Context: an optimization exercise on an open-source flow, tuned for small area, a short achievable clock period and few clock cycles. The choices shown serve that exercise and are no tape-out recipe. Where RTL was checked, it was by simulation tests only, not by an equivalence proof against the original. Some runs may be left out. An edit can pass the tests and still lose a function that they never use. Function not checked in runs 11 to 16: the RTL went through the layout flow alone.

run_1/port_trees.png
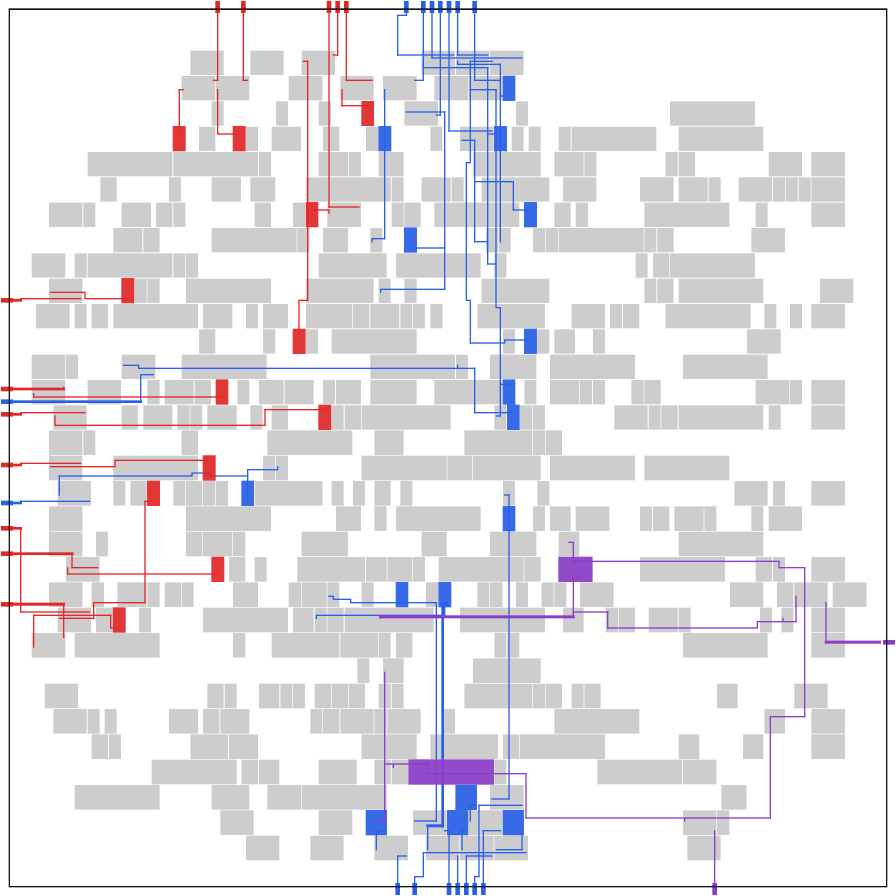
run_1/ir_map.png
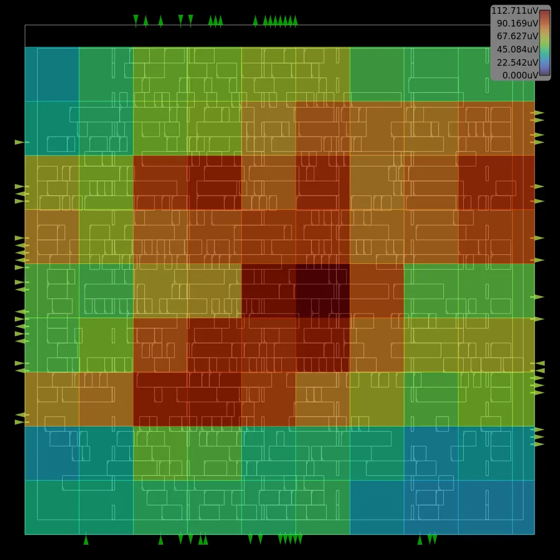
run_1/closeup.png
Region (0, 0) to (50, 50) um. Cells in grey, sequential cells in the stronger grey; small squares are vias.
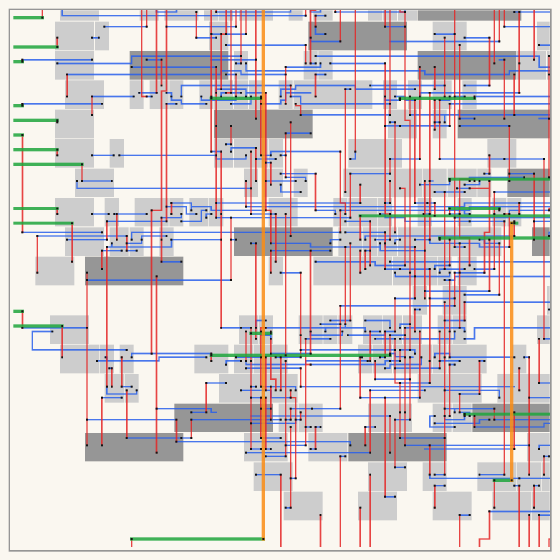
==> flow/run.sh <==
#!/bin/bash
# synth_recipe.tcl (not shown) runs the flow's synth.tcl, then flattens the netlist and writes it again
# the make line also repeats each setting of config.mk as NAME=value (left out here)
make -C /OpenROAD-flow-scripts/flow DESIGN_CONFIG=/design/flow/config.mk WORK_HOME=/design/flow/orfs CLKGATE_MAP_FILE= SYNTH_SCRIPT=/design/flow/synth_recipe.tcl finish
==> flow/config.mk <==
export PLATFORM = sky130hd
export DESIGN_NAME = MU0
export DESIGN_NICKNAME = MU0
export VERILOG_FILES = /design/flow/design.v
export SDC_FILE = /design/flow/constraint.sdc
export NUM_CORES = 4
export LEC_CHECK = 0
export CAP_MARGIN = 20
export CORE_MARGIN = 2
export CORE_UTILIZATION = 40
export SLEW_MARGIN = 20
==> flow/constraint.sdc <==
create_clock -name core_clock -period 10.0 [get_ports {Clk}]
set_input_delay 2.0000 -clock core_clock [delete_from_list [all_inputs] [get_ports {Clk}]]
set_output_delay 2.0000 -clock core_clock [all_outputs]
set_load 0.01 [all_outputs]
==> flow/design.v <==
module GND (output G);
  assign G = 1'b0;
endmodule
module VCC (output P);
  assign P = 1'b1;
endmodule
module BUF (output O, input I);
  assign O = I;
endmodule
module INV (output O, input I);
  assign O = ~I;
endmodule
module AND2 (output O, input I0, input I1);
  assign O = I0 & I1;
endmodule
module AND2B1 (output O, input I0, input I1);
  assign O = ~I0 & I1;
endmodule
module AND3 (output O, input I0, input I1, input I2);
  assign O = I0 & I1 & I2;
endmodule
module AND3B1 (output O, input I0, input I1, input I2);
  assign O = ~I0 & I1 & I2;
endmodule
module AND3B2 (output O, input I0, input I1, input I2);
  assign O = ~I0 & ~I1 & I2;
endmodule
module AND4 (output O, input I0, input I1, input I2, input I3);
  assign O = I0 & I1 & I2 & I3;
endmodule
module AND4B1 (output O, input I0, input I1, input I2, input I3);
  assign O = ~I0 & I1 & I2 & I3;
endmodule
module AND4B2 (output O, input I0, input I1, input I2, input I3);
  assign O = ~I0 & ~I1 & I2 & I3;
endmodule
module AND4B3 (output O, input I0, input I1, input I2, input I3);
  assign O = ~I0 & ~I1 & ~I2 & I3;
endmodule
module OR2 (output O, input I0, input I1);
  assign O = I0 | I1;
endmodule
module OR2B1 (output O, input I0, input I1);
  assign O = ~I0 | I1;
endmodule
module OR3 (output O, input I0, input I1, input I2);
  assign O = I0 | I1 | I2;
endmodule
module OR4 (output O, input I0, input I1, input I2, input I3);
  assign O = I0 | I1 | I2 | I3;
endmodule
module NOR4 (output O, input I0, input I1, input I2, input I3);
  assign O = ~(I0 | I1 | I2 | I3);
endmodule
module XOR2 (output O, input I0, input I1);
  assign O = I0 ^ I1;
endmodule
module FDC (output reg Q, input C, input CLR, input D);
  always @(posedge C or posedge CLR)
    if (CLR) Q <= 1'b0;
    else     Q <= D;
endmodule
module FDCE (output reg Q, input C, input CE, input CLR, input D);
  always @(posedge C or posedge CLR)
    if (CLR)     Q <= 1'b0;
    else if (CE) Q <= D;
endmodule
module mux_3_1 ( Q, A, B, C, sel );
output  Q;
input  A, B, C;
input [1:0]  sel;
AND3B1  I2 ( .O(net10), .I2(B), .I1(sel[0]), .I0(sel[1]));
AND3B1  I1 ( .O(net11), .I2(C), .I1(sel[1]), .I0(sel[0]));
AND3B2  I3 ( .O(net12), .I2(A), .I1(sel[1]), .I0(sel[0]));
AND3  I0 ( .O(net13), .I2(sel[1]), .I1(sel[0]), .I0(C));
OR4  I4 ( .O(Q), .I3(net12), .I2(net10), .I1(net11), .I0(net13));
endmodule
module decoder_3_8 ( Q, En, F );
input  En;
output [0:7]  Q;
input [2:0]  F;
AND4B3  I4 ( .I0(F[2]), .I1(F[1]), .I2(F[0]), .I3(En), .O(Q[0]));
AND4B1  I1 ( .I0(F[0]), .I1(F[2]), .I2(F[1]), .I3(En), .O(Q[6]));
AND4B1  I2 ( .I0(F[1]), .I1(F[2]), .I2(F[0]), .I3(En), .O(Q[5]));
AND4B1  I7 ( .I0(F[2]), .I1(F[1]), .I2(F[0]), .I3(En), .O(Q[3]));
AND4  I0 ( .I0(F[2]), .I1(F[1]), .I2(F[0]), .I3(En), .O(Q[7]));
AND4B2  I3 ( .I0(F[1]), .I1(F[0]), .I2(F[2]), .I3(En), .O(Q[4]));
AND4B2  I5 ( .I0(F[2]), .I1(F[1]), .I2(F[0]), .I3(En), .O(Q[1]));
AND4B2  I6 ( .I0(F[2]), .I1(F[0]), .I2(F[1]), .I3(En), .O(Q[2]));
endmodule
module MU0_control ( Acc_En, Halted, IR_En, M, PC_En, Rd, Wr, X_sel,
     Y_sel, addr_sel, fetch, Clk, F, N, Reset, Z );
output  Acc_En, Halted, IR_En, PC_En, Rd, Wr, X_sel, Y_sel, addr_sel,
     fetch;
input  Clk, N, Reset, Z;
output [1:0]  M;
input [3:0]  F;
decoder_3_8 I2 ( .Q({lda, sta, add, sub, jmp, jge, jne, stp}), .En(addr_sel),
     .F(F[2:0]));
BUF  I10 ( .I(F[2]), .O(Y_sel));
BUF  I8 ( .I(stp), .O(Halted));
FDC  I0 ( .C(Clk), .CLR(Reset), .Q(addr_sel), .D(net110));
AND2  I12 ( .I0(net120), .I1(addr_sel), .O(M[0]));
AND2  I9 ( .I0(net103), .I1(addr_sel), .O(Acc_En));
AND2  I4 ( .I0(sta), .I1(addr_sel), .O(Wr));
INV  I3 ( .I(addr_sel), .O(X_sel));
INV  I11 ( .I(addr_sel), .O(IR_En));
INV  I5 ( .I(addr_sel), .O(fetch));
AND2B1  I15 ( .I0(Z), .I1(jne), .O(net123));
AND2B1  I17 ( .I0(N), .I1(jge), .O(net126));
OR4  I16 ( .I0(net123), .I1(net126), .I2(jmp), .I3(fetch), .O(PC_En));
OR2B1  I14 ( .I0(addr_sel), .I1(sub), .O(M[1]));
OR2B1  I1 ( .I0(addr_sel), .I1(stp), .O(net110));
OR2B1  I6 ( .I0(addr_sel), .I1(net103), .O(Rd));
OR2  I13 ( .I0(sub), .I1(add), .O(net120));
OR3  I7 ( .I0(add), .I1(sub), .I2(lda), .O(net103));
endmodule
module fulladder ( cout, s, a, b, cin );
output  cout, s;
input  a, b, cin;
XOR2  I5 ( .O(net5), .I1(b), .I0(a));
XOR2  I3 ( .O(s), .I1(cin), .I0(net5));
AND2  I7 ( .O(net4), .I1(cin), .I0(net5));
AND2  I6 ( .O(net6), .I1(b), .I0(a));
OR2  I8 ( .O(cout), .I1(net6), .I0(net4));
endmodule
module adder_4bit ( cout, s, a, b, cin );
output  cout;
input  cin;
output [3:0]  s;
input [3:0]  a;
input [3:0]  b;
fulladder I3 ( net2, s[1], a[1], b[1], net1);
fulladder I2 ( net1, s[0], a[0], b[0], cin);
fulladder I1 ( cout, s[3], a[3], b[3], net3);
fulladder I0 ( net3, s[2], a[2], b[2], net2);
endmodule
module adder_16bit ( cout, s, a, b, cin );
output  cout;
input  cin;
output [15:0]  s;
input [15:0]  b;
input [15:0]  a;
adder_4bit I3 ( cout, s[15:12], a[15:12], b[15:12], net3);
adder_4bit I2 ( net3, s[11:8], a[11:8], b[11:8], net2);
adder_4bit I1 ( net2, s[7:4], a[7:4], b[7:4], net1);
adder_4bit I0 ( net1, s[3:0], a[3:0], b[3:0], cin);
endmodule
module MU0_ALU ( Q, M, X, Y );
output [15:0]  Q;
input [15:0]  X;
input [15:0]  Y;
input [1:0]  M;
wire  [0:15]  net18;
wire  [0:15]  net9;
wire  [0:15]  net6;
wire  [0:15]  net15;
AND2B1  I3[15:0] ( .O(net9[0:15]), .I0(Y[15:0]), .I1(net12));
adder_16bit I8 ( net2, Q[15:0], net18[0:15], net6[0:15], M[1]);
OR2  I4[15:0] ( .O(net6[0:15]), .I0(net15[0:15]), .I1(net9[0:15]));
OR2  I5 ( .I0(M[1]), .I1(M[0]), .O(net3));
AND2  I1[15:0] ( .O(net18[0:15]), .I0(net3), .I1(X[15:0]));
AND2  I2[15:0] ( .O(net15[0:15]), .I0(net1), .I1(Y[15:0]));
AND2  I7 ( .I0(M[1]), .I1(M[0]), .O(net12));
INV  I6 ( .I(M[1]), .O(net1));
endmodule
module MU0_conditions ( N, Z, Acc );
output  N, Z;
input [15:0]  Acc;
OR4  I0 ( .I0(Acc[15]), .I1(Acc[14]), .I2(Acc[13]), .I3(Acc[12]),
     .O(net26));
OR4  I1 ( .I0(Acc[11]), .I1(Acc[10]), .I2(Acc[9]), .I3(Acc[8]),
     .O(net21));
OR4  I2 ( .I0(Acc[7]), .I1(Acc[6]), .I2(Acc[5]), .I3(Acc[4]),
     .O(net16));
OR4  I3 ( .I0(Acc[3]), .I1(Acc[2]), .I2(Acc[1]), .I3(Acc[0]),
     .O(net11));
BUF  I5 ( .I(Acc[15]), .O(N));
NOR4  I4 ( .I0(net26), .I1(net21), .I2(net16), .I3(net11), .O(Z));
endmodule
module mux_2to1_16bit ( output reg [15:0] q,
			input [15:0] a,
			input [15:0] b,
			input sel);
	always @ (*)			 
		begin
		if (sel) q[15:0]=a[15:0];  
		else  q[15:0]=b[15:0];  
		end
endmodule
module mux_2to1_12bit ( output reg [11:0] q,
			input [11:0] a,
			input [11:0] b,
			input sel );
		always @ (*)			 
				begin
				if (sel) q[11:0]=a[11:0];	 
				else  q[11:0]=b[11:0];		 
		end
endmodule
module MU0_datapath ( Acc, Addr, Dout, F, N, PC, Z, Acc_En, Clk, Din,
     IR_En, M, PC_En, Reset, X_sel, Y_sel, addr_sel );
output  N, Z;
input  Acc_En, Clk, IR_En, PC_En, Reset, X_sel, Y_sel, addr_sel;
output [15:0]  Dout;
output [3:0]  F;
output [11:0]  Addr;
output [15:0]  Acc;
output [15:0]  PC;
input [15:0]  Din;
input [1:0]  M;
wire  [15:0]  Y;
wire  [15:0]  ALU;
wire  [15:0]  IR;
BUF  I8[3:0] ( .O(F[3:0]), .I(IR[15:12]));
MU0_ALU I0 ( ALU[15:0], M[1:0], Dout[15:0], Y[15:0]);
MU0_conditions I7 ( N, Z, Acc[15:0]);
mux_2to1_16bit I13 ( Dout[15:0], PC[15:0], Acc[15:0], X_sel);
mux_2to1_16bit I12 ( Y[15:0], IR[15:0], Din[15:0], Y_sel);
GND  I11[3:0] ( .G(PC[15:12]));
mux_2to1_12bit I14 ( Addr[11:0], IR[11:0], PC[11:0], addr_sel);
FDCE  I16[15:0] ( .Q(Acc[15:0]), .C(Clk), .CE(Acc_En), .CLR(Reset),
     .D(ALU[15:0]));
FDCE  I15[11:0] ( .Q(PC[11:0]), .C(Clk), .CE(PC_En), .CLR(Reset),
     .D(ALU[11:0]));
FDCE  I17[15:0] ( .Q(IR[15:0]), .C(Clk), .CE(IR_En), .CLR(Reset),
     .D(Din[15:0]));
endmodule
module MU0 ( Addr, Dout, Halted, Rd, Wr, cc, fetch, regC, Clk, Din,
     Reset, srcC );
output  Halted, Rd, Wr, fetch;
input  Clk, Reset;
output [11:0]  Addr;
output [1:0]  cc;
output [15:0]  Dout;
output [15:0]  regC;
input [15:0]  Din;
input [1:0]  srcC;
wire  [15:0]  flags;
wire  [0:15]  net028;
wire  [0:1]  net34;
wire  [0:3]  net35;
wire  [0:15]  net027;
mux_3_1 I9[15:0] ( regC[15:0], net028[0:15], net027[0:15], flags[15:0],
     srcC[1:0]);
MU0_control Control1 ( net26, Halted, net25, net34[0:1], net24, Rd, Wr,
     net28, net27, net29, fetch, Clk, net35[0:3], cc[1], Reset, cc[0]);
MU0_datapath DataPath1 ( net028[0:15], Addr[11:0], Dout[15:0],
     net35[0:3], cc[1], net027[0:15], cc[0], net26, Clk, Din[15:0],
     net25, net34[0:1], net24, Reset, net28, net27, net29);
GND  I6[15:2] ( .G(flags[15:2]));
BUF  I8 ( .O(flags[0]), .I(cc[0]));
BUF  I7 ( .O(flags[1]), .I(cc[1]));
endmodule
==> impl_metrics.py, run 1 <==
metrics = {
    "sta": {
        "skew_ns": 0.006089,
        "finalSetupViolCount": 0,
    },
    "final_layout": {
        "final_area_um2": 3821,
        "nNetsFinal": 455,
        "final_cell_mix": "nand2_1 (102), clkdlybuf4s50_1 (69), dfrtp_1 (44)",
        "n_all_inverters": 18,
        "clock_area_frac": 0.02194,
        "seq_share": 0.2950,
        "ff_latch_area_um2": 1127,
        "multiInputGateArea_um2": 1687,
    },
    "flow_run": {
        "maxCapViolations": 0,
    },
    "logic_synthesis": {
        "synth_nets": 431,
        "synthSimpleGateAreaFrac": 0.2059,
        "synth.most_common_cell": "nand2_1",
        "yosys-top-cells-count": "nand2_1 (102), dfrtp_1 (45), nor2_1 (40), buf_4 (34), o21ai_0 (29)",
        "ys.flop_type": "dfrtp_1",
        "postSynthCellCount": 396,
        "synth_area_per_cell_um2": 8.196,
        "yosys_warnings": 44,
        "ys_top_cells_by_area": "dfrtp_1 (35%), nand2_1 (12%), fa_1 (9.3%)",
    },
    "critical_path": {
        "cp-start-kind": "input pin",
        "rrSetupSlack_ns": 1.85,
    },
    "die": {
        "design.core.area_um2": 7807,
        "start_util": 0.4157,
        "die_area_um2": 8850,
    },
    "clocking": {
        "cts-buffers-inserted": 5,
    },
    "global_routing": {
        "grt_pass1_vias": 2501,
        "antenna_found_initial": 0,
    },
    "outcome": {
        "status": "complete, no violations",
    },
    "route": {
        "drt-total-wl_um": 8009,
        "remaining_drc_errors": 0,
    },
}
Testbench counts for the RTL of run 1, summed over its fixed seeds: cycles 70,912.
Notes on port_trees.png above:
Key: `Dout` = blue [bits 16, direction output, edge 7 south, 7 north, 2 west, end cells 16, buffers 16, wire 578 um]; `cc` = purple [bits 2, direction output, edge 1 east, 1 south, end cells 2, buffers 2, wire 195 um]; `Addr` = red [bits 12, direction output, edge 7 west, 5 north, end cells 12, buffers 12, wire 301 um]

Notes on ir_map.png above:

Notes on closeup.png above:
Key: M4 = orange; M2 = red; M1 = blue; M3 = green
Most frequent: nand2_1 (31), clkdlybuf4s50_1 (19), o21ai_0 (15). 128 logic cells have their middle in the window. Sequential cells in the window: 11. Netlist names of flops here include `DataPath1.I17.Q` (8), `DataPath1.I16.Q` (2).

run 1: state kept, by name, summed over array words and instances, names as in the netlist:
| register | flops |
|---|---|
| DataPath1.I16.Q | 16 |
| DataPath1.I17.Q | 16 |
| DataPath1.I15.Q | 12 |
| Control1.I0.Q | 1 |
run 1: critical path, stage by stage:
cell and delay [ns]:
clkdlybuf4s50_1 0.45, inv_1 0.05, xnor2_1 0.11, o21ai_0 0.16, nand2_1 0.09, fa_1 0.41, fa_1 0.40, fa_1 0.42
fa_1 0.40, fa_1 0.42, fa_1 0.42, fa_1 0.41, fa_1 0.41, fa_1 0.39, fa_1 0.40, fa_1 0.39
fa_1 0.41, fa_1 0.40, fa_1 0.39, fa_1 0.42, xnor2_2 0.21, mux2i_1 0.20, a21oi_1 0.08
run 1: stage by stage:
stage,hold WS [ns],instances,util
global route,0.5386,523,0.4894
finish,0.5134,523,0.4894
global placement,0.4799,515,0.4787
detailed placement,0.4924,515,0.4787
floorplan,0.4684,396,-
CTS,0.5144,523,0.4894
==> run 2, diff against run 1 <==
==> flow/design.v (replaced) <==
module MU0 ( Addr, Dout, Halted, Rd, Wr, cc, fetch, regC, Clk, Din,
     Reset, srcC );
output  Halted, Rd, Wr, fetch;
input  Clk, Reset;
output [11:0]  Addr;
output [1:0]  cc;
output [15:0]  Dout;
output [15:0]  regC;
input [15:0]  Din;
input [1:0]  srcC;
reg  [15:0] acc;
reg  [11:0] pc;      
reg  [11:0] sa;      
reg  [1:0]  op;      
reg         st;      
reg         hlt;     
wire        N = acc[15];
wire        Z = ~|acc;
wire [11:0] pc_inc = pc + 12'd1;
wire        fc   = ~st & ~hlt;                   
wire [2:0]  f    = Din[14:12];
wire        stp  = &f;
wire        take = f[2] & ~f[0] & (~f[1] | ~Z) |    
               f[2] & ~f[1] & f[0] & ~N;            
wire        is_sta = ~op[1] & op[0];
wire [15:0] alu = (acc & {16{op[1]}}) + (Din ^ {16{op[0]}}) + {15'd0, op[0]};
always @(posedge Clk or posedge Reset)
  if (Reset) begin
    acc <= 16'd0;
    pc  <= 12'd0;
    st  <= 1'b0;
    hlt <= 1'b0;
  end else begin
    st  <= fc & ~f[2];
    hlt <= hlt | fc & stp;
    if (st & ~is_sta) acc <= alu;
    if (fc & ~stp) pc <= take ? Din[11:0] : pc_inc;
  end
always @(posedge Clk) begin
  sa <= Din[11:0];
  op <= Din[13:12];
end
assign Addr   = st ? sa : pc;
assign Dout   = acc;
assign Rd     = ~Reset & ~hlt & ~(st & is_sta);
assign fetch  = ~Reset & fc;
assign Wr     = st & is_sta;
assign Halted = hlt | ~Reset & fc & stp;
assign cc     = {N, Z};
assign regC   = srcC[1] ? {14'd0, N, Z} :
                srcC[0] ? {4'd0, pc_inc} : acc;
endmodule
--- a/flow/config.mk
+++ b/flow/config.mk
@@ -5,7 +5,9 @@
 export SDC_FILE = /design/flow/constraint.sdc
 export NUM_CORES = 4
 export LEC_CHECK = 0
+export ABC_AREA = 1
 export CAP_MARGIN = 20
 export CORE_MARGIN = 2
-export CORE_UTILIZATION = 40
+export CORE_UTILIZATION = 60
+export SETUP_SLACK_MARGIN = 5
 export SLEW_MARGIN = 20
run_2/ir_map.png
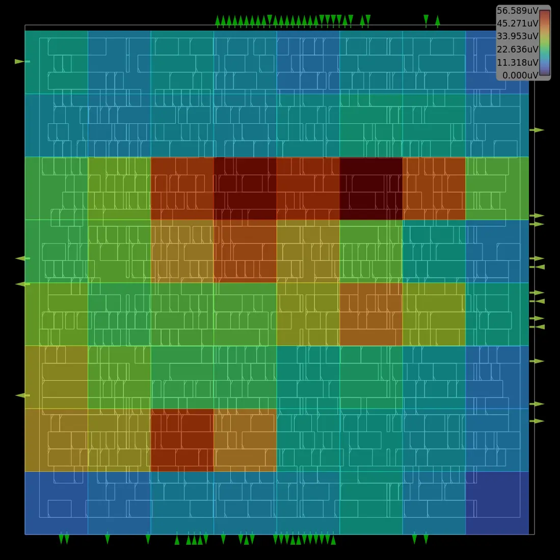

run_2/m1.png
Supply wires on this layer in grey.
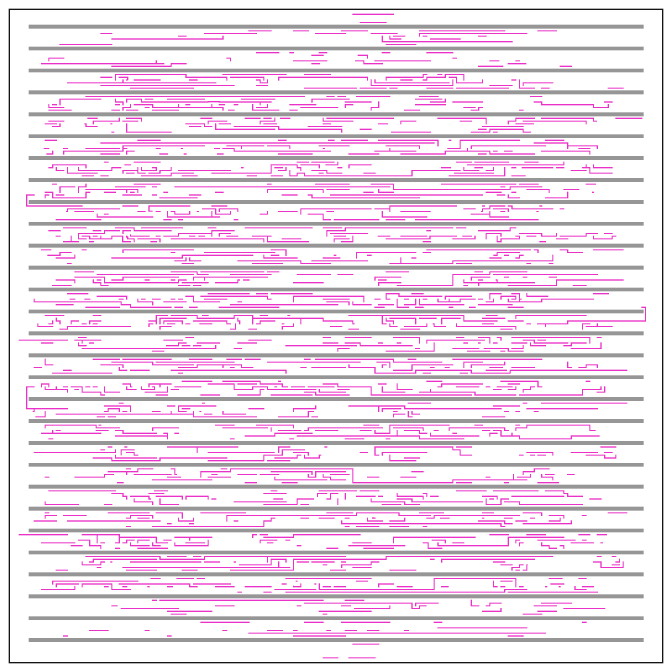
The layer carries 4140 um of wire. 543 nets have wire on it. The layer holds 42% of the routed length.

==> run 2 against run 1 <==
Against the previous run:
- still clean
- critical path depth is 18 lower
- register-to-register slack better by 5.8 ns
- clock skew is 0.0076 ns higher
- synthesized cell count is 27% higher
- count of clock-buffer cells in the layout is 1 lower
- non-clock buffer count is 1 lower
- utilization is 26 points higher
- setup slack better by 4.3 ns
==> impl_metrics.py, run 2 <==
metrics = {
    "final_layout": {
        "nNetsFinal": 598,
        "ff_latch_area_um2": 1031,
        "clock_area_frac": 0.02483,
        "final_cell_mix": "nand2_1 (130), inv_1 (74), clkdlybuf4s50_1 (45)",
        "n_all_inverters": 87,
        "regMostFlops": "acc",
        "largest_register_ffs": 16,
        "multiInputGateArea_um2": 2069,
        "reg_top3": "acc x16, pc x12, sa x12",
        "seq_share": 0.2379,
    },
    "global_routing": {
        "grt_overflow_total": 0,
        "grt_pass1_vias": 3432,
        "antenna_found_initial": 0,
        "grt_pass1_wl_um": 16130,
    },
    "logic_synthesis": {
        "synth_compound_area_frac": 0.1138,
        "synth_nets": 537,
        "synth_area_per_cell_um2": 7.090,
        "yosys-top-cells-count": "nand2_1 (131), inv_1 (76), nand3_1 (33), dfrtp_1 (30), nor2_1 (23)",
        "yosys_warnings": 1,
        "postSynthCellCount": 501,
        "synth.most_common_cell": "nand2_1",
        "ys_top_cells_by_area": "dfrtp_1 (21%), nand2_1 (14%), inv_1 (8.0%)",
        "synthSimpleGateAreaFrac": 0.3403,
        "ys.flop_type": "dfrtp_1",
        "async_reset_ff_frac": 0.6818,
    },
    "critical_path": {
        "crit_fanout": 15,
        "cpPeakStageDelay_ns": 0.30,
        "cp.buffers_inverters": 3,
        "crit_family": "buffers and inverters",
        "cp-start-kind": "input pin",
        "rrSetupSlack_ns": 7.60,
        "cp_cell_sequence": "dlygate4sd2_1 > nor2_4 > inv_4 > o22ai_1 > clkdlybuf4s15_1",
        "slowest_stage": "dlygate4sd2_1",
    },
    "clocking": {
        "root_buffer": "clkbuf_8",
        "clock_path_buffers": 2,
        "cts-buffers-inserted": 5,
        "cts-htree-levels": 2,
        "path_clk_slew_ns": 0.08,
    },
    "worst_hold_path": {
        "worstHoldEndpoint": "pc[11]$_DFFE_PP0P_",
    },
    "route": {
        "remaining_drc_errors": 0,
        "drtIter0Drc": 216,
        "drt-total-wl_um": 9933,
    },
    "die": {
        "die_area_um2": 6552,
        "start_util": 0.6108,
        "design.core.area_um2": 5816,
    },
    "outcome": {
        "status": "complete, no violations",
    },
    "sta": {
        "finalSetupViolCount": 0,
        "hold_viol": 0,
        "skew_ns": 0.01367,
        "finalHoldWorstSlack_ns": 0.5396,
    },
}
Testbench counts for the RTL of run 2, summed over its fixed seeds: cycles 63,547.
==> run 2: metrics by stage <==
| step | cells | area [um2] | util | setup slack, ns |
|---|---|---|---|---|
| 2_1_floorplan | 501 | 3552 | - | 5.103 |
| 3_3_place_gp | 628 | 4205 | 0.7231 | 4.395 |
| 3_5_place_dp | 628 | 4205 | 0.7231 | 4.286 |
| 4_1_cts | 638 | 4353 | 0.7485 | 4.980 |
| 5_1_grt | 638 | 4334 | 0.7453 | 4.988 |
| 6_report | 638 | 4334 | 0.7453 | 4.997 |
==> run 2: worst max path at each step <==
stage | depth (start not counted) | start | end | slack [ns]
after CTS | 5 | srcC[1] | regC[0] | 4.98
after global routing | 6 | Din[14] | Halted | 4.99
after global placement | 6 | Din[13] | Halted | 4.39
final | 5 | srcC[0] | regC[2] | 5.00
after detailed placement | 6 | Din[13] | Halted | 4.29
after floorplan | 3 | Reset | Rd | 5.10
==> run 2: worst reg2reg max path, stage by stage, from the launching register on <==
cell     delay [ns]
dfrtp_1        0.77
inv_2          0.19
a21oi_2        0.73
inv_2          0.30
a21oi_1        0.20
o22ai_1        0.08
==> run 3, diff against run 2 <==
--- a/flow/config.mk
+++ b/flow/config.mk
@@ -5,9 +5,8 @@
 export SDC_FILE = /design/flow/constraint.sdc
 export NUM_CORES = 4
 export LEC_CHECK = 0
-export ABC_AREA = 1
 export CAP_MARGIN = 20
 export CORE_MARGIN = 2
-export CORE_UTILIZATION = 60
+export CORE_UTILIZATION = 40
 export SETUP_SLACK_MARGIN = 5
 export SLEW_MARGIN = 20
run_3/closeup.png
Region (0, 0) to (50, 50) um. Cells in grey, sequential cells in the stronger grey; small squares are vias.
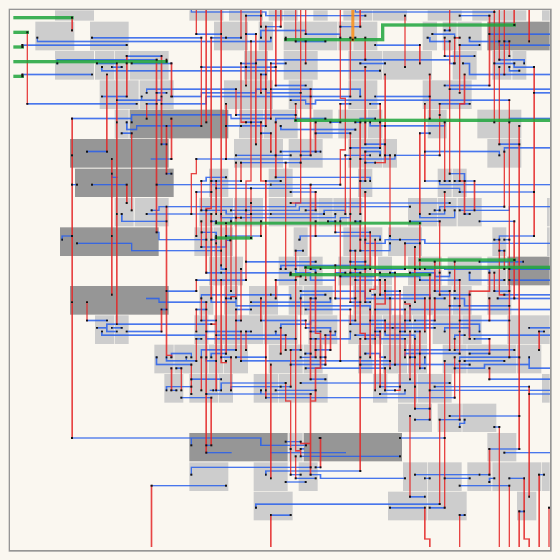
Key: M3 = green; M2 = red; M4 = orange; M1 = blue
Netlist names of flops here include `acc` (8). Sequential cells in the window: 8. 137 logic cells have their middle in the window. Most frequent: nand2_1 (18), and2_1 (13), o21ai_0 (10).

run_3/m1.png
Supply wires on this layer in grey.
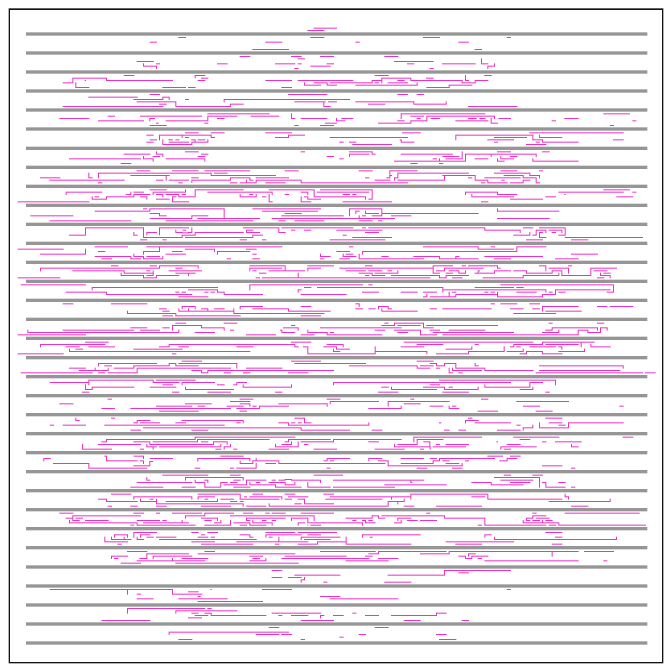
M1 GR Usage: 0.2874
Total Wirelength: 8783 um
detailed-route via count: 2930

==> run 3 against run 2 <==
Against the previous run:
- still clean
- first-iteration DRC count down 48%
- count of clock-buffer cells in the layout shrank 1
- via count is 16% lower
- register-to-register slack worse by 0.90 ns
- sequential cell count is the same
- non-clock buffer count decreased by 2
- setup slack better by 0.065 ns
- routed wire length is 12% lower
- sequential share of layout area up 1.9 points
- critical path type unchanged
==> impl_metrics.py, run 3 <==
metrics = {
    "critical_path": {
        "cp.buffers_inverters": 2,
        "crit_family": "buffers and inverters",
        "cp-start-kind": "input pin",
        "startpoint": "Reset",
        "cp_cell_sequence": "clkdlybuf4s50_1 > nor3_1 > clkdlybuf4s15_1",
        "crit_fanout": 4,
    },
    "clocking": {
        "clock_path_buffers": 2,
        "path_clk_slew_ns": 0.09,
        "root_buffer": "clkbuf_8",
    },
    "flow_run": {
        "maxCapViolations": 0,
    },
    "global_routing": {
        "grt_pass1_vias": 2834,
        "antenna_found_initial": 0,
        "grt_overflow_total": 0,
    },
    "placed_design": {
        "place_area_um2": 3882,
        "dp.cells": 534,
    },
    "final_layout": {
        "clock_area_frac": 0.02873,
        "multiInputGateArea_um2": 1991,
        "ff_latch_area_um2": 1031,
        "final_area_um2": 4006,
        "n_all_inverters": 14,
        "utilization": 0.5185,
        "reg_top3": "acc x16, pc x12, sa x12",
        "regMostFlops": "acc",
    },
    "die": {
        "die_area_um2": 8684,
        "design.core.area_um2": 7727,
    },
    "logic_synthesis": {
        "synth_nets": 421,
        "synth.most_common_cell": "nand2_1",
        "synth_area_per_cell_um2": 8.264,
        "ys_top_cells_by_area": "dfrtp_1 (24%), dfxtp_1 (8.8%), o21ai_0 (6.1%)",
        "ys.flop_type": "dfrtp_1",
    },
    "outcome": {
        "status": "complete, no violations",
    },
    "route": {
        "drtIter0Drc": 113,
    },
    "sta": {
        "skew_ns": 0.009548,
        "hold_viol": 0,
    },
}
[run 3: cell count changes after synthesis, moves of 11 or more]
cell / change
clkbuf_1: +11
nand3_2: -12
nand2_2: -13
a211oi_1: +11
inv_2: -11
xnor2_1: +14
o21ai_0: +18
nand3_1: -19
inv_1: -62
and2_1: +16
o22ai_1: -12
nand2_1: -86
[run 3: per-layer routing]
metal / vias to the layer above / track usage / wire [um]
met5: - / 0 / 0
met4: 0 / 0.04167 / 78
met3: 6 / 0.04593 / 406
met2: 59 / 0.3406 / 4095
met1: 1392 / 0.2874 / 4203
li1: 1473 / - / -
[run 3: path summary, 6_finish.rpt]
| check | endpoint | slack, ns | cells past startpoint |
|---|---|---|---|
| worst max-delay path | Rd | 5.06 | 3 |
| worst min-delay path | pc[11]$_DFFE_PP0P_ | 0.54 | 1 |
| worst max register to register | acc[14]$_DFFE_PP0P_ | 6.70 | 9 |
| worst min register to register | pc[11]$_DFFE_PP0P_ | 0.54 | 1 |
| max in group asynchronous | pc[11]$_DFFE_PP0P_ | 7.53 | 3 |
| min in group asynchronous | hlt$_DFF_PP0_ | 2.17 | 3 |
==> run 4, diff against run 3 <==
--- a/flow/config.mk
+++ b/flow/config.mk
@@ -8,5 +8,4 @@
 export CAP_MARGIN = 20
 export CORE_MARGIN = 2
 export CORE_UTILIZATION = 40
-export SETUP_SLACK_MARGIN = 5
 export SLEW_MARGIN = 20
run_4/closeup.png
Region (0, 0) to (50, 50) um. Cells in grey, sequential cells in the stronger grey; small squares are vias.
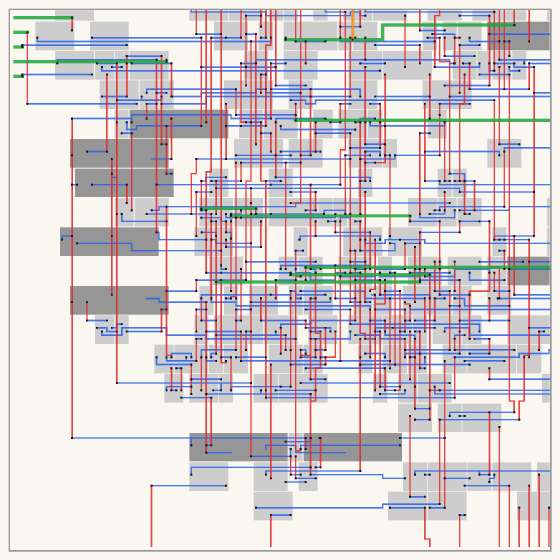

run_4/clock_wires.png
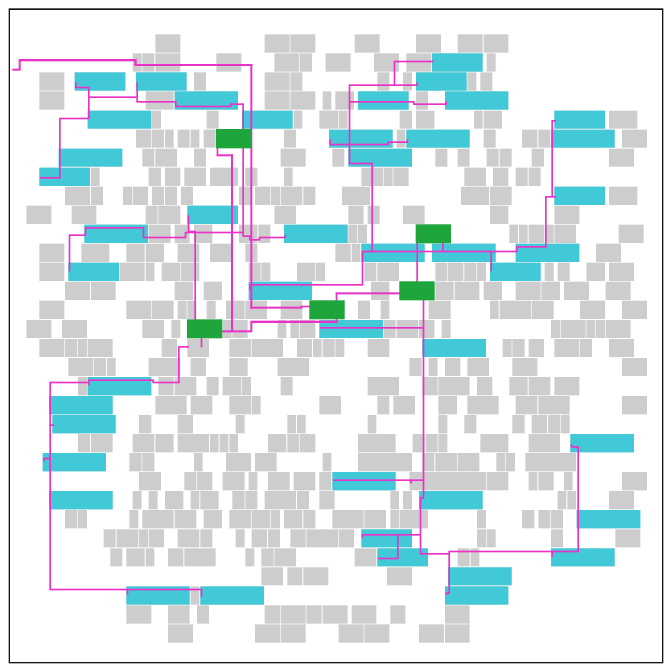
Key: clock-net drivers = green [count 5]; clock wires = magenta [length 639 um]; flip-flops = cyan [count 44]
There are 6 routed clock nets. Position of the flops: spread over the die.

==> run 4 against run 3 <==
Against the previous run:
- count of clock-buffer cells in the layout unchanged
- final area down 0.22%
- utilization down 0.11 points
- register-to-register slack worse by 0.02 ns
- still clean on timing, DRC and antenna
- synthesized cell count unchanged
- fmax down 18%
- first-iteration DRC count down 4.4%
- routed wire length down 0.23%
- sequential cell count unchanged
- critical endpoint is now regC[8]
==> impl_metrics.py, run 4 <==
metrics = {
    "outcome": {
        "status": "complete, no violations",
    },
    "die": {
        "design.core.area_um2": 7727,
        "start_util": 0.4118,
    },
    "logic_synthesis": {
        "synthSimpleGateAreaFrac": 0.2088,
        "async_reset_ff_frac": 0.6818,
        "yosys-top-cells-count": "nand2_1 (45), o21ai_0 (39), dfrtp_1 (30), nor2_1 (28), a21oi_1 (20)",
        "ys_top_cells_by_area": "dfrtp_1 (24%), dfxtp_1 (8.8%), o21ai_0 (6.1%)",
        "yosys_warnings": 1,
        "ys.flop_type": "dfrtp_1",
        "synth.most_common_cell": "nand2_1",
        "synth_compound_area_frac": 0.2257,
        "synth_area_per_cell_um2": 8.264,
    },
    "critical_path": {
        "r2r_cells": 9,
        "endpoint": "regC[8]",
        "cp-start-kind": "input pin",
        "startpoint": "srcC[0]",
        "rr_endpoint": "acc[14]$_DFFE_PP0P_",
        "rrSetupSlack_ns": 6.68,
    },
    "route": {
        "drt-total-wl_um": 8763,
        "remaining_drc_errors": 0,
        "drtIter0Drc": 108,
        "vias": 2946,
    },
    "clocking": {
        "cts-buffers-inserted": 5,
        "cts-htree-levels": 2,
        "path_clk_slew_ns": 0.09,
    },
    "worst_hold_path": {
        "hold_path_depth": 1,
    },
    "global_routing": {
        "antenna_found_initial": 0,
        "grt_pass1_wl_um": 14330,
    },
    "placed_design": {
        "place_area_um2": 3882,
        "dp.cells": 534,
        "pre_cts_ws_ns": 4.006,
    },
    "final_layout": {
        "nNetsFinal": 475,
        "reg_top3": "acc x16, pc x12, sa x12",
        "ff_latch_area_um2": 1031,
        "final_cell_mix": "clkdlybuf4s50_1 (69), nand2_1 (45), o21ai_0 (39)",
        "final_area_um2": 3998,
        "utilization": 0.5173,
    },
    "sta": {
        "hold_viol": 0,
        "finalWorstSetupSlack_ns": 3.985,
        "finalSetupViolCount": 0,
    },
}
-- run 4: cell types whose count changed in the layout (fill, tap and decap cells not counted), sizes merged --
cell,before,now
clkdlybuf4s50,45,69
dlygate4sd2,14,0
buf,5,1
clkdlybuf4s15,3,0
dlymetal6s2s,3,0
clkbuf,6,5
-- run 4: cell families (layout without fill, tap and decap cells) --
family | count (synthesis) | after routing
and+or+nand+nor | 136 | 136
AOI/OAI and AO/OA | 110 | 110
DFF | 44 | 44
buffers and inverters | 37 | 92
xor gates and xnor gates | 35 | 35
adders and majority gates | 16 | 16
muxes | 7 | 7
-- run 4: worst max-delay path, cell delays in order --
cell             delay [ns]
clkdlybuf4s50_1        1.00
nor2_1                 0.08
a211oi_1               0.32
clkdlybuf4s50_1        0.60
-- run 4: metal layers --
metal  routed length [um]  global-route usage
met1                 4109              0.2869
met2                 4122              0.3412
met3                  453             0.04512
met4                   78             0.04167
met5                    0                   0
-- run 4: final cells by class --
cell class	instances	area share
multi-input cells	304	0.4936
flip-flops and latches	44	0.2579
repair buffers	70	0.1746
well taps	102	0.03192
clock buffers	5	0.01721
inverters	14	0.01315
clock inverters	3	0.01158
==> run 5, diff against run 4 <==
==> flow/flow/run.sh (new file) <==
#!/bin/bash
set -euo pipefail
bash standard.sh "SETUP_SLACK_MARGIN=6" "BUFFER_PORTS_ARGS=-buffer_cell sky130_fd_sc_hd__buf_1" finish > standard.log 2>&1
==> flow/standard.sh (new file) <==
#!/bin/bash
# synth_recipe.tcl (not shown) runs the flow's synth.tcl, then flattens the netlist and writes it again
# the make line also repeats each setting of config.mk as NAME=value (left out here)
make -C /OpenROAD-flow-scripts/flow DESIGN_CONFIG=/design/flow/config.mk WORK_HOME=/design/flow/orfs CLKGATE_MAP_FILE= SYNTH_SCRIPT=/design/flow/synth_recipe.tcl "${@:-finish}"
removed: flow/run.sh
run_5/clock_wires.png
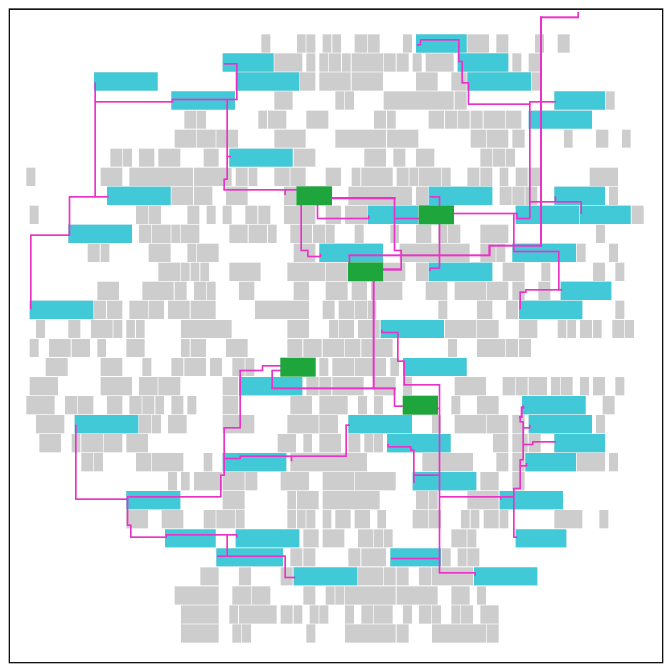
clock latency at the later pin of the worst-skew pair: 0.30 ns

run_5/m1.png
Supply wires on this layer in grey.
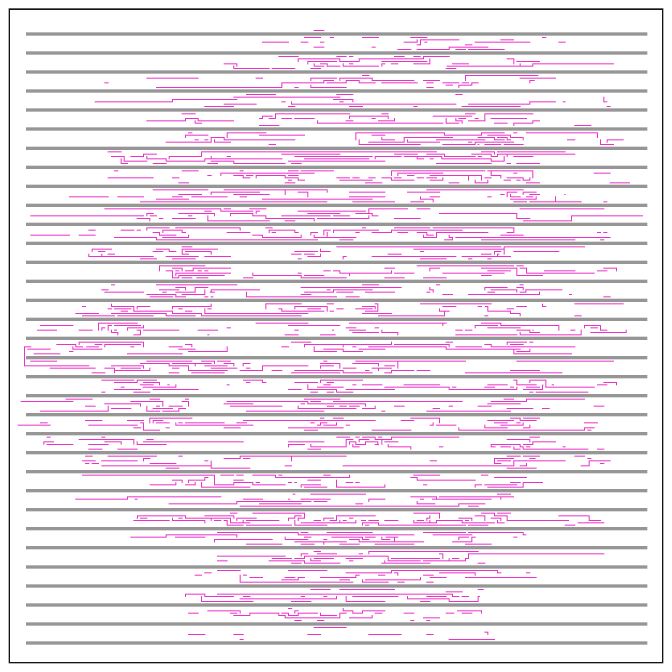
The wires run mostly horizontal. The layer holds 46% of the routed length. 436 nets have wire on it.

==> run 5 against run 4 <==
Against the previous run:
- still clean
- hold slack got worse by 0.0020 ns
- final cell count increased by 2.2%
- non-clock buffer count increased by 12
- setup slack improved by 1.3 ns
- global-route usage increased by 0.13 points
- critical path type unchanged
==> impl_metrics.py, run 5 <==
metrics = {
    "outcome": {
        "status": "complete, no violations",
    },
    "clocking": {
        "clock_path_buffers": 2,
        "path_clk_slew_ns": 0.08,
    },
    "sta": {
        "finalWorstSetupSlack_ns": 5.327,
        "hold_viol": 0,
    },
    "critical_path": {
        "crit_family": "buffers and inverters",
        "cp-start-kind": "input pin",
        "slowest_stage": "buf_16",
    },
    "final_layout": {
        "clkbuf_count": 6,
        "ff_latch_area_um2": 1033,
        "utilization": 0.5188,
        "n_all_inverters": 14,
        "finalNonFillerCells": 554,
        "buffers": 82,
        "numSequentialCells": 44,
        "clock_area_frac": 0.02684,
        "final_area_um2": 4009,
    },
    "logic_synthesis": {
        "ys.flop_type": "dfrtp_1",
        "yosys-top-cells-count": "nand2_1 (45), o21ai_0 (39), dfrtp_1 (30), nor2_1 (28), a21oi_1 (20)",
        "synth_area_per_cell_um2": 8.264,
        "yosys_warnings": 1,
        "synth_nets": 421,
        "async_reset_ff_frac": 0.6818,
    },
    "global_routing": {
        "antenna_found_initial": 0,
        "busiest_layer": "met2",
        "grt_pass1_wl_um": 14460,
        "grt_overflow_total": 0,
    },
    "route": {
        "wl_met1_um": 4194,
        "drtIter0Drc": 163,
        "wl_met3_um": 360,
        "drt-total-wl_um": 9097,
    },
    "placed_design": {
        "dp.cells": 535,
    },
}
## run 5: cell counts after synthesis
Identical to the previous run, type by type.
## run 5: cell families (layout without fill, tap and decap cells)
group | Yosys count | after routing | share of synthesized area
AOI/OAI and AO/OA | 110 | 110 | 0.2257
xor gates and xnor gates | 35 | 35 | 0.09634
adders and majority gates | 16 | 16 | 0.06528
buffers and inverters | 37 | 104 | 0.05584
DFF | 44 | 44 | 0.3240
muxes | 7 | 7 | 0.02399
and+or+nand+nor | 136 | 136 | 0.2088
## run 5: final timing paths
kind,cells past startpoint,startpoint,slack [ns],endpoint
setup / recovery,5,srcC[0],5.33,regC[15]
hold / removal,1,pc[11]$_DFFE_PP0P_,0.53,pc[11]$_DFFE_PP0P_
setup reg to reg,11,op[1]$_DFF_P_,7.21,acc[10]$_DFFE_PP0P_
hold reg to reg,1,pc[11]$_DFFE_PP0P_,0.53,pc[11]$_DFFE_PP0P_
max in group asynchronous,3,Reset,7.87,st$_DFF_PP0_
min in group asynchronous,3,Reset,1.81,hlt$_DFF_PP0_
## run 5: timing repair
action                                  CTS  global route
endpoints found under the setup margin   23            25
setup buffers                             4             4
gates resized for setup                  61            14
gates cloned                              2             1
pin swaps                                 4             9
==> run 6, diff against run 5 <==
==> flow/flow/run.sh (replaced) <==
#!/bin/bash
set -euo pipefail
bash standard.sh "SETUP_SLACK_MARGIN=5" "BUFFER_PORTS_ARGS=-buffer_cell sky130_fd_sc_hd__buf_1" finish > standard.log 2>&1
run_6/clock_wires.png
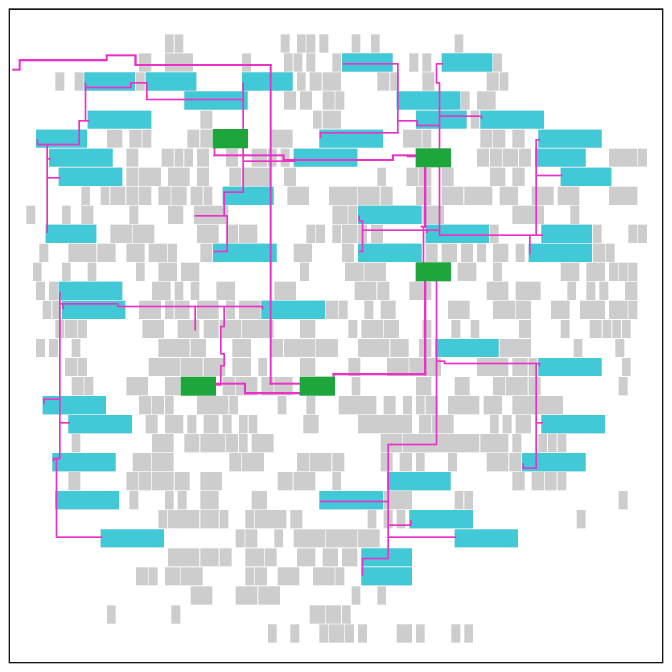
Key: flip-flops = cyan [count 44]; clock wires = magenta [length 625 um]; clock-net drivers = green [count 5]
There are 6 routed clock nets.

run_6/closeup.png
Region (0, 0) to (50, 50) um. Cells in grey, sequential cells in the stronger grey; small squares are vias.
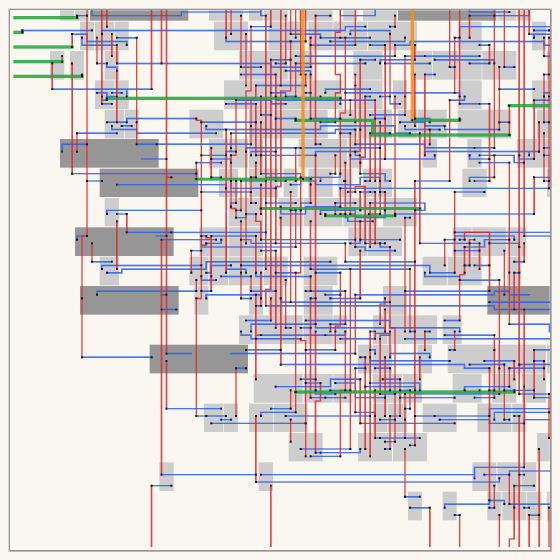
Key: M3 = green; M2 = red; M1 = blue; M4 = orange
Most frequent: nand2_1 (18), buf_1 (13), and2_1 (12). 132 logic cells have their middle in the window. Sequential cells in the window: 6. Netlist names of flops here include `acc` (6).

==> run 6 against run 5 <==
Against the previous run:
- utilization down 5.6 points
- routed wire length shrank 5.9%
- count of clock-buffer cells in the layout stayed put
==> impl_metrics.py, run 6 <==
metrics = {
    "final_layout": {
        "final_cell_mix": "buf_1 (67), nand2_1 (45), o21ai_0 (39)",
        "largest_register_ffs": 16,
        "nMultiInputCombCells": 304,
        "buffers": 70,
        "numSequentialCells": 44,
        "regMostFlops": "acc",
        "finalNonFillerCells": 542,
        "final_area_um2": 3577,
        "multiInputGateArea_um2": 1973,
        "utilization": 0.4629,
    },
    "logic_synthesis": {
        "synth.most_common_cell": "nand2_1",
        "synth_nets": 421,
        "ys.flop_type": "dfrtp_1",
        "yosys-top-cells-count": "nand2_1 (45), o21ai_0 (39), dfrtp_1 (30), nor2_1 (28), a21oi_1 (20)",
        "postSynthCellCount": 385,
    },
    "sta": {
        "skew_ns": 0.006951,
        "finalWorstSetupSlack_ns": 5.128,
        "hold_viol": 0,
        "finalSetupViolCount": 0,
    },
    "die": {
        "taps": 102,
        "die_area_um2": 8684,
        "start_util": 0.4118,
        "design.core.area_um2": 7727,
    },
    "clocking": {
        "post_cts_buffers": 0,
        "root_buffer": "clkbuf_8",
    },
    "outcome": {
        "status": "complete, no violations",
    },
    "global_routing": {
        "grt_overflow_total": 0,
    },
    "route": {
        "remaining_drc_errors": 0,
        "drtIter0Drc": 138,
        "wl_met2_um": 3892,
    },
    "critical_path": {
        "rrSetupSlack_ns": 6.70,
        "startpoint": "Din[14]",
    },
}
-- run 6: cell counts after synthesis --
Identical to the previous run, type by type.
-- run 6: critical path, cell delays in order --
cell     delay [ns]
buf_1          0.26
nand3_1        0.20
o31ai_1        0.22
buf_1          0.18
-- run 6: layer usage --
metal  track usage  vias up
met3       0.04271       10
met1        0.2876     1394
met4       0.05882        0
met5             0        -
met2        0.3255       77
li1              -     1460
-- run 6: cell families after synthesis --
kind of cell / synth area share
adder cells (fa/ha/maj): 0.06528
AND/OR/NAND/NOR: 0.2088
multiplexers: 0.02399
XOR/XNOR: 0.09634
AO/OA/AOI/OAI: 0.2257
buffers and inverters: 0.05584
flip-flops: 0.3240
-- run 6: how the worst min path moves through the flow --
stage,to,from,slack (ns),depth (start not counted)
floorplan,st$_DFF_PP0_,hlt$_DFF_PP0_,0.46,1
detailed placement,pc[11]$_DFFE_PP0P_,pc[11]$_DFFE_PP0P_,0.53,1
global route,st$_DFF_PP0_,hlt$_DFF_PP0_,0.56,1
finish,st$_DFF_PP0_,hlt$_DFF_PP0_,0.54,1
CTS,st$_DFF_PP0_,hlt$_DFF_PP0_,0.55,1
global placement,pc[11]$_DFFE_PP0P_,pc[11]$_DFFE_PP0P_,0.51,1
--- run 7 (changed files replaced; the others as in run 6) ---
==> flow/design.v <==
module add16 (output [15:0] s, input [15:0] a, input [15:0] b, input cin);
wire [15:0] p0 = a ^ b;
wire g0_0 = a[0] & b[0] | p0[0] & cin;
wire g0_1 = a[1] & b[1];
wire g0_2 = a[2] & b[2];
wire g0_3 = a[3] & b[3];
wire g0_4 = a[4] & b[4];
wire g0_5 = a[5] & b[5];
wire g0_6 = a[6] & b[6];
wire g0_7 = a[7] & b[7];
wire g0_8 = a[8] & b[8];
wire g0_9 = a[9] & b[9];
wire g0_10 = a[10] & b[10];
wire g0_11 = a[11] & b[11];
wire g0_12 = a[12] & b[12];
wire g0_13 = a[13] & b[13];
wire g0_14 = a[14] & b[14];
wire g0_15 = a[15] & b[15];
wire g_1_0 = g0_1 | p0[1] & g0_0;
wire g_3_2 = g0_3 | p0[3] & g0_2;
wire p_3_2 = p0[3] & p0[2];
wire g_5_4 = g0_5 | p0[5] & g0_4;
wire p_5_4 = p0[5] & p0[4];
wire g_7_6 = g0_7 | p0[7] & g0_6;
wire p_7_6 = p0[7] & p0[6];
wire g_9_8 = g0_9 | p0[9] & g0_8;
wire p_9_8 = p0[9] & p0[8];
wire g_11_10 = g0_11 | p0[11] & g0_10;
wire p_11_10 = p0[11] & p0[10];
wire g_13_12 = g0_13 | p0[13] & g0_12;
wire p_13_12 = p0[13] & p0[12];
wire g_15_14 = g0_15 | p0[15] & g0_14;
wire p_15_14 = p0[15] & p0[14];
wire g_3_0 = g_3_2 | p_3_2 & g_1_0;
wire g_7_4 = g_7_6 | p_7_6 & g_5_4;
wire p_7_4 = p_7_6 & p_5_4;
wire g_11_8 = g_11_10 | p_11_10 & g_9_8;
wire p_11_8 = p_11_10 & p_9_8;
wire g_15_12 = g_15_14 | p_15_14 & g_13_12;
wire p_15_12 = p_15_14 & p_13_12;
wire g_7_0 = g_7_4 | p_7_4 & g_3_0;
wire g_15_8 = g_15_12 | p_15_12 & g_11_8;
wire p_15_8 = p_15_12 & p_11_8;
wire g_15_0 = g_15_8 | p_15_8 & g_7_0;
wire g_11_0 = g_11_8 | p_11_8 & g_7_0;
wire g_5_0 = g_5_4 | p_5_4 & g_3_0;
wire g_9_0 = g_9_8 | p_9_8 & g_7_0;
wire g_13_0 = g_13_12 | p_13_12 & g_11_0;
wire g_2_0 = g0_2 | p0[2] & g_1_0;
wire g_4_0 = g0_4 | p0[4] & g_3_0;
wire g_6_0 = g0_6 | p0[6] & g_5_0;
wire g_8_0 = g0_8 | p0[8] & g_7_0;
wire g_10_0 = g0_10 | p0[10] & g_9_0;
wire g_12_0 = g0_12 | p0[12] & g_11_0;
wire g_14_0 = g0_14 | p0[14] & g_13_0;
assign s[0] = p0[0] ^ cin;
assign s[1] = p0[1] ^ g0_0;
assign s[2] = p0[2] ^ g_1_0;
assign s[3] = p0[3] ^ g_2_0;
assign s[4] = p0[4] ^ g_3_0;
assign s[5] = p0[5] ^ g_4_0;
assign s[6] = p0[6] ^ g_5_0;
assign s[7] = p0[7] ^ g_6_0;
assign s[8] = p0[8] ^ g_7_0;
assign s[9] = p0[9] ^ g_8_0;
assign s[10] = p0[10] ^ g_9_0;
assign s[11] = p0[11] ^ g_10_0;
assign s[12] = p0[12] ^ g_11_0;
assign s[13] = p0[13] ^ g_12_0;
assign s[14] = p0[14] ^ g_13_0;
assign s[15] = p0[15] ^ g_14_0;
endmodule
module MU0 ( Addr, Dout, Halted, Rd, Wr, cc, fetch, regC, Clk, Din,
     Reset, srcC );
output  Halted, Rd, Wr, fetch;
input  Clk, Reset;
output [11:0]  Addr;
output [1:0]  cc;
output [15:0]  Dout;
output [15:0]  regC;
input [15:0]  Din;
input [1:0]  srcC;
reg  [15:0] acc;
reg  [11:0] pc;      
reg  [11:0] sa;      
reg  [1:0]  op;      
reg         st;      
reg         hlt;     
wire        N = acc[15];
wire        Z = ~|acc;
wire        fc   = ~st & ~hlt;                   
wire [2:0]  f    = Din[14:12];
wire        stp  = &f;
wire        take = f[2] & ~f[0] & (~f[1] | ~Z) |    
               f[2] & ~f[1] & f[0] & ~N;            
wire        is_sta = ~op[1] & op[0];
wire [11:0] pc_n = pc + {11'd0, fc};
wire        en = st & ~is_sta;
wire [15:0] alu;
add16 u_add (.s(alu), .a(acc & {16{op[1] | ~en}}),
             .b((Din ^ {16{op[0]}}) & {16{en}}), .cin(op[0] & en));
always @(posedge Clk or posedge Reset)
  if (Reset) begin
    acc <= 16'd0;
    pc  <= 12'd0;
    st  <= 1'b0;
    hlt <= 1'b0;
  end else begin
    st  <= fc & ~f[2];
    hlt <= hlt | fc & stp;
    acc <= alu;
    pc  <= fc & take ? Din[11:0] : pc_n;
  end
always @(posedge Clk) begin
  sa <= Din[11:0];
  op <= Din[13:12];
end
assign Addr   = st ? sa : pc;
assign Dout   = acc;
assign Rd     = ~Reset & ~hlt & ~(st & is_sta);
assign fetch  = ~Reset & fc;
assign Wr     = st & is_sta;
assign Halted = hlt | ~Reset & fc & stp;
assign cc     = {N, Z};
assign regC   = srcC[1] ? {14'd0, N, Z} :
                srcC[0] ? {4'd0, pc_n} : acc;
endmodule
==> flow/config.mk <==
export PLATFORM = sky130hd
export DESIGN_NAME = MU0
export DESIGN_NICKNAME = MU0
export VERILOG_FILES = /design/flow/design.v
export SDC_FILE = /design/flow/constraint.sdc
export NUM_CORES = 4
export LEC_CHECK = 0
export CAP_MARGIN = 20
export CORE_MARGIN = 2
export CORE_UTILIZATION = 70
export SLEW_MARGIN = 20
run_7/clock_wires.png
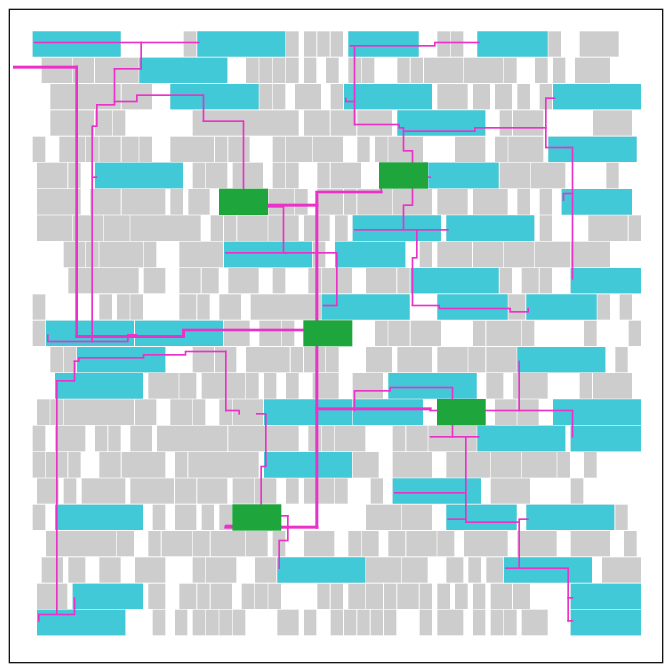
Key: clock wires = magenta [length 533 um]; clock-net drivers = green [count 5]; flip-flops = cyan [count 44]
Position of the flops: spread over the die. There are 6 routed clock nets.

run_7/ir_map.png
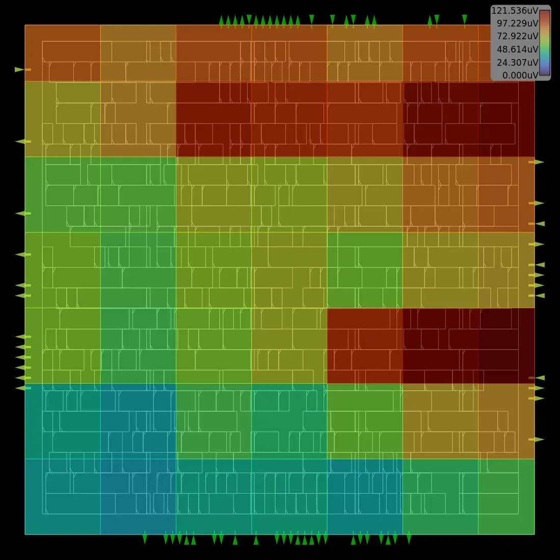

==> run 7 against run 6 <==
Against the previous run:
- critical path depth did not move
- register-to-register slack worse by 1.1 ns
- synthesized cell count fell by 24%
- final cell count shrank 25%
- routed wire length down 26%
- setup slack improved by 0.049 ns
- global-route usage rose by 10 points
- count of clock-buffer cells in the layout unchanged
- die area is 48% lower
==> impl_metrics.py, run 7 <==
metrics = {
    "logic_synthesis": {
        "synth.most_common_cell": "inv_1",
        "ys_top_cells_by_area": "dfrtp_1 (27%), dfxtp_1 (9.9%), xnor2_1 (7.1%)",
        "synth_area_per_cell_um2": 9.584,
        "yosys_warnings": 1,
        "synthMuxAreaShare": 0.09813,
        "synthXorXnorAreaFrac": 0.1026,
        "synth_fa_ha_area_frac": 0.1261,
        "yosys-top-cells-count": "inv_1 (33), dfrtp_1 (30), nor2_1 (25), xnor2_1 (23), and2_1 (18)",
        "synth_nets": 337,
        "synth_top_family_by_area": "simple AND/OR/NAND/NOR gates",
        "synth_compound_area_frac": 0.07416,
        "synth_cell_type_count": 37,
        "synthSimpleGateAreaFrac": 0.1643,
        "ys.flop_type": "dfrtp_1",
        "async_reset_ff_frac": 0.6818,
        "postSynthCellCount": 294,
    },
    "placed_design": {
        "place_area_um2": 3077,
        "pre_cts_ws_ns": 4.710,
    },
    "flow_run": {
        "maxCapViolations": 0,
    },
    "outcome": {
        "status": "complete, no violations",
    },
    "global_routing": {
        "grt_pass1_vias": 2125,
        "met3_usage": 0.04833,
        "gr-usage-met2": 0.4715,
        "busiest_layer": "met2",
        "grt_overflow_total": 0,
    },
    "clocking": {
        "path_clk_slew_ns": 0.08,
        "clk_latency_ns": 0.30,
        "post_cts_buffers": 0,
        "clock_path_buffers": 2,
        "cts-htree-levels": 2,
        "root_buffer": "clkbuf_8",
    },
    "route": {
        "remaining_drc_errors": 0,
        "wl_met3_um": 361,
        "drtIter0Drc": 185,
        "vias": 2269,
        "drt-total-wl_um": 6306,
        "highest_layer": "met4",
        "wl_met1_um": 2804,
    },
    "final_layout": {
        "nNetsFinal": 401,
        "finalNonFillerCells": 409,
        "final_cell_mix": "buf_1 (67), inv_1 (33), dfrtp_1 (30)",
        "utilization": 0.8124,
        "largest_register_ffs": 16,
        "final_area_um2": 3203,
        "reg_top3": "acc x16, pc x12, sa x12",
    },
    "die": {
        "die_area_um2": 4549,
        "start_util": 0.7147,
        "design.core.area_um2": 3943,
    },
    "sta": {
        "finalSetupViolCount": 0,
        "finalHoldWorstSlack_ns": 0.5688,
        "hold_viol": 0,
        "finalWorstSetupSlack_ns": 5.176,
    },
}
Testbench counts for the RTL of run 7, summed over its fixed seeds: cycles 63,547.
==> run 7: cell types whose count changed after synthesis, sizes merged, moves of 4 or more <==
cell,delta
a21o,-5
a21oi,-18
clkbuf,-9
fa,+8
inv,+19
mux2,+8
mux2i,+11
nand2,-28
nand3,-8
o21ai,-30
xnor2,+4
xor2,-6
==> run 7: final timing paths <==
check,depth (start not counted),end,slack (ns),startpoint
setup / recovery,4,regC[3],5.18,srcC[0]
hold / removal,1,st$_DFF_PP0_,0.57,hlt$_DFF_PP0_
setup reg to reg,13,acc[15]$_DFF_PP0_,5.60,st$_DFF_PP0_
hold reg to reg,1,st$_DFF_PP0_,0.57,hlt$_DFF_PP0_
max in group asynchronous,3,acc[3]$_DFF_PP0_,7.89,Reset
min in group asynchronous,3,hlt$_DFF_PP0_,1.81,Reset
==> run 7: critical path: stages <==
cell and delay (ns):
clkbuf_4 0.26, nor2_1 0.08, a211oi_1 0.29, buf_1 0.19
==> run 7: layout make-up <==
class                   instances  area (um2)  area share
clock inverters                 2       38.79     0.01211
inverters                      33       123.9     0.03867
multi-input cells             204        1593      0.4973
repair buffers                 70       271.5     0.08477
well taps                      50       62.56     0.01953
flip-flops and latches         44        1031      0.3219
clock buffers                   6       82.58     0.02578
==> run 8, diff against run 7 <==
--- a/flow/config.mk
+++ b/flow/config.mk
@@ -8,4 +8,6 @@
 export CAP_MARGIN = 20
 export CORE_MARGIN = 2
 export CORE_UTILIZATION = 70
+export CTS_CLUSTER_DIAMETER = 200
+export CTS_CLUSTER_SIZE = 50
 export SLEW_MARGIN = 20
run_8/m1.png
Supply wires on this layer in grey.
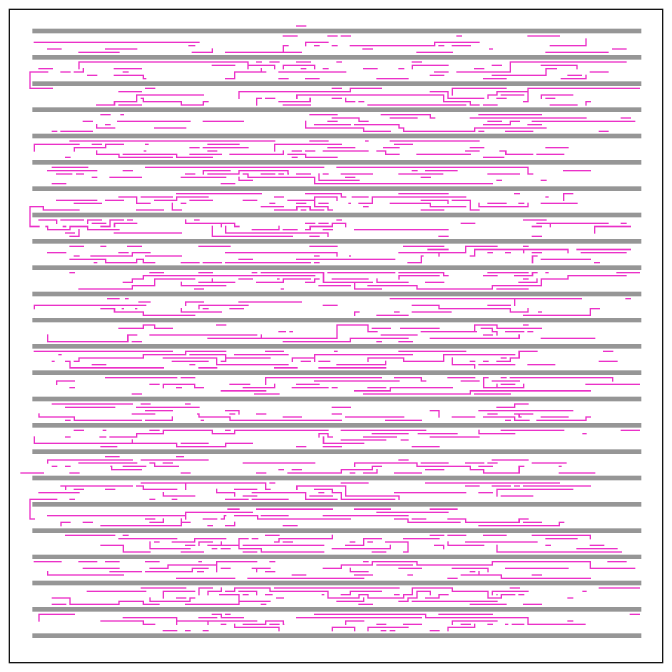
The longest straight run is 21.2 um. The layer carries 2800 um of wire. The wires run mostly horizontal. The layer holds 44% of the routed length.

run_8/port_trees.png
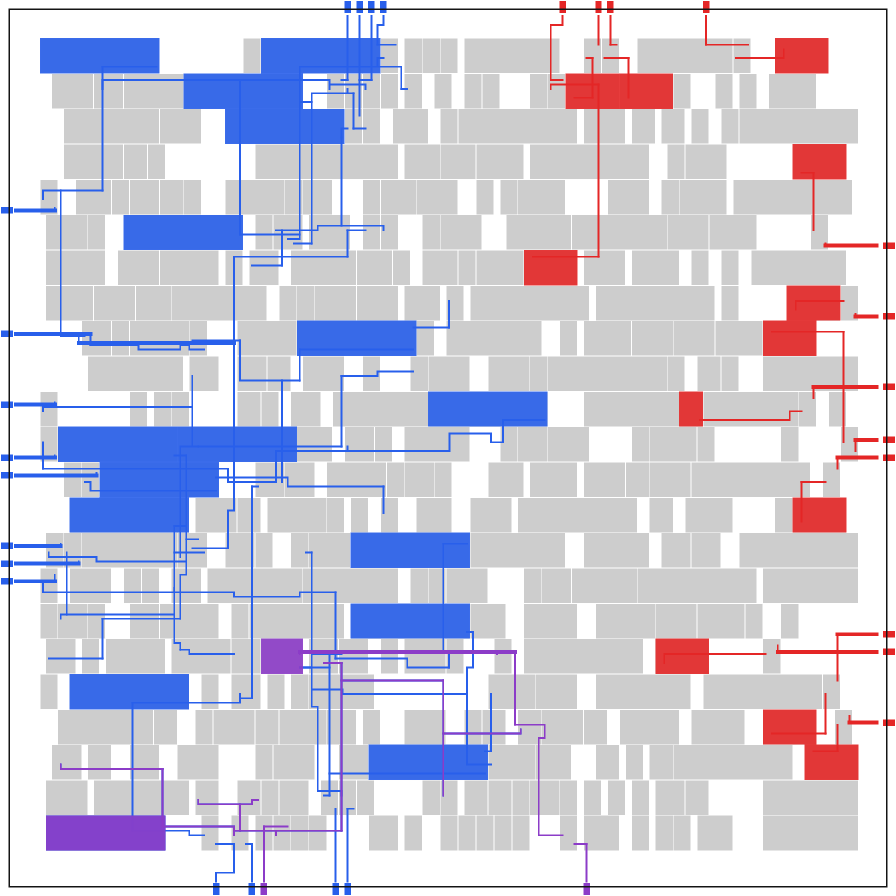
Key: `Addr` = red [bits 12, direction output, edge 8 east, 4 north, end cells 12, buffers 12, wire 145 um]; `cc` = purple [bits 2, direction output, edge south, end cells 2, buffers 2, wire 118 um]; `Dout` = blue [bits 16, direction output, edge 8 west, 4 south, 4 north, end cells 16, buffers 16, wire 753 um]

==> run 8 against run 7 <==
Against the previous run:
- final cell count unchanged
- setup slack is the same
- non-clock buffer count is the same
- clock skew unchanged
- still clean on timing, DRC and antenna
- critical endpoint unchanged
- utilization did not move
- highest routed layer unchanged
==> impl_metrics.py, run 8 <==
metrics = {
    "final_layout": {
        "buffers": 70,
        "final_area_um2": 3203,
        "nNetsFinal": 401,
        "regMostFlops": "acc",
        "ff_latch_area_um2": 1031,
        "numSequentialCells": 44,
        "multi_input_area_share": 0.4973,
        "nMultiInputCombCells": 204,
        "multiInputGateArea_um2": 1593,
    },
    "logic_synthesis": {
        "synth_fa_ha_area_frac": 0.1261,
        "ys_top_cells_by_area": "dfrtp_1 (27%), dfxtp_1 (9.9%), xnor2_1 (7.1%)",
        "yosys-top-cells-count": "inv_1 (33), dfrtp_1 (30), nor2_1 (25), xnor2_1 (23), and2_1 (18)",
        "synthXorXnorAreaFrac": 0.1026,
    },
    "global_routing": {
        "antenna_found_initial": 0,
        "grt_pass1_wl_um": 10310,
        "met3_usage": 0.04833,
    },
    "clocking": {
        "cts-htree-levels": 2,
        "post_cts_buffers": 0,
        "clock_path_buffers": 2,
    },
    "sta": {
        "skew_ns": 0.006841,
    },
    "outcome": {
        "status": "complete, no violations",
    },
    "critical_path": {
        "slowest_stage": "a211oi_1",
        "cp_cell_sequence": "clkbuf_4 > nor2_1 > a211oi_1 > buf_1",
        "cp-start-kind": "input pin",
    },
    "die": {
        "die_area_um2": 4549,
        "design.core.area_um2": 3943,
    },
    "route": {
        "vias": 2269,
    },
}
-- run 8: stage by stage --
stage	setup WS, ns	util	hold WS, ns	cells
floorplan	5.092	-	0.4805	294
global placement	4.725	0.7804	0.5208	401
detailed placement	4.710	0.7804	0.5524	401
CTS	5.047	0.8115	0.5676	409
global route	5.029	0.8124	0.6107	409
finish	5.176	0.8124	0.5688	409
-- run 8: worst paths after layout --
| path | end | startpoint | cells past startpoint |
|---|---|---|---|
| max in group asynchronous | acc[3]$_DFF_PP0_ | Reset | 3 |
| worst min-delay path | st$_DFF_PP0_ | hlt$_DFF_PP0_ | 1 |
| worst min register to register | st$_DFF_PP0_ | hlt$_DFF_PP0_ | 1 |
| worst max register to register | acc[15]$_DFF_PP0_ | st$_DFF_PP0_ | 13 |
| worst max-delay path | regC[3] | srcC[0] | 4 |
| min in group asynchronous | hlt$_DFF_PP0_ | Reset | 3 |
-- run 8: routing by layer --
metal	share of wire	vias to the layer above
met5	0	-
met4	0.020	0
met3	0.057	12
met2	0.48	69
met1	0.44	1086
li1	-	1102
==> run 9, diff against run 8 <==
--- a/flow/config.mk
+++ b/flow/config.mk
@@ -7,7 +7,5 @@
 export LEC_CHECK = 0
 export CAP_MARGIN = 20
 export CORE_MARGIN = 2
-export CORE_UTILIZATION = 70
-export CTS_CLUSTER_DIAMETER = 200
-export CTS_CLUSTER_SIZE = 50
+export CORE_UTILIZATION = 40
 export SLEW_MARGIN = 20
run_9/ir_map.png
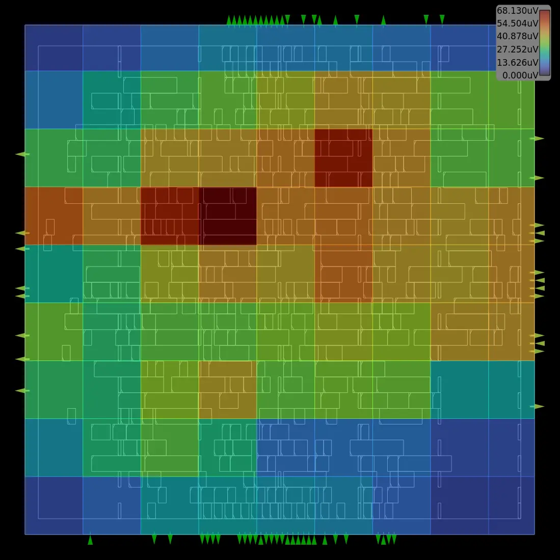

run_9/port_trees.png
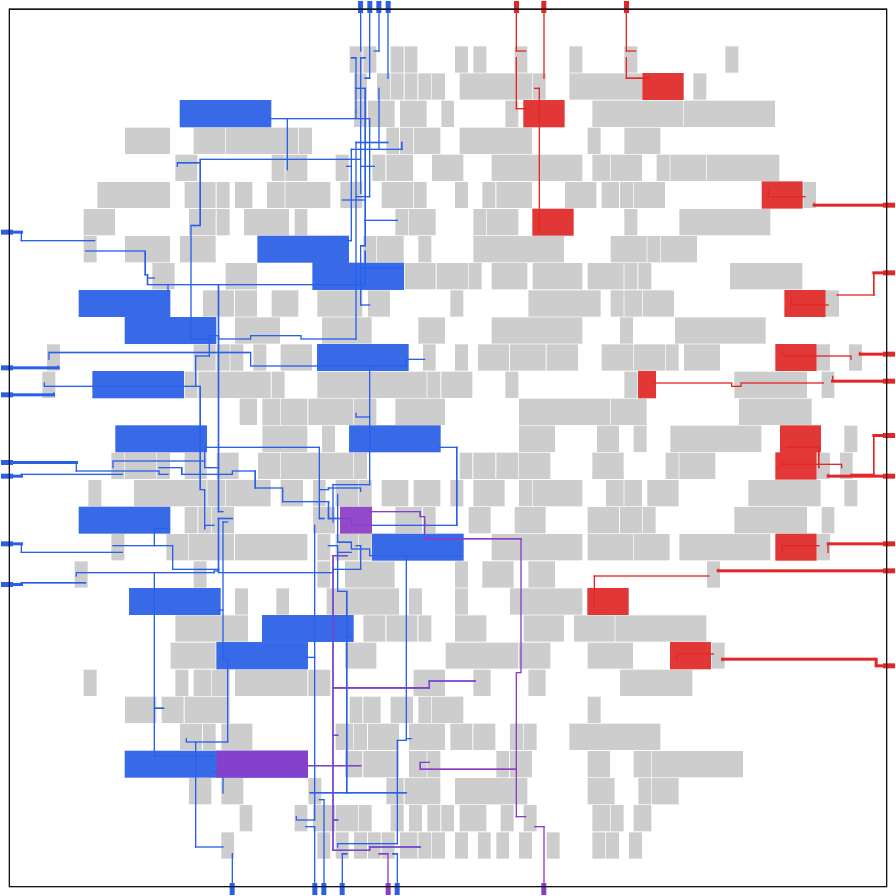
Ports: 70
PortBufs: 69

==> run 9 against run 8 <==
Against the previous run:
- first-iteration DRC count is 50% lower
- sequential cell count stayed put
- register-to-register slack better by 0.02 ns
- synthesized cell count stayed put
- sequential share of layout area is 0.51 points lower
- area after synthesis stayed put
- critical path type unchanged
- still clean
- routed wire length is 5.2% higher
- clock skew is 0.0038 ns higher
- hold slack worse by 0.033 ns
==> impl_metrics.py, run 9 <==
metrics = {
    "clocking": {
        "post_cts_buffers": 0,
        "path_clk_slew_ns": 0.09,
        "clock_path_buffers": 2,
    },
    "route": {
        "drtIter0Drc": 93,
        "wl_met2_um": 3183,
        "wl_met1_um": 3174,
        "remaining_drc_errors": 0,
    },
    "critical_path": {
        "cp.depth": 4,
        "cp.buffers_inverters": 2,
        "crit_family": "buffers and inverters",
        "rr_startpoint": "st$_DFF_PP0_",
        "r2r_cells": 13,
        "slowest_stage": "a211oi_1",
        "endpoint": "regC[4]",
    },
    "worst_hold_path": {
        "worstHoldEndpoint": "st$_DFF_PP0_",
        "hold_start": "hlt$_DFF_PP0_",
        "hold_path_depth": 1,
    },
    "die": {
        "die_area_um2": 7732,
        "start_util": 0.4147,
    },
    "global_routing": {
        "busiest_layer": "met2",
        "grt_overflow_total": 0,
    },
    "logic_synthesis": {
        "async_reset_ff_frac": 0.6818,
        "synth_nets": 337,
        "yosys-top-cells-count": "inv_1 (33), dfrtp_1 (30), nor2_1 (25), xnor2_1 (23), and2_1 (18)",
        "synth_area_per_cell_um2": 9.584,
        "postSynthCellCount": 294,
        "synth.most_common_cell": "inv_1",
        "yosys_warnings": 1,
    },
    "outcome": {
        "status": "complete, no violations",
    },
    "final_layout": {
        "largest_register_ffs": 16,
    },
    "sta": {
        "finalHoldWorstSlack_ns": 0.5360,
        "finalSetupViolCount": 0,
    },
}
-- run 9: cell counts after synthesis --
Identical to the previous run, type by type.
-- run 9: cells by family (layout without fill, tap and decap cells) --
| kind of cell | Yosys count | count (layout) | synth area share |
|---|---|---|---|
| fa+ha+maj | 23 | 23 | 0.1261 |
| xor+xnor | 33 | 33 | 0.1026 |
| flops | 44 | 44 | 0.3659 |
| compound gates | 32 | 32 | 0.07415 |
| buf+inv | 46 | 111 | 0.06883 |
| simple gates | 90 | 90 | 0.1643 |
| mux | 26 | 26 | 0.09813 |
-- run 9: per-stage QoR --
stage	setup slack, ns	std cells
5_1_grt	5.022	455
3_5_place_dp	4.652	447
3_3_place_gp	4.671	447
6_report	5.086	455
2_1_floorplan	5.092	294
4_1_cts	5.046	455
-- run 9: area by class of cell --
| cell class | count | area [um2] | area share |
|---|---|---|---|
| clock inverters | 3 | 46.29 | 0.01423 |
| multi-input cells | 204 | 1593 | 0.4894 |
| well taps | 96 | 120.1 | 0.03691 |
| repair buffers | 70 | 271.5 | 0.08343 |
| inverters | 33 | 123.9 | 0.03806 |
| clock buffers | 5 | 68.82 | 0.02115 |
| flip-flops and latches | 44 | 1031 | 0.3168 |
==> run 10, diff against run 9 <==
==> flow/flow/run.sh (replaced) <==
#!/bin/bash
set -euo pipefail
bash standard.sh "SETUP_SLACK_MARGIN=5.5" "BUFFER_PORTS_ARGS=-buffer_cell sky130_fd_sc_hd__buf_1" finish > standard.log 2>&1
--- a/flow/config.mk
+++ b/flow/config.mk
@@ -7,5 +7,5 @@
 export LEC_CHECK = 0
 export CAP_MARGIN = 20
 export CORE_MARGIN = 2
-export CORE_UTILIZATION = 40
+export CORE_UTILIZATION = 70
 export SLEW_MARGIN = 20
run_10/clock_wires.png
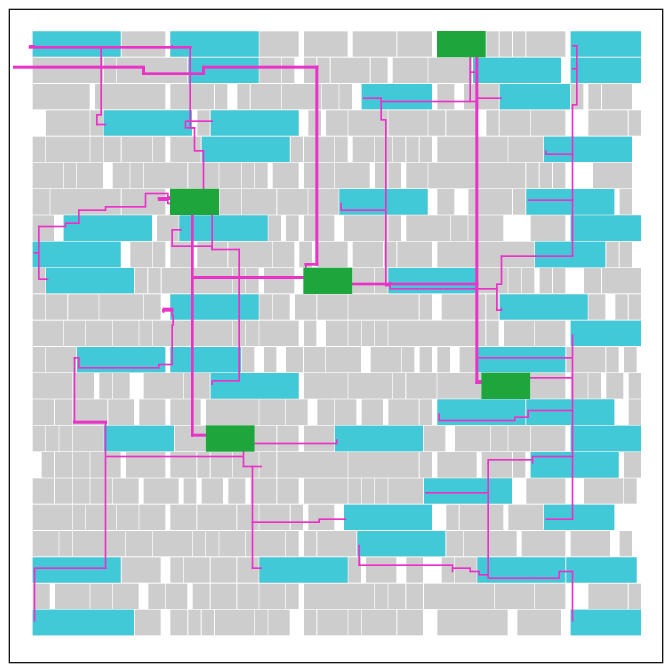
Key: clock wires = magenta [length 589 um]; clock-net drivers = green [count 5]; flip-flops = cyan [count 44]
There are 6 routed clock nets.

run_10/m1.png
Supply wires on this layer in grey.
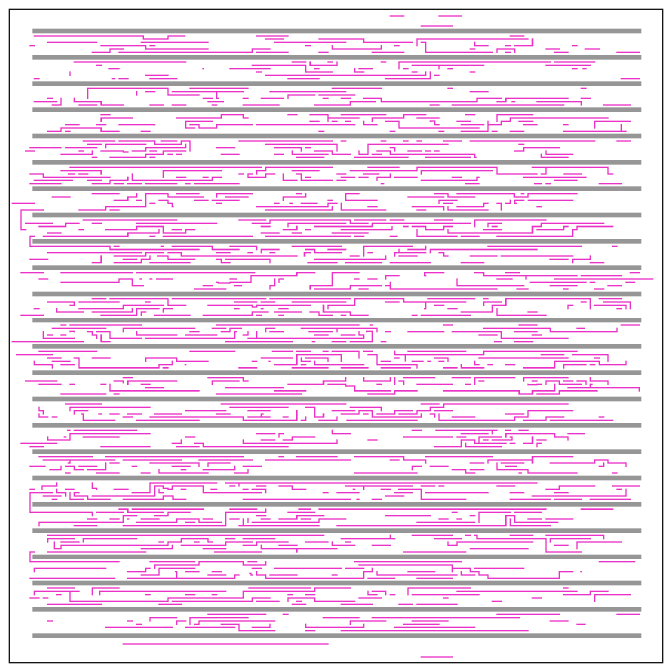
detailed-route via count: 3021
Total Wirelength: 10720 um
M1 GR Usage: 0.5080

==> run 10 against run 9 <==
Against the previous run:
- still clean
- setup slack improved by 0.11 ns
- via count is 40% higher
- die area shrank 41%
- non-clock buffer count up 33
- sequential cell count is the same
- sequential share of layout area down 3.9 points
- count of clock-buffer cells in the layout grew 2
- register-to-register slack better by 0.08 ns
- global-route usage rose by 21 points
==> impl_metrics.py, run 10 <==
metrics = {
    "global_routing": {
        "antenna_found_initial": 0,
        "grt_max_degree": 31,
        "grt_pass1_wl_um": 13160,
        "grt_pass1_vias": 2583,
        "met3_usage": 0.1050,
        "gr-usage-met2": 0.6374,
        "grt_overflow_total": 0,
    },
    "sta": {
        "finalSetupViolCount": 0,
        "slew_violations": 0,
        "finalWorstSetupSlack_ns": 5.201,
        "skew_ns": 0.006197,
        "hold_viol": 0,
        "finalHoldWorstSlack_ns": 0.6578,
    },
    "clocking": {
        "post_cts_buffers": 21,
        "path_clk_slew_ns": 0.09,
        "clk_latency_ns": 0.31,
        "clock_path_buffers": 2,
        "root_buffer": "clkbuf_8",
        "cts-buffers-inserted": 5,
        "cts-htree-levels": 2,
        "cts_resized": 46,
    },
    "route": {
        "remaining_drc_errors": 0,
        "wl_met2_um": 4988,
        "drtIter0Drc": 412,
        "highest_layer": "met4",
    },
    "final_layout": {
        "utilization": 0.9460,
        "multiInputGateArea_um2": 1724,
        "final_area_um2": 3730,
        "nNetsFinal": 434,
        "regMostFlops": "acc",
        "final_cell_mix": "buf_1 (46), inv_1 (33), dfrtp_1 (29)",
    },
    "logic_synthesis": {
        "synth.most_common_cell": "inv_1",
        "synth_nets": 337,
        "ys.flop_type": "dfrtp_1",
        "ys_top_cells_by_area": "dfrtp_1 (27%), dfxtp_1 (9.9%), xnor2_1 (7.1%)",
        "yosys_warnings": 1,
        "synth_area_per_cell_um2": 9.584,
        "postSynthCellCount": 294,
        "synth_cell_type_count": 37,
        "async_reset_ff_frac": 0.6818,
        "yosys-top-cells-count": "inv_1 (33), dfrtp_1 (30), nor2_1 (25), xnor2_1 (23), and2_1 (18)",
    },
    "placed_design": {
        "gp_congestion": 0.8686,
        "pre_cts_ws_ns": 4.750,
        "io_buffers": 69,
        "place_area_um2": 3149,
    },
    "critical_path": {
        "crit_fanout": 6,
        "cpPeakStageDelay_ns": 0.26,
        "slowest_stage": "mux2i_1",
        "crit_family": "buffers and inverters",
        "cp_cell_sequence": "buf_12 > buf_16 > mux2i_1 > o21ai_1 > buf_2",
        "cp.buffers_inverters": 3,
    },
    "die": {
        "die_area_um2": 4549,
        "fp-row-count": 23,
        "start_util": 0.7147,
        "io_pins": 70,
        "design.core.area_um2": 3943,
    },
    "outcome": {
        "status": "complete, no violations",
    },
}
[run 10: cell type report]
cell class	count	area share
sequential	44	0.2774
clock inverter	1	0.001342
multi-input combinational	204	0.4623
inverter	33	0.03321
clock buffer	7	0.02046
timing repair buffer	103	0.1885
tap	50	0.01677
[run 10: cells by family after synthesis]
group,after synthesis,share of synthesized area
simple gates,90,0.1643
mux,26,0.09813
flops,44,0.3659
fa+ha+maj,23,0.1261
compound gates,32,0.07415
xor+xnor,33,0.1026
buf+inv,46,0.06883
[run 10: worst paths after layout]
kind                          startpoint                 to  slack [ns]  cells after the start
max in group asynchronous          Reset       st$_DFF_PP0_        7.77                      3
min reg2reg                hlt$_DFF_PP0_       st$_DFF_PP0_        0.66                      1
max                              srcC[0]            regC[0]        5.20                      5
max reg2reg                op[0]$_DFF_P_  acc[15]$_DFF_PP0_        5.70                     13
min in group asynchronous          Reset       st$_DFF_PP0_        1.90                      3
min                        hlt$_DFF_PP0_       st$_DFF_PP0_        0.66                      1
==> run 11, diff against run 10 <==
--- a/flow/design.v
+++ b/flow/design.v
@@ -96,22 +96,23 @@
 wire        is_sta = ~op[1] & op[0];
 wire [11:0] pc_n = pc + {11'd0, fc};
 wire        en = st & ~is_sta;
+wire        ka = ~Reset & (op[1] | ~en);    
+wire        kb = ~Reset & en;               
 wire [15:0] alu;
-add16 u_add (.s(alu), .a(acc & {16{op[1] | ~en}}),
-             .b((Din ^ {16{op[0]}}) & {16{en}}), .cin(op[0] & en));
+add16 u_add (.s(alu), .a(acc & {16{ka}}),
+             .b((Din ^ {16{op[0]}}) & {16{kb}}), .cin(op[0] & kb));
 always @(posedge Clk or posedge Reset)
   if (Reset) begin
-    acc <= 16'd0;
     pc  <= 12'd0;
     st  <= 1'b0;
     hlt <= 1'b0;
   end else begin
     st  <= fc & ~f[2];
     hlt <= hlt | fc & stp;
-    acc <= alu;
     pc  <= fc & take ? Din[11:0] : pc_n;
   end
 always @(posedge Clk) begin
+  acc <= alu;
   sa <= Din[11:0];
   op <= Din[13:12];
 end
==> flow/flow/run.sh (replaced) <==
#!/bin/bash
set -euo pipefail
bash standard.sh "SETUP_SLACK_MARGIN=5" "BUFFER_PORTS_ARGS=-buffer_cell sky130_fd_sc_hd__buf_1" finish > standard.log 2>&1
run_11/m1.png
Supply wires on this layer in grey.
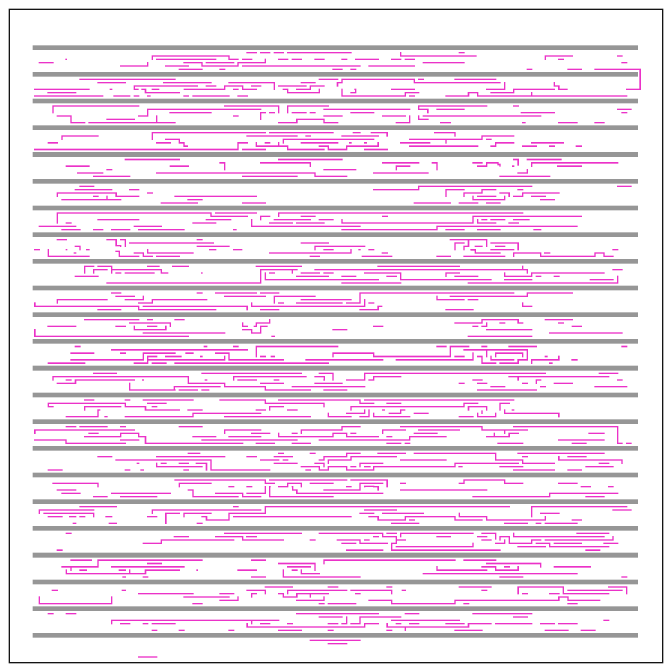
The layer holds 44% of the routed length. 355 nets have wire on it. The longest straight run is 24.8 um. The layer carries 2740 um of wire. The wires run mostly horizontal.

run_11/ir_map.png
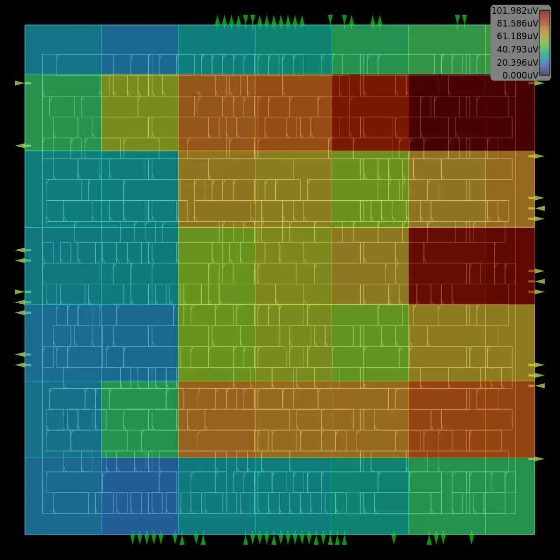

==> run 11 against run 10 <==
Against the previous run:
- critical path depth down 1
- clock skew rose by 0.0014 ns
- area after synthesis down 3.3%
- sequential share of layout area is 2.5 points higher
- die area decreased by 3.1%
- hold slack lost 0.11 ns
- critical endpoint is now regC[4]
==> impl_metrics.py, run 11 <==
metrics = {
    "die": {
        "design.core.area_um2": 3689,
        "die_area_um2": 4408,
        "io_pins": 70,
    },
    "sta": {
        "slew_violations": 0,
        "skew_ns": 0.007640,
        "finalHoldWorstSlack_ns": 0.5527,
        "finalSetupViolCount": 0,
    },
    "critical_path": {
        "rr_endpoint": "acc[15]$_DFF_P_",
        "rr_startpoint": "op[0]$_DFF_P_",
        "startpoint": "srcC[0]",
    },
    "clocking": {
        "clock_path_buffers": 2,
        "root_buffer": "clkbuf_8",
        "path_clk_slew_ns": 0.09,
        "clk_latency_ns": 0.30,
        "cts-buffers-inserted": 5,
    },
    "final_layout": {
        "multi_input_area_share": 0.5102,
        "seq_share": 0.3029,
        "final_area_um2": 3139,
        "buffers": 71,
        "nNetsFinal": 398,
        "final_cell_mix": "buf_1 (66), inv_1 (30), dfxtp_1 (30)",
        "utilization": 0.8511,
    },
    "logic_synthesis": {
        "postSynthCellCount": 291,
        "synth_fa_ha_area_frac": 0.1304,
        "synth_nets": 334,
        "synth.most_common_cell": "inv_1",
        "ys_top_cells_by_area": "dfxtp_1 (22%), dfrtp_1 (13%), xnor2_1 (7.1%)",
    },
    "placed_design": {
        "dp.cells": 394,
        "pre_cts_ws_ns": 4.518,
        "io_buffers": 69,
        "place_area_um2": 2968,
    },
    "outcome": {
        "status": "complete, no violations",
    },
    "flow_run": {
        "maxCapViolations": 0,
    },
    "global_routing": {
        "grt_max_degree": 24,
        "grt_overflow_total": 0,
    },
    "route": {
        "drt-total-wl_um": 6276,
    },
}
[run 11: cell count changes after synthesis, moves of 2 or more]
cell	before	now
buf_2	2	4
inv_1	33	31
o21ai_0	11	7
and2_1	18	20
xor2_1	10	12
and3_1	4	1
dfrtp_1	30	14
nand3_1	5	8
dfxtp_1	14	30
[run 11: worst min-delay path by stage]
stage	endpoint	slack [ns]	start	cells past startpoint
6_report	st$_DFF_PP0_	0.55	hlt$_DFF_PP0_	1
5_1_grt	st$_DFF_PP0_	0.60	hlt$_DFF_PP0_	1
4_1_cts	st$_DFF_PP0_	0.55	hlt$_DFF_PP0_	1
3_5_place_dp	st$_DFF_PP0_	0.54	hlt$_DFF_PP0_	1
3_3_place_gp	st$_DFF_PP0_	0.53	hlt$_DFF_PP0_	1
2_1_floorplan	st$_DFF_PP0_	0.48	hlt$_DFF_PP0_	1
[run 11: critical path: stages]
cell and delay [ns]:
buf_2 0.33, nor2_1 0.10, a211oi_1 0.32, buf_1 0.20
[run 11: metal layers]
layer	wire (um)	global-route usage	vias to the layer above
li1	-	-	1083
met1	2744	0.4245	1046
met2	3067	0.5225	70
met3	352	0.04940	12
met4	112	0.1122	0
met5	0	0	-
==> run 12, diff against run 11 <==
==> flow/flow/run.sh (replaced) <==
#!/bin/bash
# Standard ORFS layout in two parts. Between placement and clock tree
# synthesis, flow/size_io.tcl sizes the port buffers on the paths from the
# inputs straight to the outputs (srcC to regC, Reset and Din to the bus
# controls). Ports are buffered with buf_1 first; timing repair then aims
# at a 5 ns setup margin.
set -euo pipefail
K=("SETUP_SLACK_MARGIN=5" "BUFFER_PORTS_ARGS=-buffer_cell sky130_fd_sc_hd__buf_1" "CTS_ARGS=-sink_clustering_enable -repair_clock_nets -dont_use_dummy_load")
bash standard.sh "${K[@]}" place > standard_place.log 2>&1
openroad -no_init -exit flow/size_io.tcl > size_io.log 2>&1
bash standard.sh "${K[@]}" finish > standard_finish.log 2>&1
==> flow/flow/size_io.tcl (new file) <==
set ::sizes {regC* sky130_fd_sc_hd__buf_2 Halted sky130_fd_sc_hd__buf_2 Rd sky130_fd_sc_hd__buf_2 fetch sky130_fd_sc_hd__buf_2 srcC* sky130_fd_sc_hd__buf_4}
# Resize the port buffers of the input-to-output paths in the placed design,
# then legalise the placement again.
set p $::env(FLOW_HOME)/platforms/$::env(FLOW_PLATFORM)
set r orfs/results/$::env(FLOW_PLATFORM)/MU0/base
read_lef $p/lef/sky130_fd_sc_hd.tlef
read_lef $p/lef/sky130_fd_sc_hd_merged.lef
read_liberty $p/lib/sky130_fd_sc_hd__tt_025C_1v80.lib
read_db $r/3_place.odb
read_sdc $r/3_place.sdc
source $p/setRC.tcl
estimate_parasitics -placement
report_checks -path_delay max -group_path_count 5 -format end
# the buffer on a port: the cell its net drives (input) or is driven by (output)
proc size_port {pattern cell} {
  set block [ord::get_db_block]
  foreach bt [$block getBTerms] {
    set name [$bt getName]
    if {![string match $pattern $name]} continue
    set want [expr {[$bt getIoType] eq "OUTPUT" ? "OUTPUT" : "INPUT"}]
    foreach it [[$bt getNet] getITerms] {
      if {[$it getIoType] ne $want} continue
      set inst [[$it getInst] getName]
      puts "$name: $inst [[[$it getInst] getMaster] getName] -> $cell"
      replace_cell [get_cells $inst] $cell
    }
  }
}
foreach {port cell} $::sizes { size_port $port $cell }
estimate_parasitics -placement
report_checks -path_delay max -group_path_count 5 -format end
report_checks -path_delay max
detailed_placement
check_placement -verbose
write_db $r/3_place.odb
run_12/ir_map.png
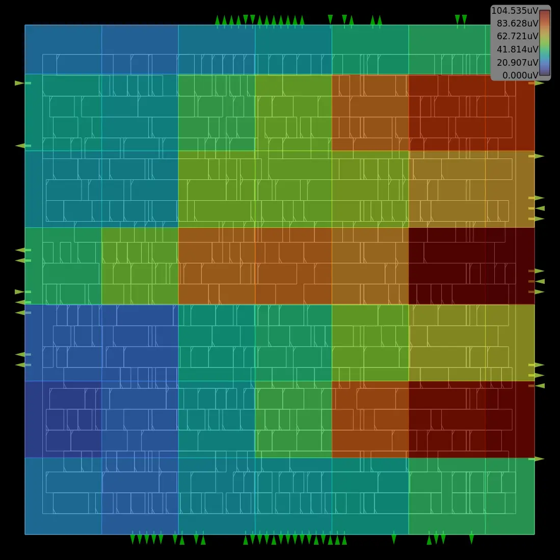

run_12/port_trees.png
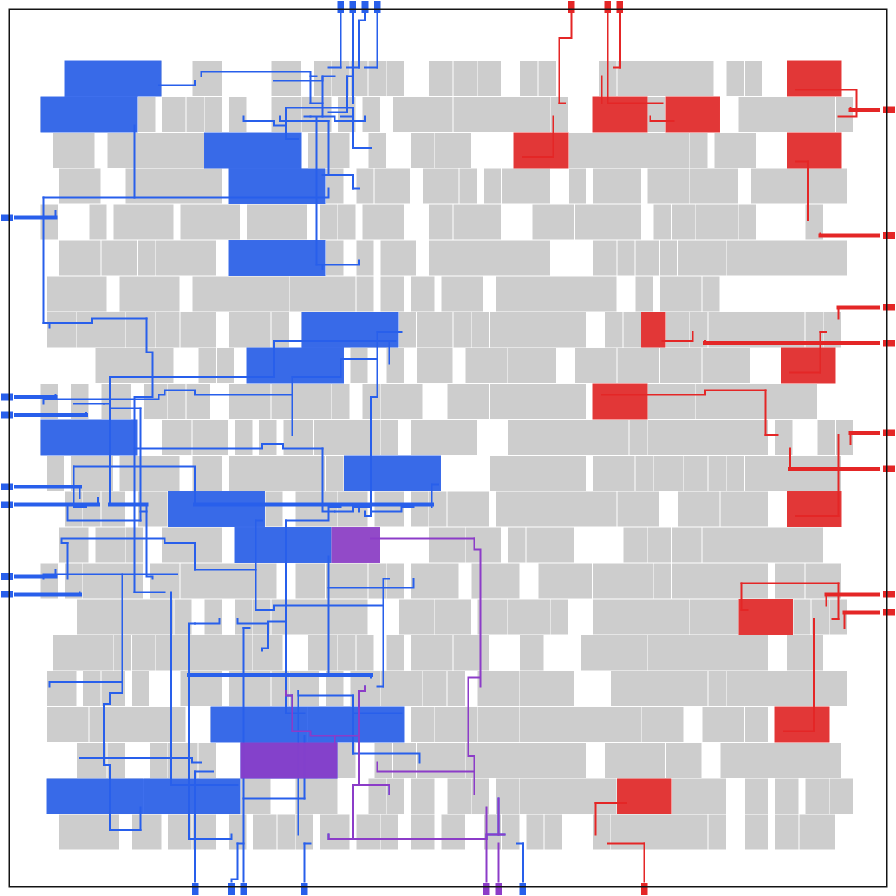

==> run 12 against run 11 <==
Against the previous run:
- fmax grew 3.5%
- final area fell by 1.2%
- sequential share of layout area rose by 0.38 points
- first-iteration DRC count shrank 23%
- highest routed layer unchanged
- critical path type is now in -> reg
- hold slack better by 0.0014 ns
- global-route usage shrank 0.87 points
==> impl_metrics.py, run 12 <==
metrics = {
    "logic_synthesis": {
        "yosys-top-cells-count": "inv_1 (31), dfxtp_1 (30), nor2_1 (26), xnor2_1 (22), and2_1 (20)",
        "async_reset_ff_frac": 0.3182,
        "yosys_warnings": 1,
        "synth_area_per_cell_um2": 9.365,
        "synth_nets": 334,
    },
    "final_layout": {
        "nonClkBufAreaFrac": 0.09645,
        "ff_latch_area_um2": 950.9,
        "dominant_cells": "multi-input combinational cells",
        "multiInputGateArea_um2": 1602,
        "buffers": 70,
        "clkbuf_count": 5,
        "multi_input_area_share": 0.5165,
        "regMostFlops": "acc",
        "finalNonFillerCells": 400,
        "numSequentialCells": 44,
    },
    "clocking": {
        "root_buffer": "clkbuf_8",
        "path_clk_slew_ns": 0.08,
        "cts-htree-levels": 2,
        "cts-buffers-inserted": 5,
    },
    "route": {
        "wl_met2_um": 3150,
        "highest_layer": "met4",
        "remaining_drc_errors": 0,
        "drtIter0Drc": 128,
        "vias": 2196,
    },
    "worst_hold_path": {
        "hold_path_depth": 1,
    },
    "global_routing": {
        "grt_max_degree": 24,
        "grt_util_met1": 0.4115,
        "busiest_layer": "met2",
        "gr-usage-met2": 0.5213,
        "grt_pass1_vias": 2147,
        "grt_overflow_total": 0,
    },
    "placed_design": {
        "gp_congestion": 0.9150,
        "io_buffers": 69,
    },
    "flow_run": {
        "maxCapViolations": 0,
    },
    "die": {
        "taps": 48,
        "start_util": 0.7388,
        "die_area_um2": 4408,
        "design.core.area_um2": 3689,
        "fp-row-count": 22,
    },
    "critical_path": {
        "endpoint": "acc[15]$_DFF_P_",
        "crit_fanout": 8,
        "rrSetupSlack_ns": 5.96,
        "cpPeakStageDelay_ns": 0.39,
        "cp.depth": 15,
        "startpoint": "Reset",
        "r2r_cells": 14,
        "rr_endpoint": "acc[15]$_DFF_P_",
    },
    "outcome": {
        "status": "complete, no violations",
    },
    "sta": {
        "finalSetupViolCount": 0,
    },
}
==> run 12: kinds of logic (layout without fill, tap and decap cells) <==
family / count (synthesis) / after routing / share of synthesized area
buffers and inverters: 45 / 106 / 0.07071
AND/OR/NAND/NOR: 91 / 91 / 0.1699
adder cells (fa/ha/maj): 23 / 23 / 0.1304
AO/OA/AOI/OAI: 29 / 29 / 0.07300
multiplexers: 25 / 25 / 0.09780
XOR/XNOR: 34 / 34 / 0.1093
flip-flops: 44 / 44 / 0.3489
==> run 12: timing repair <==
| item | CTS | global route |
|---|---|---|
| resized for setup | 2 | 4 |
| setup endpoints to repair | 8 | 4 |
| setup buffers | 1 | 0 |
| gates cloned | 0 | 0 |
==> run 12: stage by stage <==
step / instance area [um2] / hold WS (ns) / util / setup WS (ns)
4_1_cts: 3082 / 0.5534 / 0.8355 / 5.018
6_report: 3100 / 0.5541 / 0.8406 / 5.215
2_1_floorplan: 2725 / 0.4805 / - / 5.092
3_3_place_gp: 2968 / 0.5277 / 0.8046 / 4.601
3_5_place_dp: 2968 / 0.5408 / 0.8046 / 4.518
5_1_grt: 3100 / 0.5882 / 0.8406 / 5.003
==> run 13, diff against run 12 <==
--- a/flow/flow/run.sh
+++ b/flow/flow/run.sh
@@ -5,7 +5,7 @@
 # controls). Ports are buffered with buf_1 first; timing repair then aims
 # at a 5 ns setup margin.
 set -euo pipefail
-K=("SETUP_SLACK_MARGIN=5" "BUFFER_PORTS_ARGS=-buffer_cell sky130_fd_sc_hd__buf_1" "CTS_ARGS=-sink_clustering_enable -repair_clock_nets -dont_use_dummy_load")
+K=("SETUP_SLACK_MARGIN=5.3" "BUFFER_PORTS_ARGS=-buffer_cell sky130_fd_sc_hd__buf_1" "CTS_ARGS=-sink_clustering_enable -repair_clock_nets -dont_use_dummy_load")
 bash standard.sh "${K[@]}" place > standard_place.log 2>&1
 openroad -no_init -exit flow/size_io.tcl > size_io.log 2>&1
 bash standard.sh "${K[@]}" finish > standard_finish.log 2>&1
run_13/m1.png
Supply wires on this layer in grey.
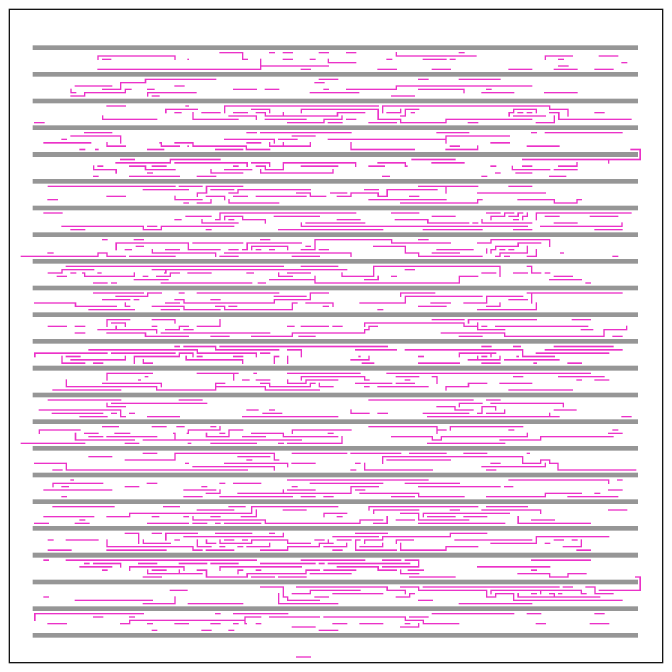
The longest straight run is 23.0 um. 350 nets have wire on it. The layer carries 2840 um of wire. The layer holds 44% of the routed length. The wires run mostly horizontal.

run_13/port_trees.png
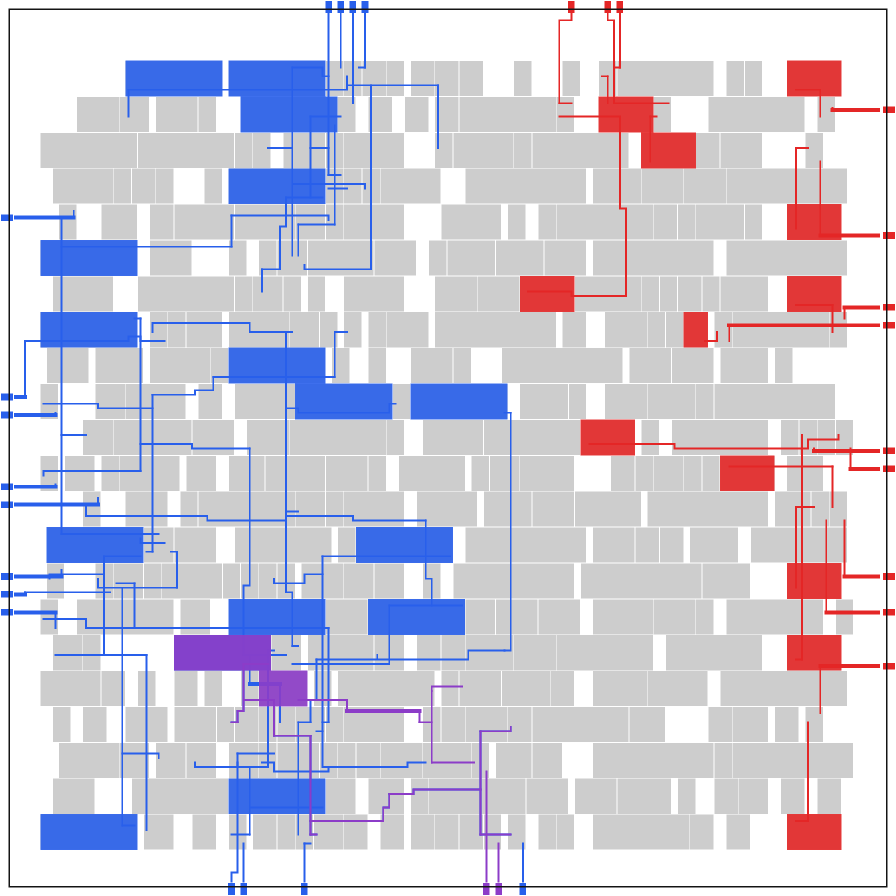
Key: `cc` = purple [bits 2, direction output, edge south, end cells 2, buffers 2, wire 85.3 um]; `Dout` = blue [bits 16, direction output, edge 8 west, 4 south, 4 north, end cells 16, buffers 16, wire 739 um]; `Addr` = red [bits 12, direction output, edge 9 east, 3 north, end cells 12, buffers 12, wire 203 um]

==> run 13 against run 12 <==
Against the previous run:
- count of clock-buffer cells in the layout did not move
- still clean
- critical path depth decreased by 11
- final area rose by 2.6%
- sequential share of layout area shrank 0.74 points
- routed wire length up 1.5%
- hold slack got worse by 0.029 ns
- synthesized cell count is the same
- register-to-register slack better by 0.25 ns
==> impl_metrics.py, run 13 <==
metrics = {
    "outcome": {
        "status": "complete, no violations",
    },
    "logic_synthesis": {
        "synth_fa_ha_area_frac": 0.1304,
        "synthMuxAreaShare": 0.09780,
        "ys.flop_type": "dfxtp_1",
        "yosys_warnings": 1,
        "yosys-top-cells-count": "inv_1 (31), dfxtp_1 (30), nor2_1 (26), xnor2_1 (22), and2_1 (20)",
        "synthSimpleGateAreaFrac": 0.1699,
        "synth_compound_area_frac": 0.07300,
        "synthXorXnorAreaFrac": 0.1093,
        "synth_cell_type_count": 40,
        "postSynthCellCount": 291,
        "async_reset_ff_frac": 0.3182,
        "synth_nets": 334,
    },
    "critical_path": {
        "crit_fanout": 23,
        "rrSetupSlack_ns": 6.21,
        "cp.buffers_inverters": 2,
        "cp_cell_sequence": "buf_12 > nor2_1 > a211oi_2 > buf_2",
        "rr_endpoint": "acc[15]$_DFF_P_",
        "cp-start-kind": "input pin",
        "crit_family": "buffers and inverters",
        "slowest_stage": "a211oi_2",
    },
    "sta": {
        "hold_viol": 0,
        "slew_violations": 0,
        "finalSetupViolCount": 0,
        "finalHoldWorstSlack_ns": 0.5256,
        "skew_ns": 0.02017,
    },
    "clocking": {
        "root_buffer": "clkbuf_8",
        "clk_latency_ns": 0.30,
        "cts-buffers-inserted": 5,
        "clock_path_buffers": 2,
    },
    "die": {
        "io_pins": 70,
        "design.core.area_um2": 3689,
    },
    "final_layout": {
        "utilization": 0.8626,
        "final_cell_mix": "buf_1 (45), inv_1 (30), dfxtp_1 (30)",
        "regMostFlops": "acc",
    },
    "flow_run": {
        "maxCapViolations": 0,
    },
    "route": {
        "remaining_drc_errors": 0,
        "vias": 2190,
        "drtIter0Drc": 199,
    },
    "worst_hold_path": {
        "worstHoldEndpoint": "st$_DFF_PP0_",
    },
    "global_routing": {
        "grt_pass1_vias": 2217,
    },
    "placed_design": {
        "io_buffers": 69,
    },
}
-- run 13: worst reg2reg max path, delay by kind of cell (launching register included) --
family | cells | cell delay [ns]
flip-flops | 1 | 0.98
XOR/XNOR | 2 | 0.30
adder cells (fa/ha/maj) | 3 | 0.94
AO/OA/AOI/OAI | 4 | 0.59
AND/OR/NAND/NOR | 4 | 0.80
buffers and inverters | 1 | 0.08
-- run 13: metal layers --
metal,global-route usage,part of all wire
met1,0.4211,0.44
met4,0.1020,0.019
met3,0.04089,0.049
met5,0,0
met2,0.5400,0.49
-- run 13: layout make-up --
cell class,count,area [um2]
clock buffer,5,68.82
fill,215,506.7
inverter,31,120.1
multi-input combinational,202,1667
sequential,44,952.2
tap,48,60.06
timing repair buffer,70,314.1
-- run 13: through the flow --
stage,instance area (um2),cells,setup slack [ns]
2_1_floorplan,2794,291,5.301
3_3_place_gp,3024,394,4.590
3_5_place_dp,3024,394,4.556
4_1_cts,3148,400,5.317
5_1_grt,3182,400,5.226
6_report,3182,400,5.334
==> run 14, diff against run 13 <==
==> flow/flow/run.sh (replaced) <==
#!/bin/bash
# Standard ORFS layout in two parts. Between placement and clock tree
# synthesis, flow/size_io.tcl sizes the port buffers on the paths from the
# inputs straight to the outputs (srcC to regC, Reset and Din to the bus
# controls). Ports are buffered with buf_1 first; timing repair then aims
# at a 5 ns setup margin.
set -euo pipefail
K=("SETUP_SLACK_MARGIN=5.6" "BUFFER_PORTS_ARGS=-buffer_cell sky130_fd_sc_hd__buf_1" "CTS_ARGS=-sink_clustering_enable -repair_clock_nets -dont_use_dummy_load")
bash standard.sh "${K[@]}" place > standard_place.log 2>&1
openroad -no_init -exit flow/size_io.tcl > size_io.log 2>&1
bash standard.sh "${K[@]}" finish > standard_finish.log 2>&1
==> run 14 against run 13 <==
Against the previous run:
- the flow now stops in global routing
- area after synthesis did not move
- synthesized cell count is the same
==> impl_metrics.py, run 14 <==
metrics = {
    "logic_synthesis": {
        "synth_nets": 334,
        "synth_fa_ha_area_frac": 0.1304,
        "postSynthCellCount": 291,
        "ys.flop_type": "dfxtp_1",
        "synth-seq-area-share": 0.3489,
        "yosys-top-cells-count": "inv_1 (31), dfxtp_1 (30), nor2_1 (26), xnor2_1 (22), and2_1 (20)",
        "ys_top_cells_by_area": "dfxtp_1 (22%), dfrtp_1 (13%), xnor2_1 (7.1%)",
        "yosys_warnings": 1,
        "synth.most_common_cell": "inv_1",
        "synth_area_per_cell_um2": 9.365,
        "synth_cell_type_count": 40,
        "synth-edff-count": 0,
        "synthSimpleGateAreaFrac": 0.1699,
        "synth.top_cell.area_share": 0.2204,
        "synth_area_um2": 2725,
        "async_reset_ff_frac": 0.3182,
        "synth_largest_area_cell": "dfxtp_1",
        "synth.ff_latch_count": 44,
        "synthMuxAreaShare": 0.09780,
        "synth_top_family_by_area": "simple AND/OR/NAND/NOR gates",
        "synth_compound_area_frac": 0.07300,
        "synthXorXnorAreaFrac": 0.1093,
    },
    "placed_design": {
        "place_area_um2": 3149,
        "gp_congestion": 0.8206,
        "detailed_place_hpwl_um": 4962,
        "dp.cells": 395,
        "io_buffers": 69,
    },
    "die": {
        "start_util": 0.7388,
        "die_y_um": 66.40,
        "die_w_um": 66.40,
        "io_pins": 70,
        "fp-row-count": 22,
    },
    "global_routing": {
        "grt_max_degree": 22,
        "gr-usage-all-layers": 0.8906,
        "grt_overflow_total": 232,
    },
    "outcome": {
        "stop_stage": "global routing",
        "stop_error": "[ERROR GRT-0232] Routing congestion too high. Check the congestion heatmap in the GUI.",
        "status": "aborted with a tool error",
    },
    "clocking": {
        "clock_path_buffers": 2,
        "cts.sinks": 44,
        "cts-htree-levels": 2,
        "root_buffer": "clkbuf_8",
        "cts-buffers-inserted": 5,
    },
    "sta": {
        "worst-ep-kind": "output port",
        "worst_endpoint": "regC[13]",
    },
}
==> run 14: routing by layer <==
metal	overflow	global-route usage
met1	1	0.8020
met2	148	1.153
met3	1	0.6167
met4	82	1.102
met5	0	0.1806
==> run 14: metrics by stage <==
step | setup slack, ns | util
after floorplan | 5.384 | -
after CTS | 5.387 | 0.9410
after global placement | 4.801 | 0.8538
after detailed placement | 4.765 | 0.8538
==> run 14: kinds of logic after synthesis <==
kind of cell             after synthesis
AO/OA/AOI/OAI                         29
XOR/XNOR                              34
adder cells (fa/ha/maj)               23
buffers and inverters                 45
flip-flops                            44
multiplexers                          25
AND/OR/NAND/NOR                       91
==> run 14: timing repair <==
| action | CTS |
|---|---|
| hold buffers | 0 |
| pin swaps | 12 |
| endpoints found under the setup margin | 31 |
| gates resized for setup | 38 |
| setup buffers | 4 |
| cloned | 2 |
==> run 14: worst min-delay path by stage <==
stage,depth (start not counted),endpoint
after detailed placement,1,st$_DFF_PP0_
after floorplan,1,st$_DFF_PP0_
after global placement,1,st$_DFF_PP0_
after CTS,1,st$_DFF_PP0_
==> run 15, diff against run 14 <==
==> flow/flow/run.sh (replaced) <==
#!/bin/bash
# Standard ORFS layout in two parts. Between placement and clock tree
# synthesis, flow/size_io.tcl sizes the port buffers on the paths from the
# inputs straight to the outputs (srcC to regC, Reset and Din to the bus
# controls). Ports are buffered with buf_1 first; timing repair then aims
# at a 5 ns setup margin.
set -euo pipefail
K=("SETUP_SLACK_MARGIN=5.3" "BUFFER_PORTS_ARGS=-buffer_cell sky130_fd_sc_hd__buf_1" "CTS_ARGS=-sink_clustering_enable -repair_clock_nets -dont_use_dummy_load -sink_clustering_size 50 -sink_clustering_max_diameter 1000 -buf_list sky130_fd_sc_hd__clkbuf_8 -root_buf sky130_fd_sc_hd__clkbuf_8")
bash standard.sh "${K[@]}" place > standard_place.log 2>&1
openroad -no_init -exit flow/size_io.tcl > size_io.log 2>&1
bash standard.sh "${K[@]}" finish > standard_finish.log 2>&1
run_15/sizing.png
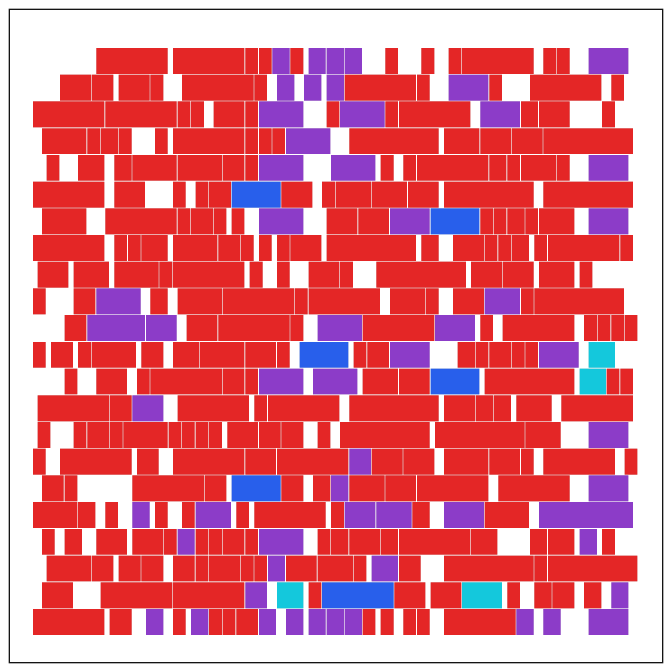
Key: x1 and smaller = red [cells 285, share 81%, most used buf_1]; x6 and larger = blue [cells 6, share 1.7%, most used clkbuf_8]; x3 and x4 = cyan [cells 4, share 1.1%, most used buf_4]; x2 = purple [cells 57, share 16%, most used buf_2]

run_15/ir_map.png
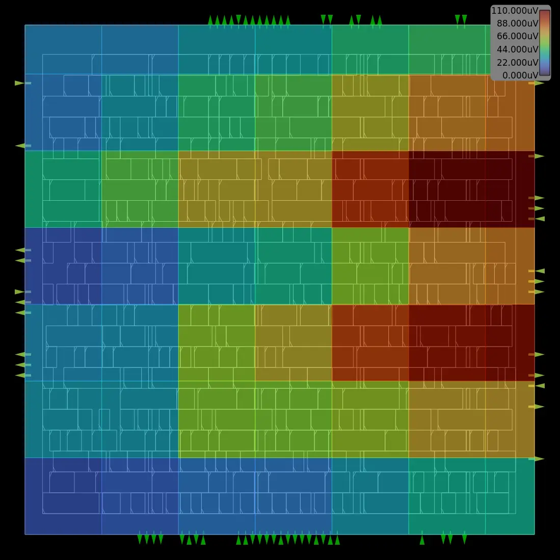

==> run 15 against run 14 <==
Against the previous run:
- the run now finishes clean
- area after synthesis stayed put
- synthesized cell count did not move
==> impl_metrics.py, run 15 <==
metrics = {
    "outcome": {
        "status": "complete, no violations",
    },
    "critical_path": {
        "cpPeakStageDelay_ns": 0.25,
        "crit_fanout": 23,
        "r2r_cells": 14,
        "cp_cell_sequence": "buf_12 > nor2_1 > a211oi_2 > buf_2",
        "rrSetupSlack_ns": 6.21,
        "cp.depth": 4,
        "rr_startpoint": "op[0]$_DFF_P_",
    },
    "final_layout": {
        "nNetsFinal": 397,
        "multiInputGateArea_um2": 1667,
        "final_cell_mix": "buf_1 (45), inv_1 (30), dfxtp_1 (30)",
        "final_area_um2": 3182,
    },
    "logic_synthesis": {
        "ys_top_cells_by_area": "dfxtp_1 (22%), dfrtp_1 (13%), xnor2_1 (7.1%)",
        "synth.top_cell.area_share": 0.2204,
        "async_reset_ff_frac": 0.3182,
        "synth_area_per_cell_um2": 9.365,
        "synth-edff-count": 0,
        "synth_cell_type_count": 40,
    },
    "global_routing": {
        "grt_max_degree": 24,
        "busiest_layer": "met2",
        "met3_usage": 0.04089,
        "antenna_found_initial": 0,
    },
    "clocking": {
        "clk_latency_ns": 0.30,
        "cts-htree-levels": 2,
    },
    "die": {
        "die_w_um": 66.40,
        "start_util": 0.7388,
        "fp-row-count": 22,
    },
    "route": {
        "remaining_drc_errors": 0,
        "drt-total-wl_um": 6379,
    },
    "worst_hold_path": {
        "hold_start": "hlt$_DFF_PP0_",
    },
    "sta": {
        "hold_viol": 0,
    },
}
[run 15: what timing repair did]
action / 4_1_cts / 5_1_grt
setup endpoints to repair: 23 / 16
resized for setup: 5 / 11
pin swaps: 0 / 1
buffers inserted: 1 / 0
[run 15: kinds of logic (layout without fill, tap and decap cells)]
logic type,Yosys count,count (layout),synth area share
compound gates,29,29,0.07300
xor+xnor,34,34,0.1093
fa+ha+maj,23,23,0.1304
buf+inv,45,106,0.07071
flops,44,44,0.3489
mux,25,25,0.09780
simple gates,91,91,0.1699
[run 15: stage by stage]
step	cells	setup slack [ns]	utilization	hold WS, ns
floorplan	291	5.301	-	0.4805
global placement	394	4.590	0.8199	0.5253
detailed placement	394	4.556	0.8199	0.5272
CTS	400	5.317	0.8535	0.5340
global route	400	5.226	0.8626	0.5961
finish	400	5.334	0.8626	0.5256
==> run 16, diff against run 15 <==
==> flow/flow/run.sh (replaced) <==
#!/bin/bash
# Standard ORFS layout in two parts. Between placement and clock tree
# synthesis, flow/size_io.tcl sizes the port buffers on the paths from the
# inputs straight to the outputs (srcC to regC, Reset and Din to the bus
# controls). Ports are buffered with buf_1 first; timing repair then aims
# at a 5 ns setup margin.
set -euo pipefail
K=("SETUP_SLACK_MARGIN=5.3" "BUFFER_PORTS_ARGS=-buffer_cell sky130_fd_sc_hd__buf_1" "CTS_ARGS=-sink_clustering_enable -repair_clock_nets -dont_use_dummy_load -buf_list sky130_fd_sc_hd__clkbuf_16 -root_buf sky130_fd_sc_hd__clkbuf_16")
bash standard.sh "${K[@]}" place > standard_place.log 2>&1
openroad -no_init -exit flow/size_io.tcl > size_io.log 2>&1
bash standard.sh "${K[@]}" finish > standard_finish.log 2>&1
run_16/ir_map.png
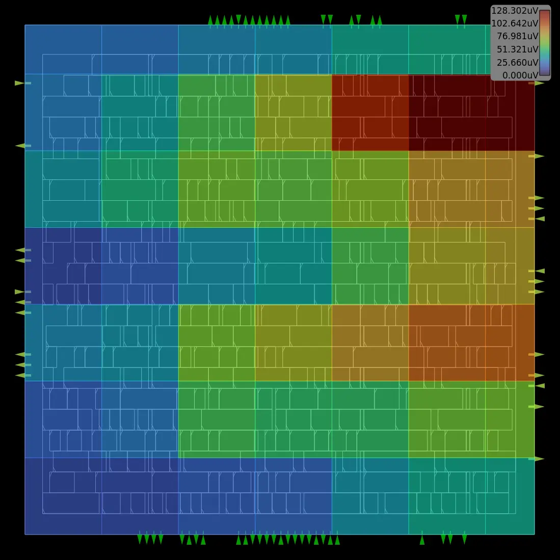

run_16/sizing.png
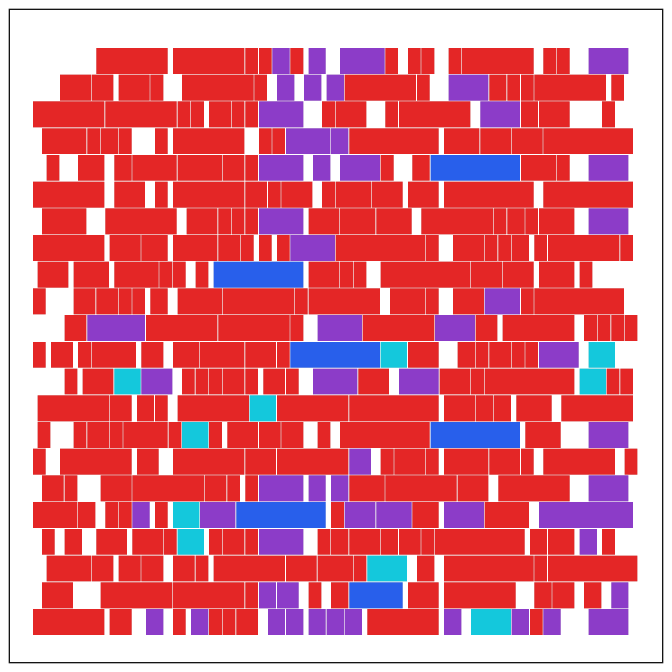
Key: x1 and smaller = red [cells 286, share 80%, most used buf_1]; x6 and larger = blue [cells 6, share 1.7%, most used clkbuf_16]; x3 and x4 = cyan [cells 10, share 2.8%, most used buf_4]; x2 = purple [cells 55, share 15%, most used buf_2]

==> run 16 against run 15 <==
Against the previous run:
- sequential cell count did not move
- routed wire length is 14% higher
- count of clock-buffer cells in the layout is the same
- first-iteration DRC count rose by 6.0%
- final area increased by 2.6%
==> impl_metrics.py, run 16 <==
metrics = {
    "outcome": {
        "status": "complete, no violations",
    },
    "final_layout": {
        "regMostFlops": "acc",
        "seq_share": 0.2916,
        "n_fill_cell": 191,
        "nMultiInputCombCells": 202,
        "final_area_um2": 3266,
        "ff_latch_area_um2": 952.2,
        "buffers": 75,
        "n_all_inverters": 31,
        "clock_area_frac": 0.03831,
        "nonClkBufAreaFrac": 0.1065,
    },
    "logic_synthesis": {
        "synth_area_per_cell_um2": 9.365,
        "yosys-top-cells-count": "inv_1 (31), dfxtp_1 (30), nor2_1 (26), xnor2_1 (22), and2_1 (20)",
        "synth.top_cell.area_share": 0.2204,
        "synth-edff-count": 0,
        "synth.most_common_cell": "inv_1",
        "synth_largest_area_cell": "dfxtp_1",
        "synth_cell_type_count": 40,
        "ys.flop_type": "dfxtp_1",
        "synth_nets": 334,
        "ys_top_cells_by_area": "dfxtp_1 (22%), dfrtp_1 (13%), xnor2_1 (7.1%)",
        "async_reset_ff_frac": 0.3182,
        "synth-seq-area-share": 0.3489,
        "yosys_warnings": 1,
    },
    "clocking": {
        "clock_path_buffers": 2,
        "cts.sinks": 44,
        "cts-htree-levels": 2,
        "cts_resized": 6,
        "clk_latency_ns": 0.29,
    },
    "placed_design": {
        "io_buffers": 69,
        "detailed_place_hpwl_um": 4780,
        "gp_congestion": 0.8942,
    },
    "die": {
        "io_pins": 70,
        "die_y_um": 66.40,
        "taps": 48,
        "start_util": 0.7388,
    },
    "sta": {
        "hold_viol": 0,
        "slew_violations": 0,
        "finalWorstSetupSlack_ns": 5.336,
    },
    "critical_path": {
        "cp_cell_sequence": "buf_8 > nor2_1 > a211oi_2 > buf_2",
        "crit_family": "buffers and inverters",
        "slowest_stage": "a211oi_2",
        "cp.buffers_inverters": 2,
        "cpPeakStageDelay_ns": 0.23,
    },
    "route": {
        "drtIter0Drc": 211,
        "wl_met1_um": 2806,
        "vias": 2378,
        "wl_met2_um": 3579,
        "drt-total-wl_um": 7271,
    },
    "global_routing": {
        "gr-usage-all-layers": 0.3451,
        "grt_max_degree": 24,
        "grt_pass1_vias": 2285,
    },
}
run 16: cell types whose count changed in the layout (fill, tap and decap cells not counted), sizes merged:
cell    delta
buf        +6
clkbuf     -1
run 16: path summary, 6_finish.rpt:
kind / cells after the start / to / slack [ns] / startpoint
setup reg to reg: 14 / acc[15]$_DFF_P_ / 6.19 / op[0]$_DFF_P_
hold reg to reg: 1 / st$_DFF_PP0_ / 0.52 / hlt$_DFF_PP0_
setup / recovery: 4 / regC[5] / 5.34 / srcC[0]
max in group asynchronous: 3 / st$_DFF_PP0_ / 7.96 / Reset
hold / removal: 1 / st$_DFF_PP0_ / 0.52 / hlt$_DFF_PP0_
min in group asynchronous: 3 / pc[6]$_DFF_PP0_ / 1.84 / Reset
run 16: cell families (layout without fill, tap and decap cells):
kind of cell / after synthesis / after routing / synth area share
DFF: 44 / 44 / 0.3489
and+or+nand+nor: 91 / 91 / 0.1699
buffers and inverters: 45 / 111 / 0.07071
adders and majority gates: 23 / 23 / 0.1304
AOI/OAI and AO/OA: 29 / 29 / 0.07300
muxes: 25 / 25 / 0.09780
xor gates and xnor gates: 34 / 34 / 0.1093

static timing again, ports no longer ideal:
No port has a modelled driver above. Below, the same layouts with a new extraction and two added sets of constraints.
Step 1 assumes that a clkbuf_16 drives the clock port and a buf_2 every other input.
Step 2 moves the port delays by t, midway between the first and last clock arrival at a register: inputs arrive t later, outputs are due t later. That takes back most of the time a late clock gives input paths.
Slacks: no drivers / after step 1 / after step 2; pairs: no drivers / after step 1.
run | shift t [ns] | setup WS [ns] | worst data-port slew with drivers (ns)
run 1 | 0.321 | 0.715 / 0.723 / 0.402 | 0.03
run 2 | 0.329 | 4.997 / 4.972 / 4.972 | 0.04
run 3 | 0.329 | 5.062 / 5.038 / 5.038 | 0.05
run 4 | 0.330 | 3.985 / 3.956 / 3.956 | 0.03
run 5 | 0.324 | 5.327 / 5.282 / 5.282 | 0.08
run 6 | 0.336 | 5.128 / 5.106 / 5.106 | 0.03
run 7 | 0.326 | 5.176 / 5.148 / 5.148 | 0.04
run 8 | 0.326 | 5.176 / 5.148 / 5.148 | 0.04
run 9 | 0.329 | 5.086 / 5.061 / 5.061 | 0.03
run 10 | 0.336 | 5.201 / 5.136 / 5.103 | 0.07
run 11 | 0.323 | 5.049 / 5.002 / 4.979 | 0.04
run 12 | 0.314 | 5.215 / 5.189 / 4.897 | 0.04
run 13 | 0.319 | 5.334 / 5.267 / 5.126 | 0.06
run 15 | 0.319 | 5.334 / 5.267 / 5.126 | 0.06
run 16 | 0.314 | 5.336 / 5.281 / 5.146 | 0.05
After both steps every run listed still meets setup and hold. The setup slack of run 12, which loses most, moves by -0.026 ns with the drivers and by -0.318 ns with both steps.
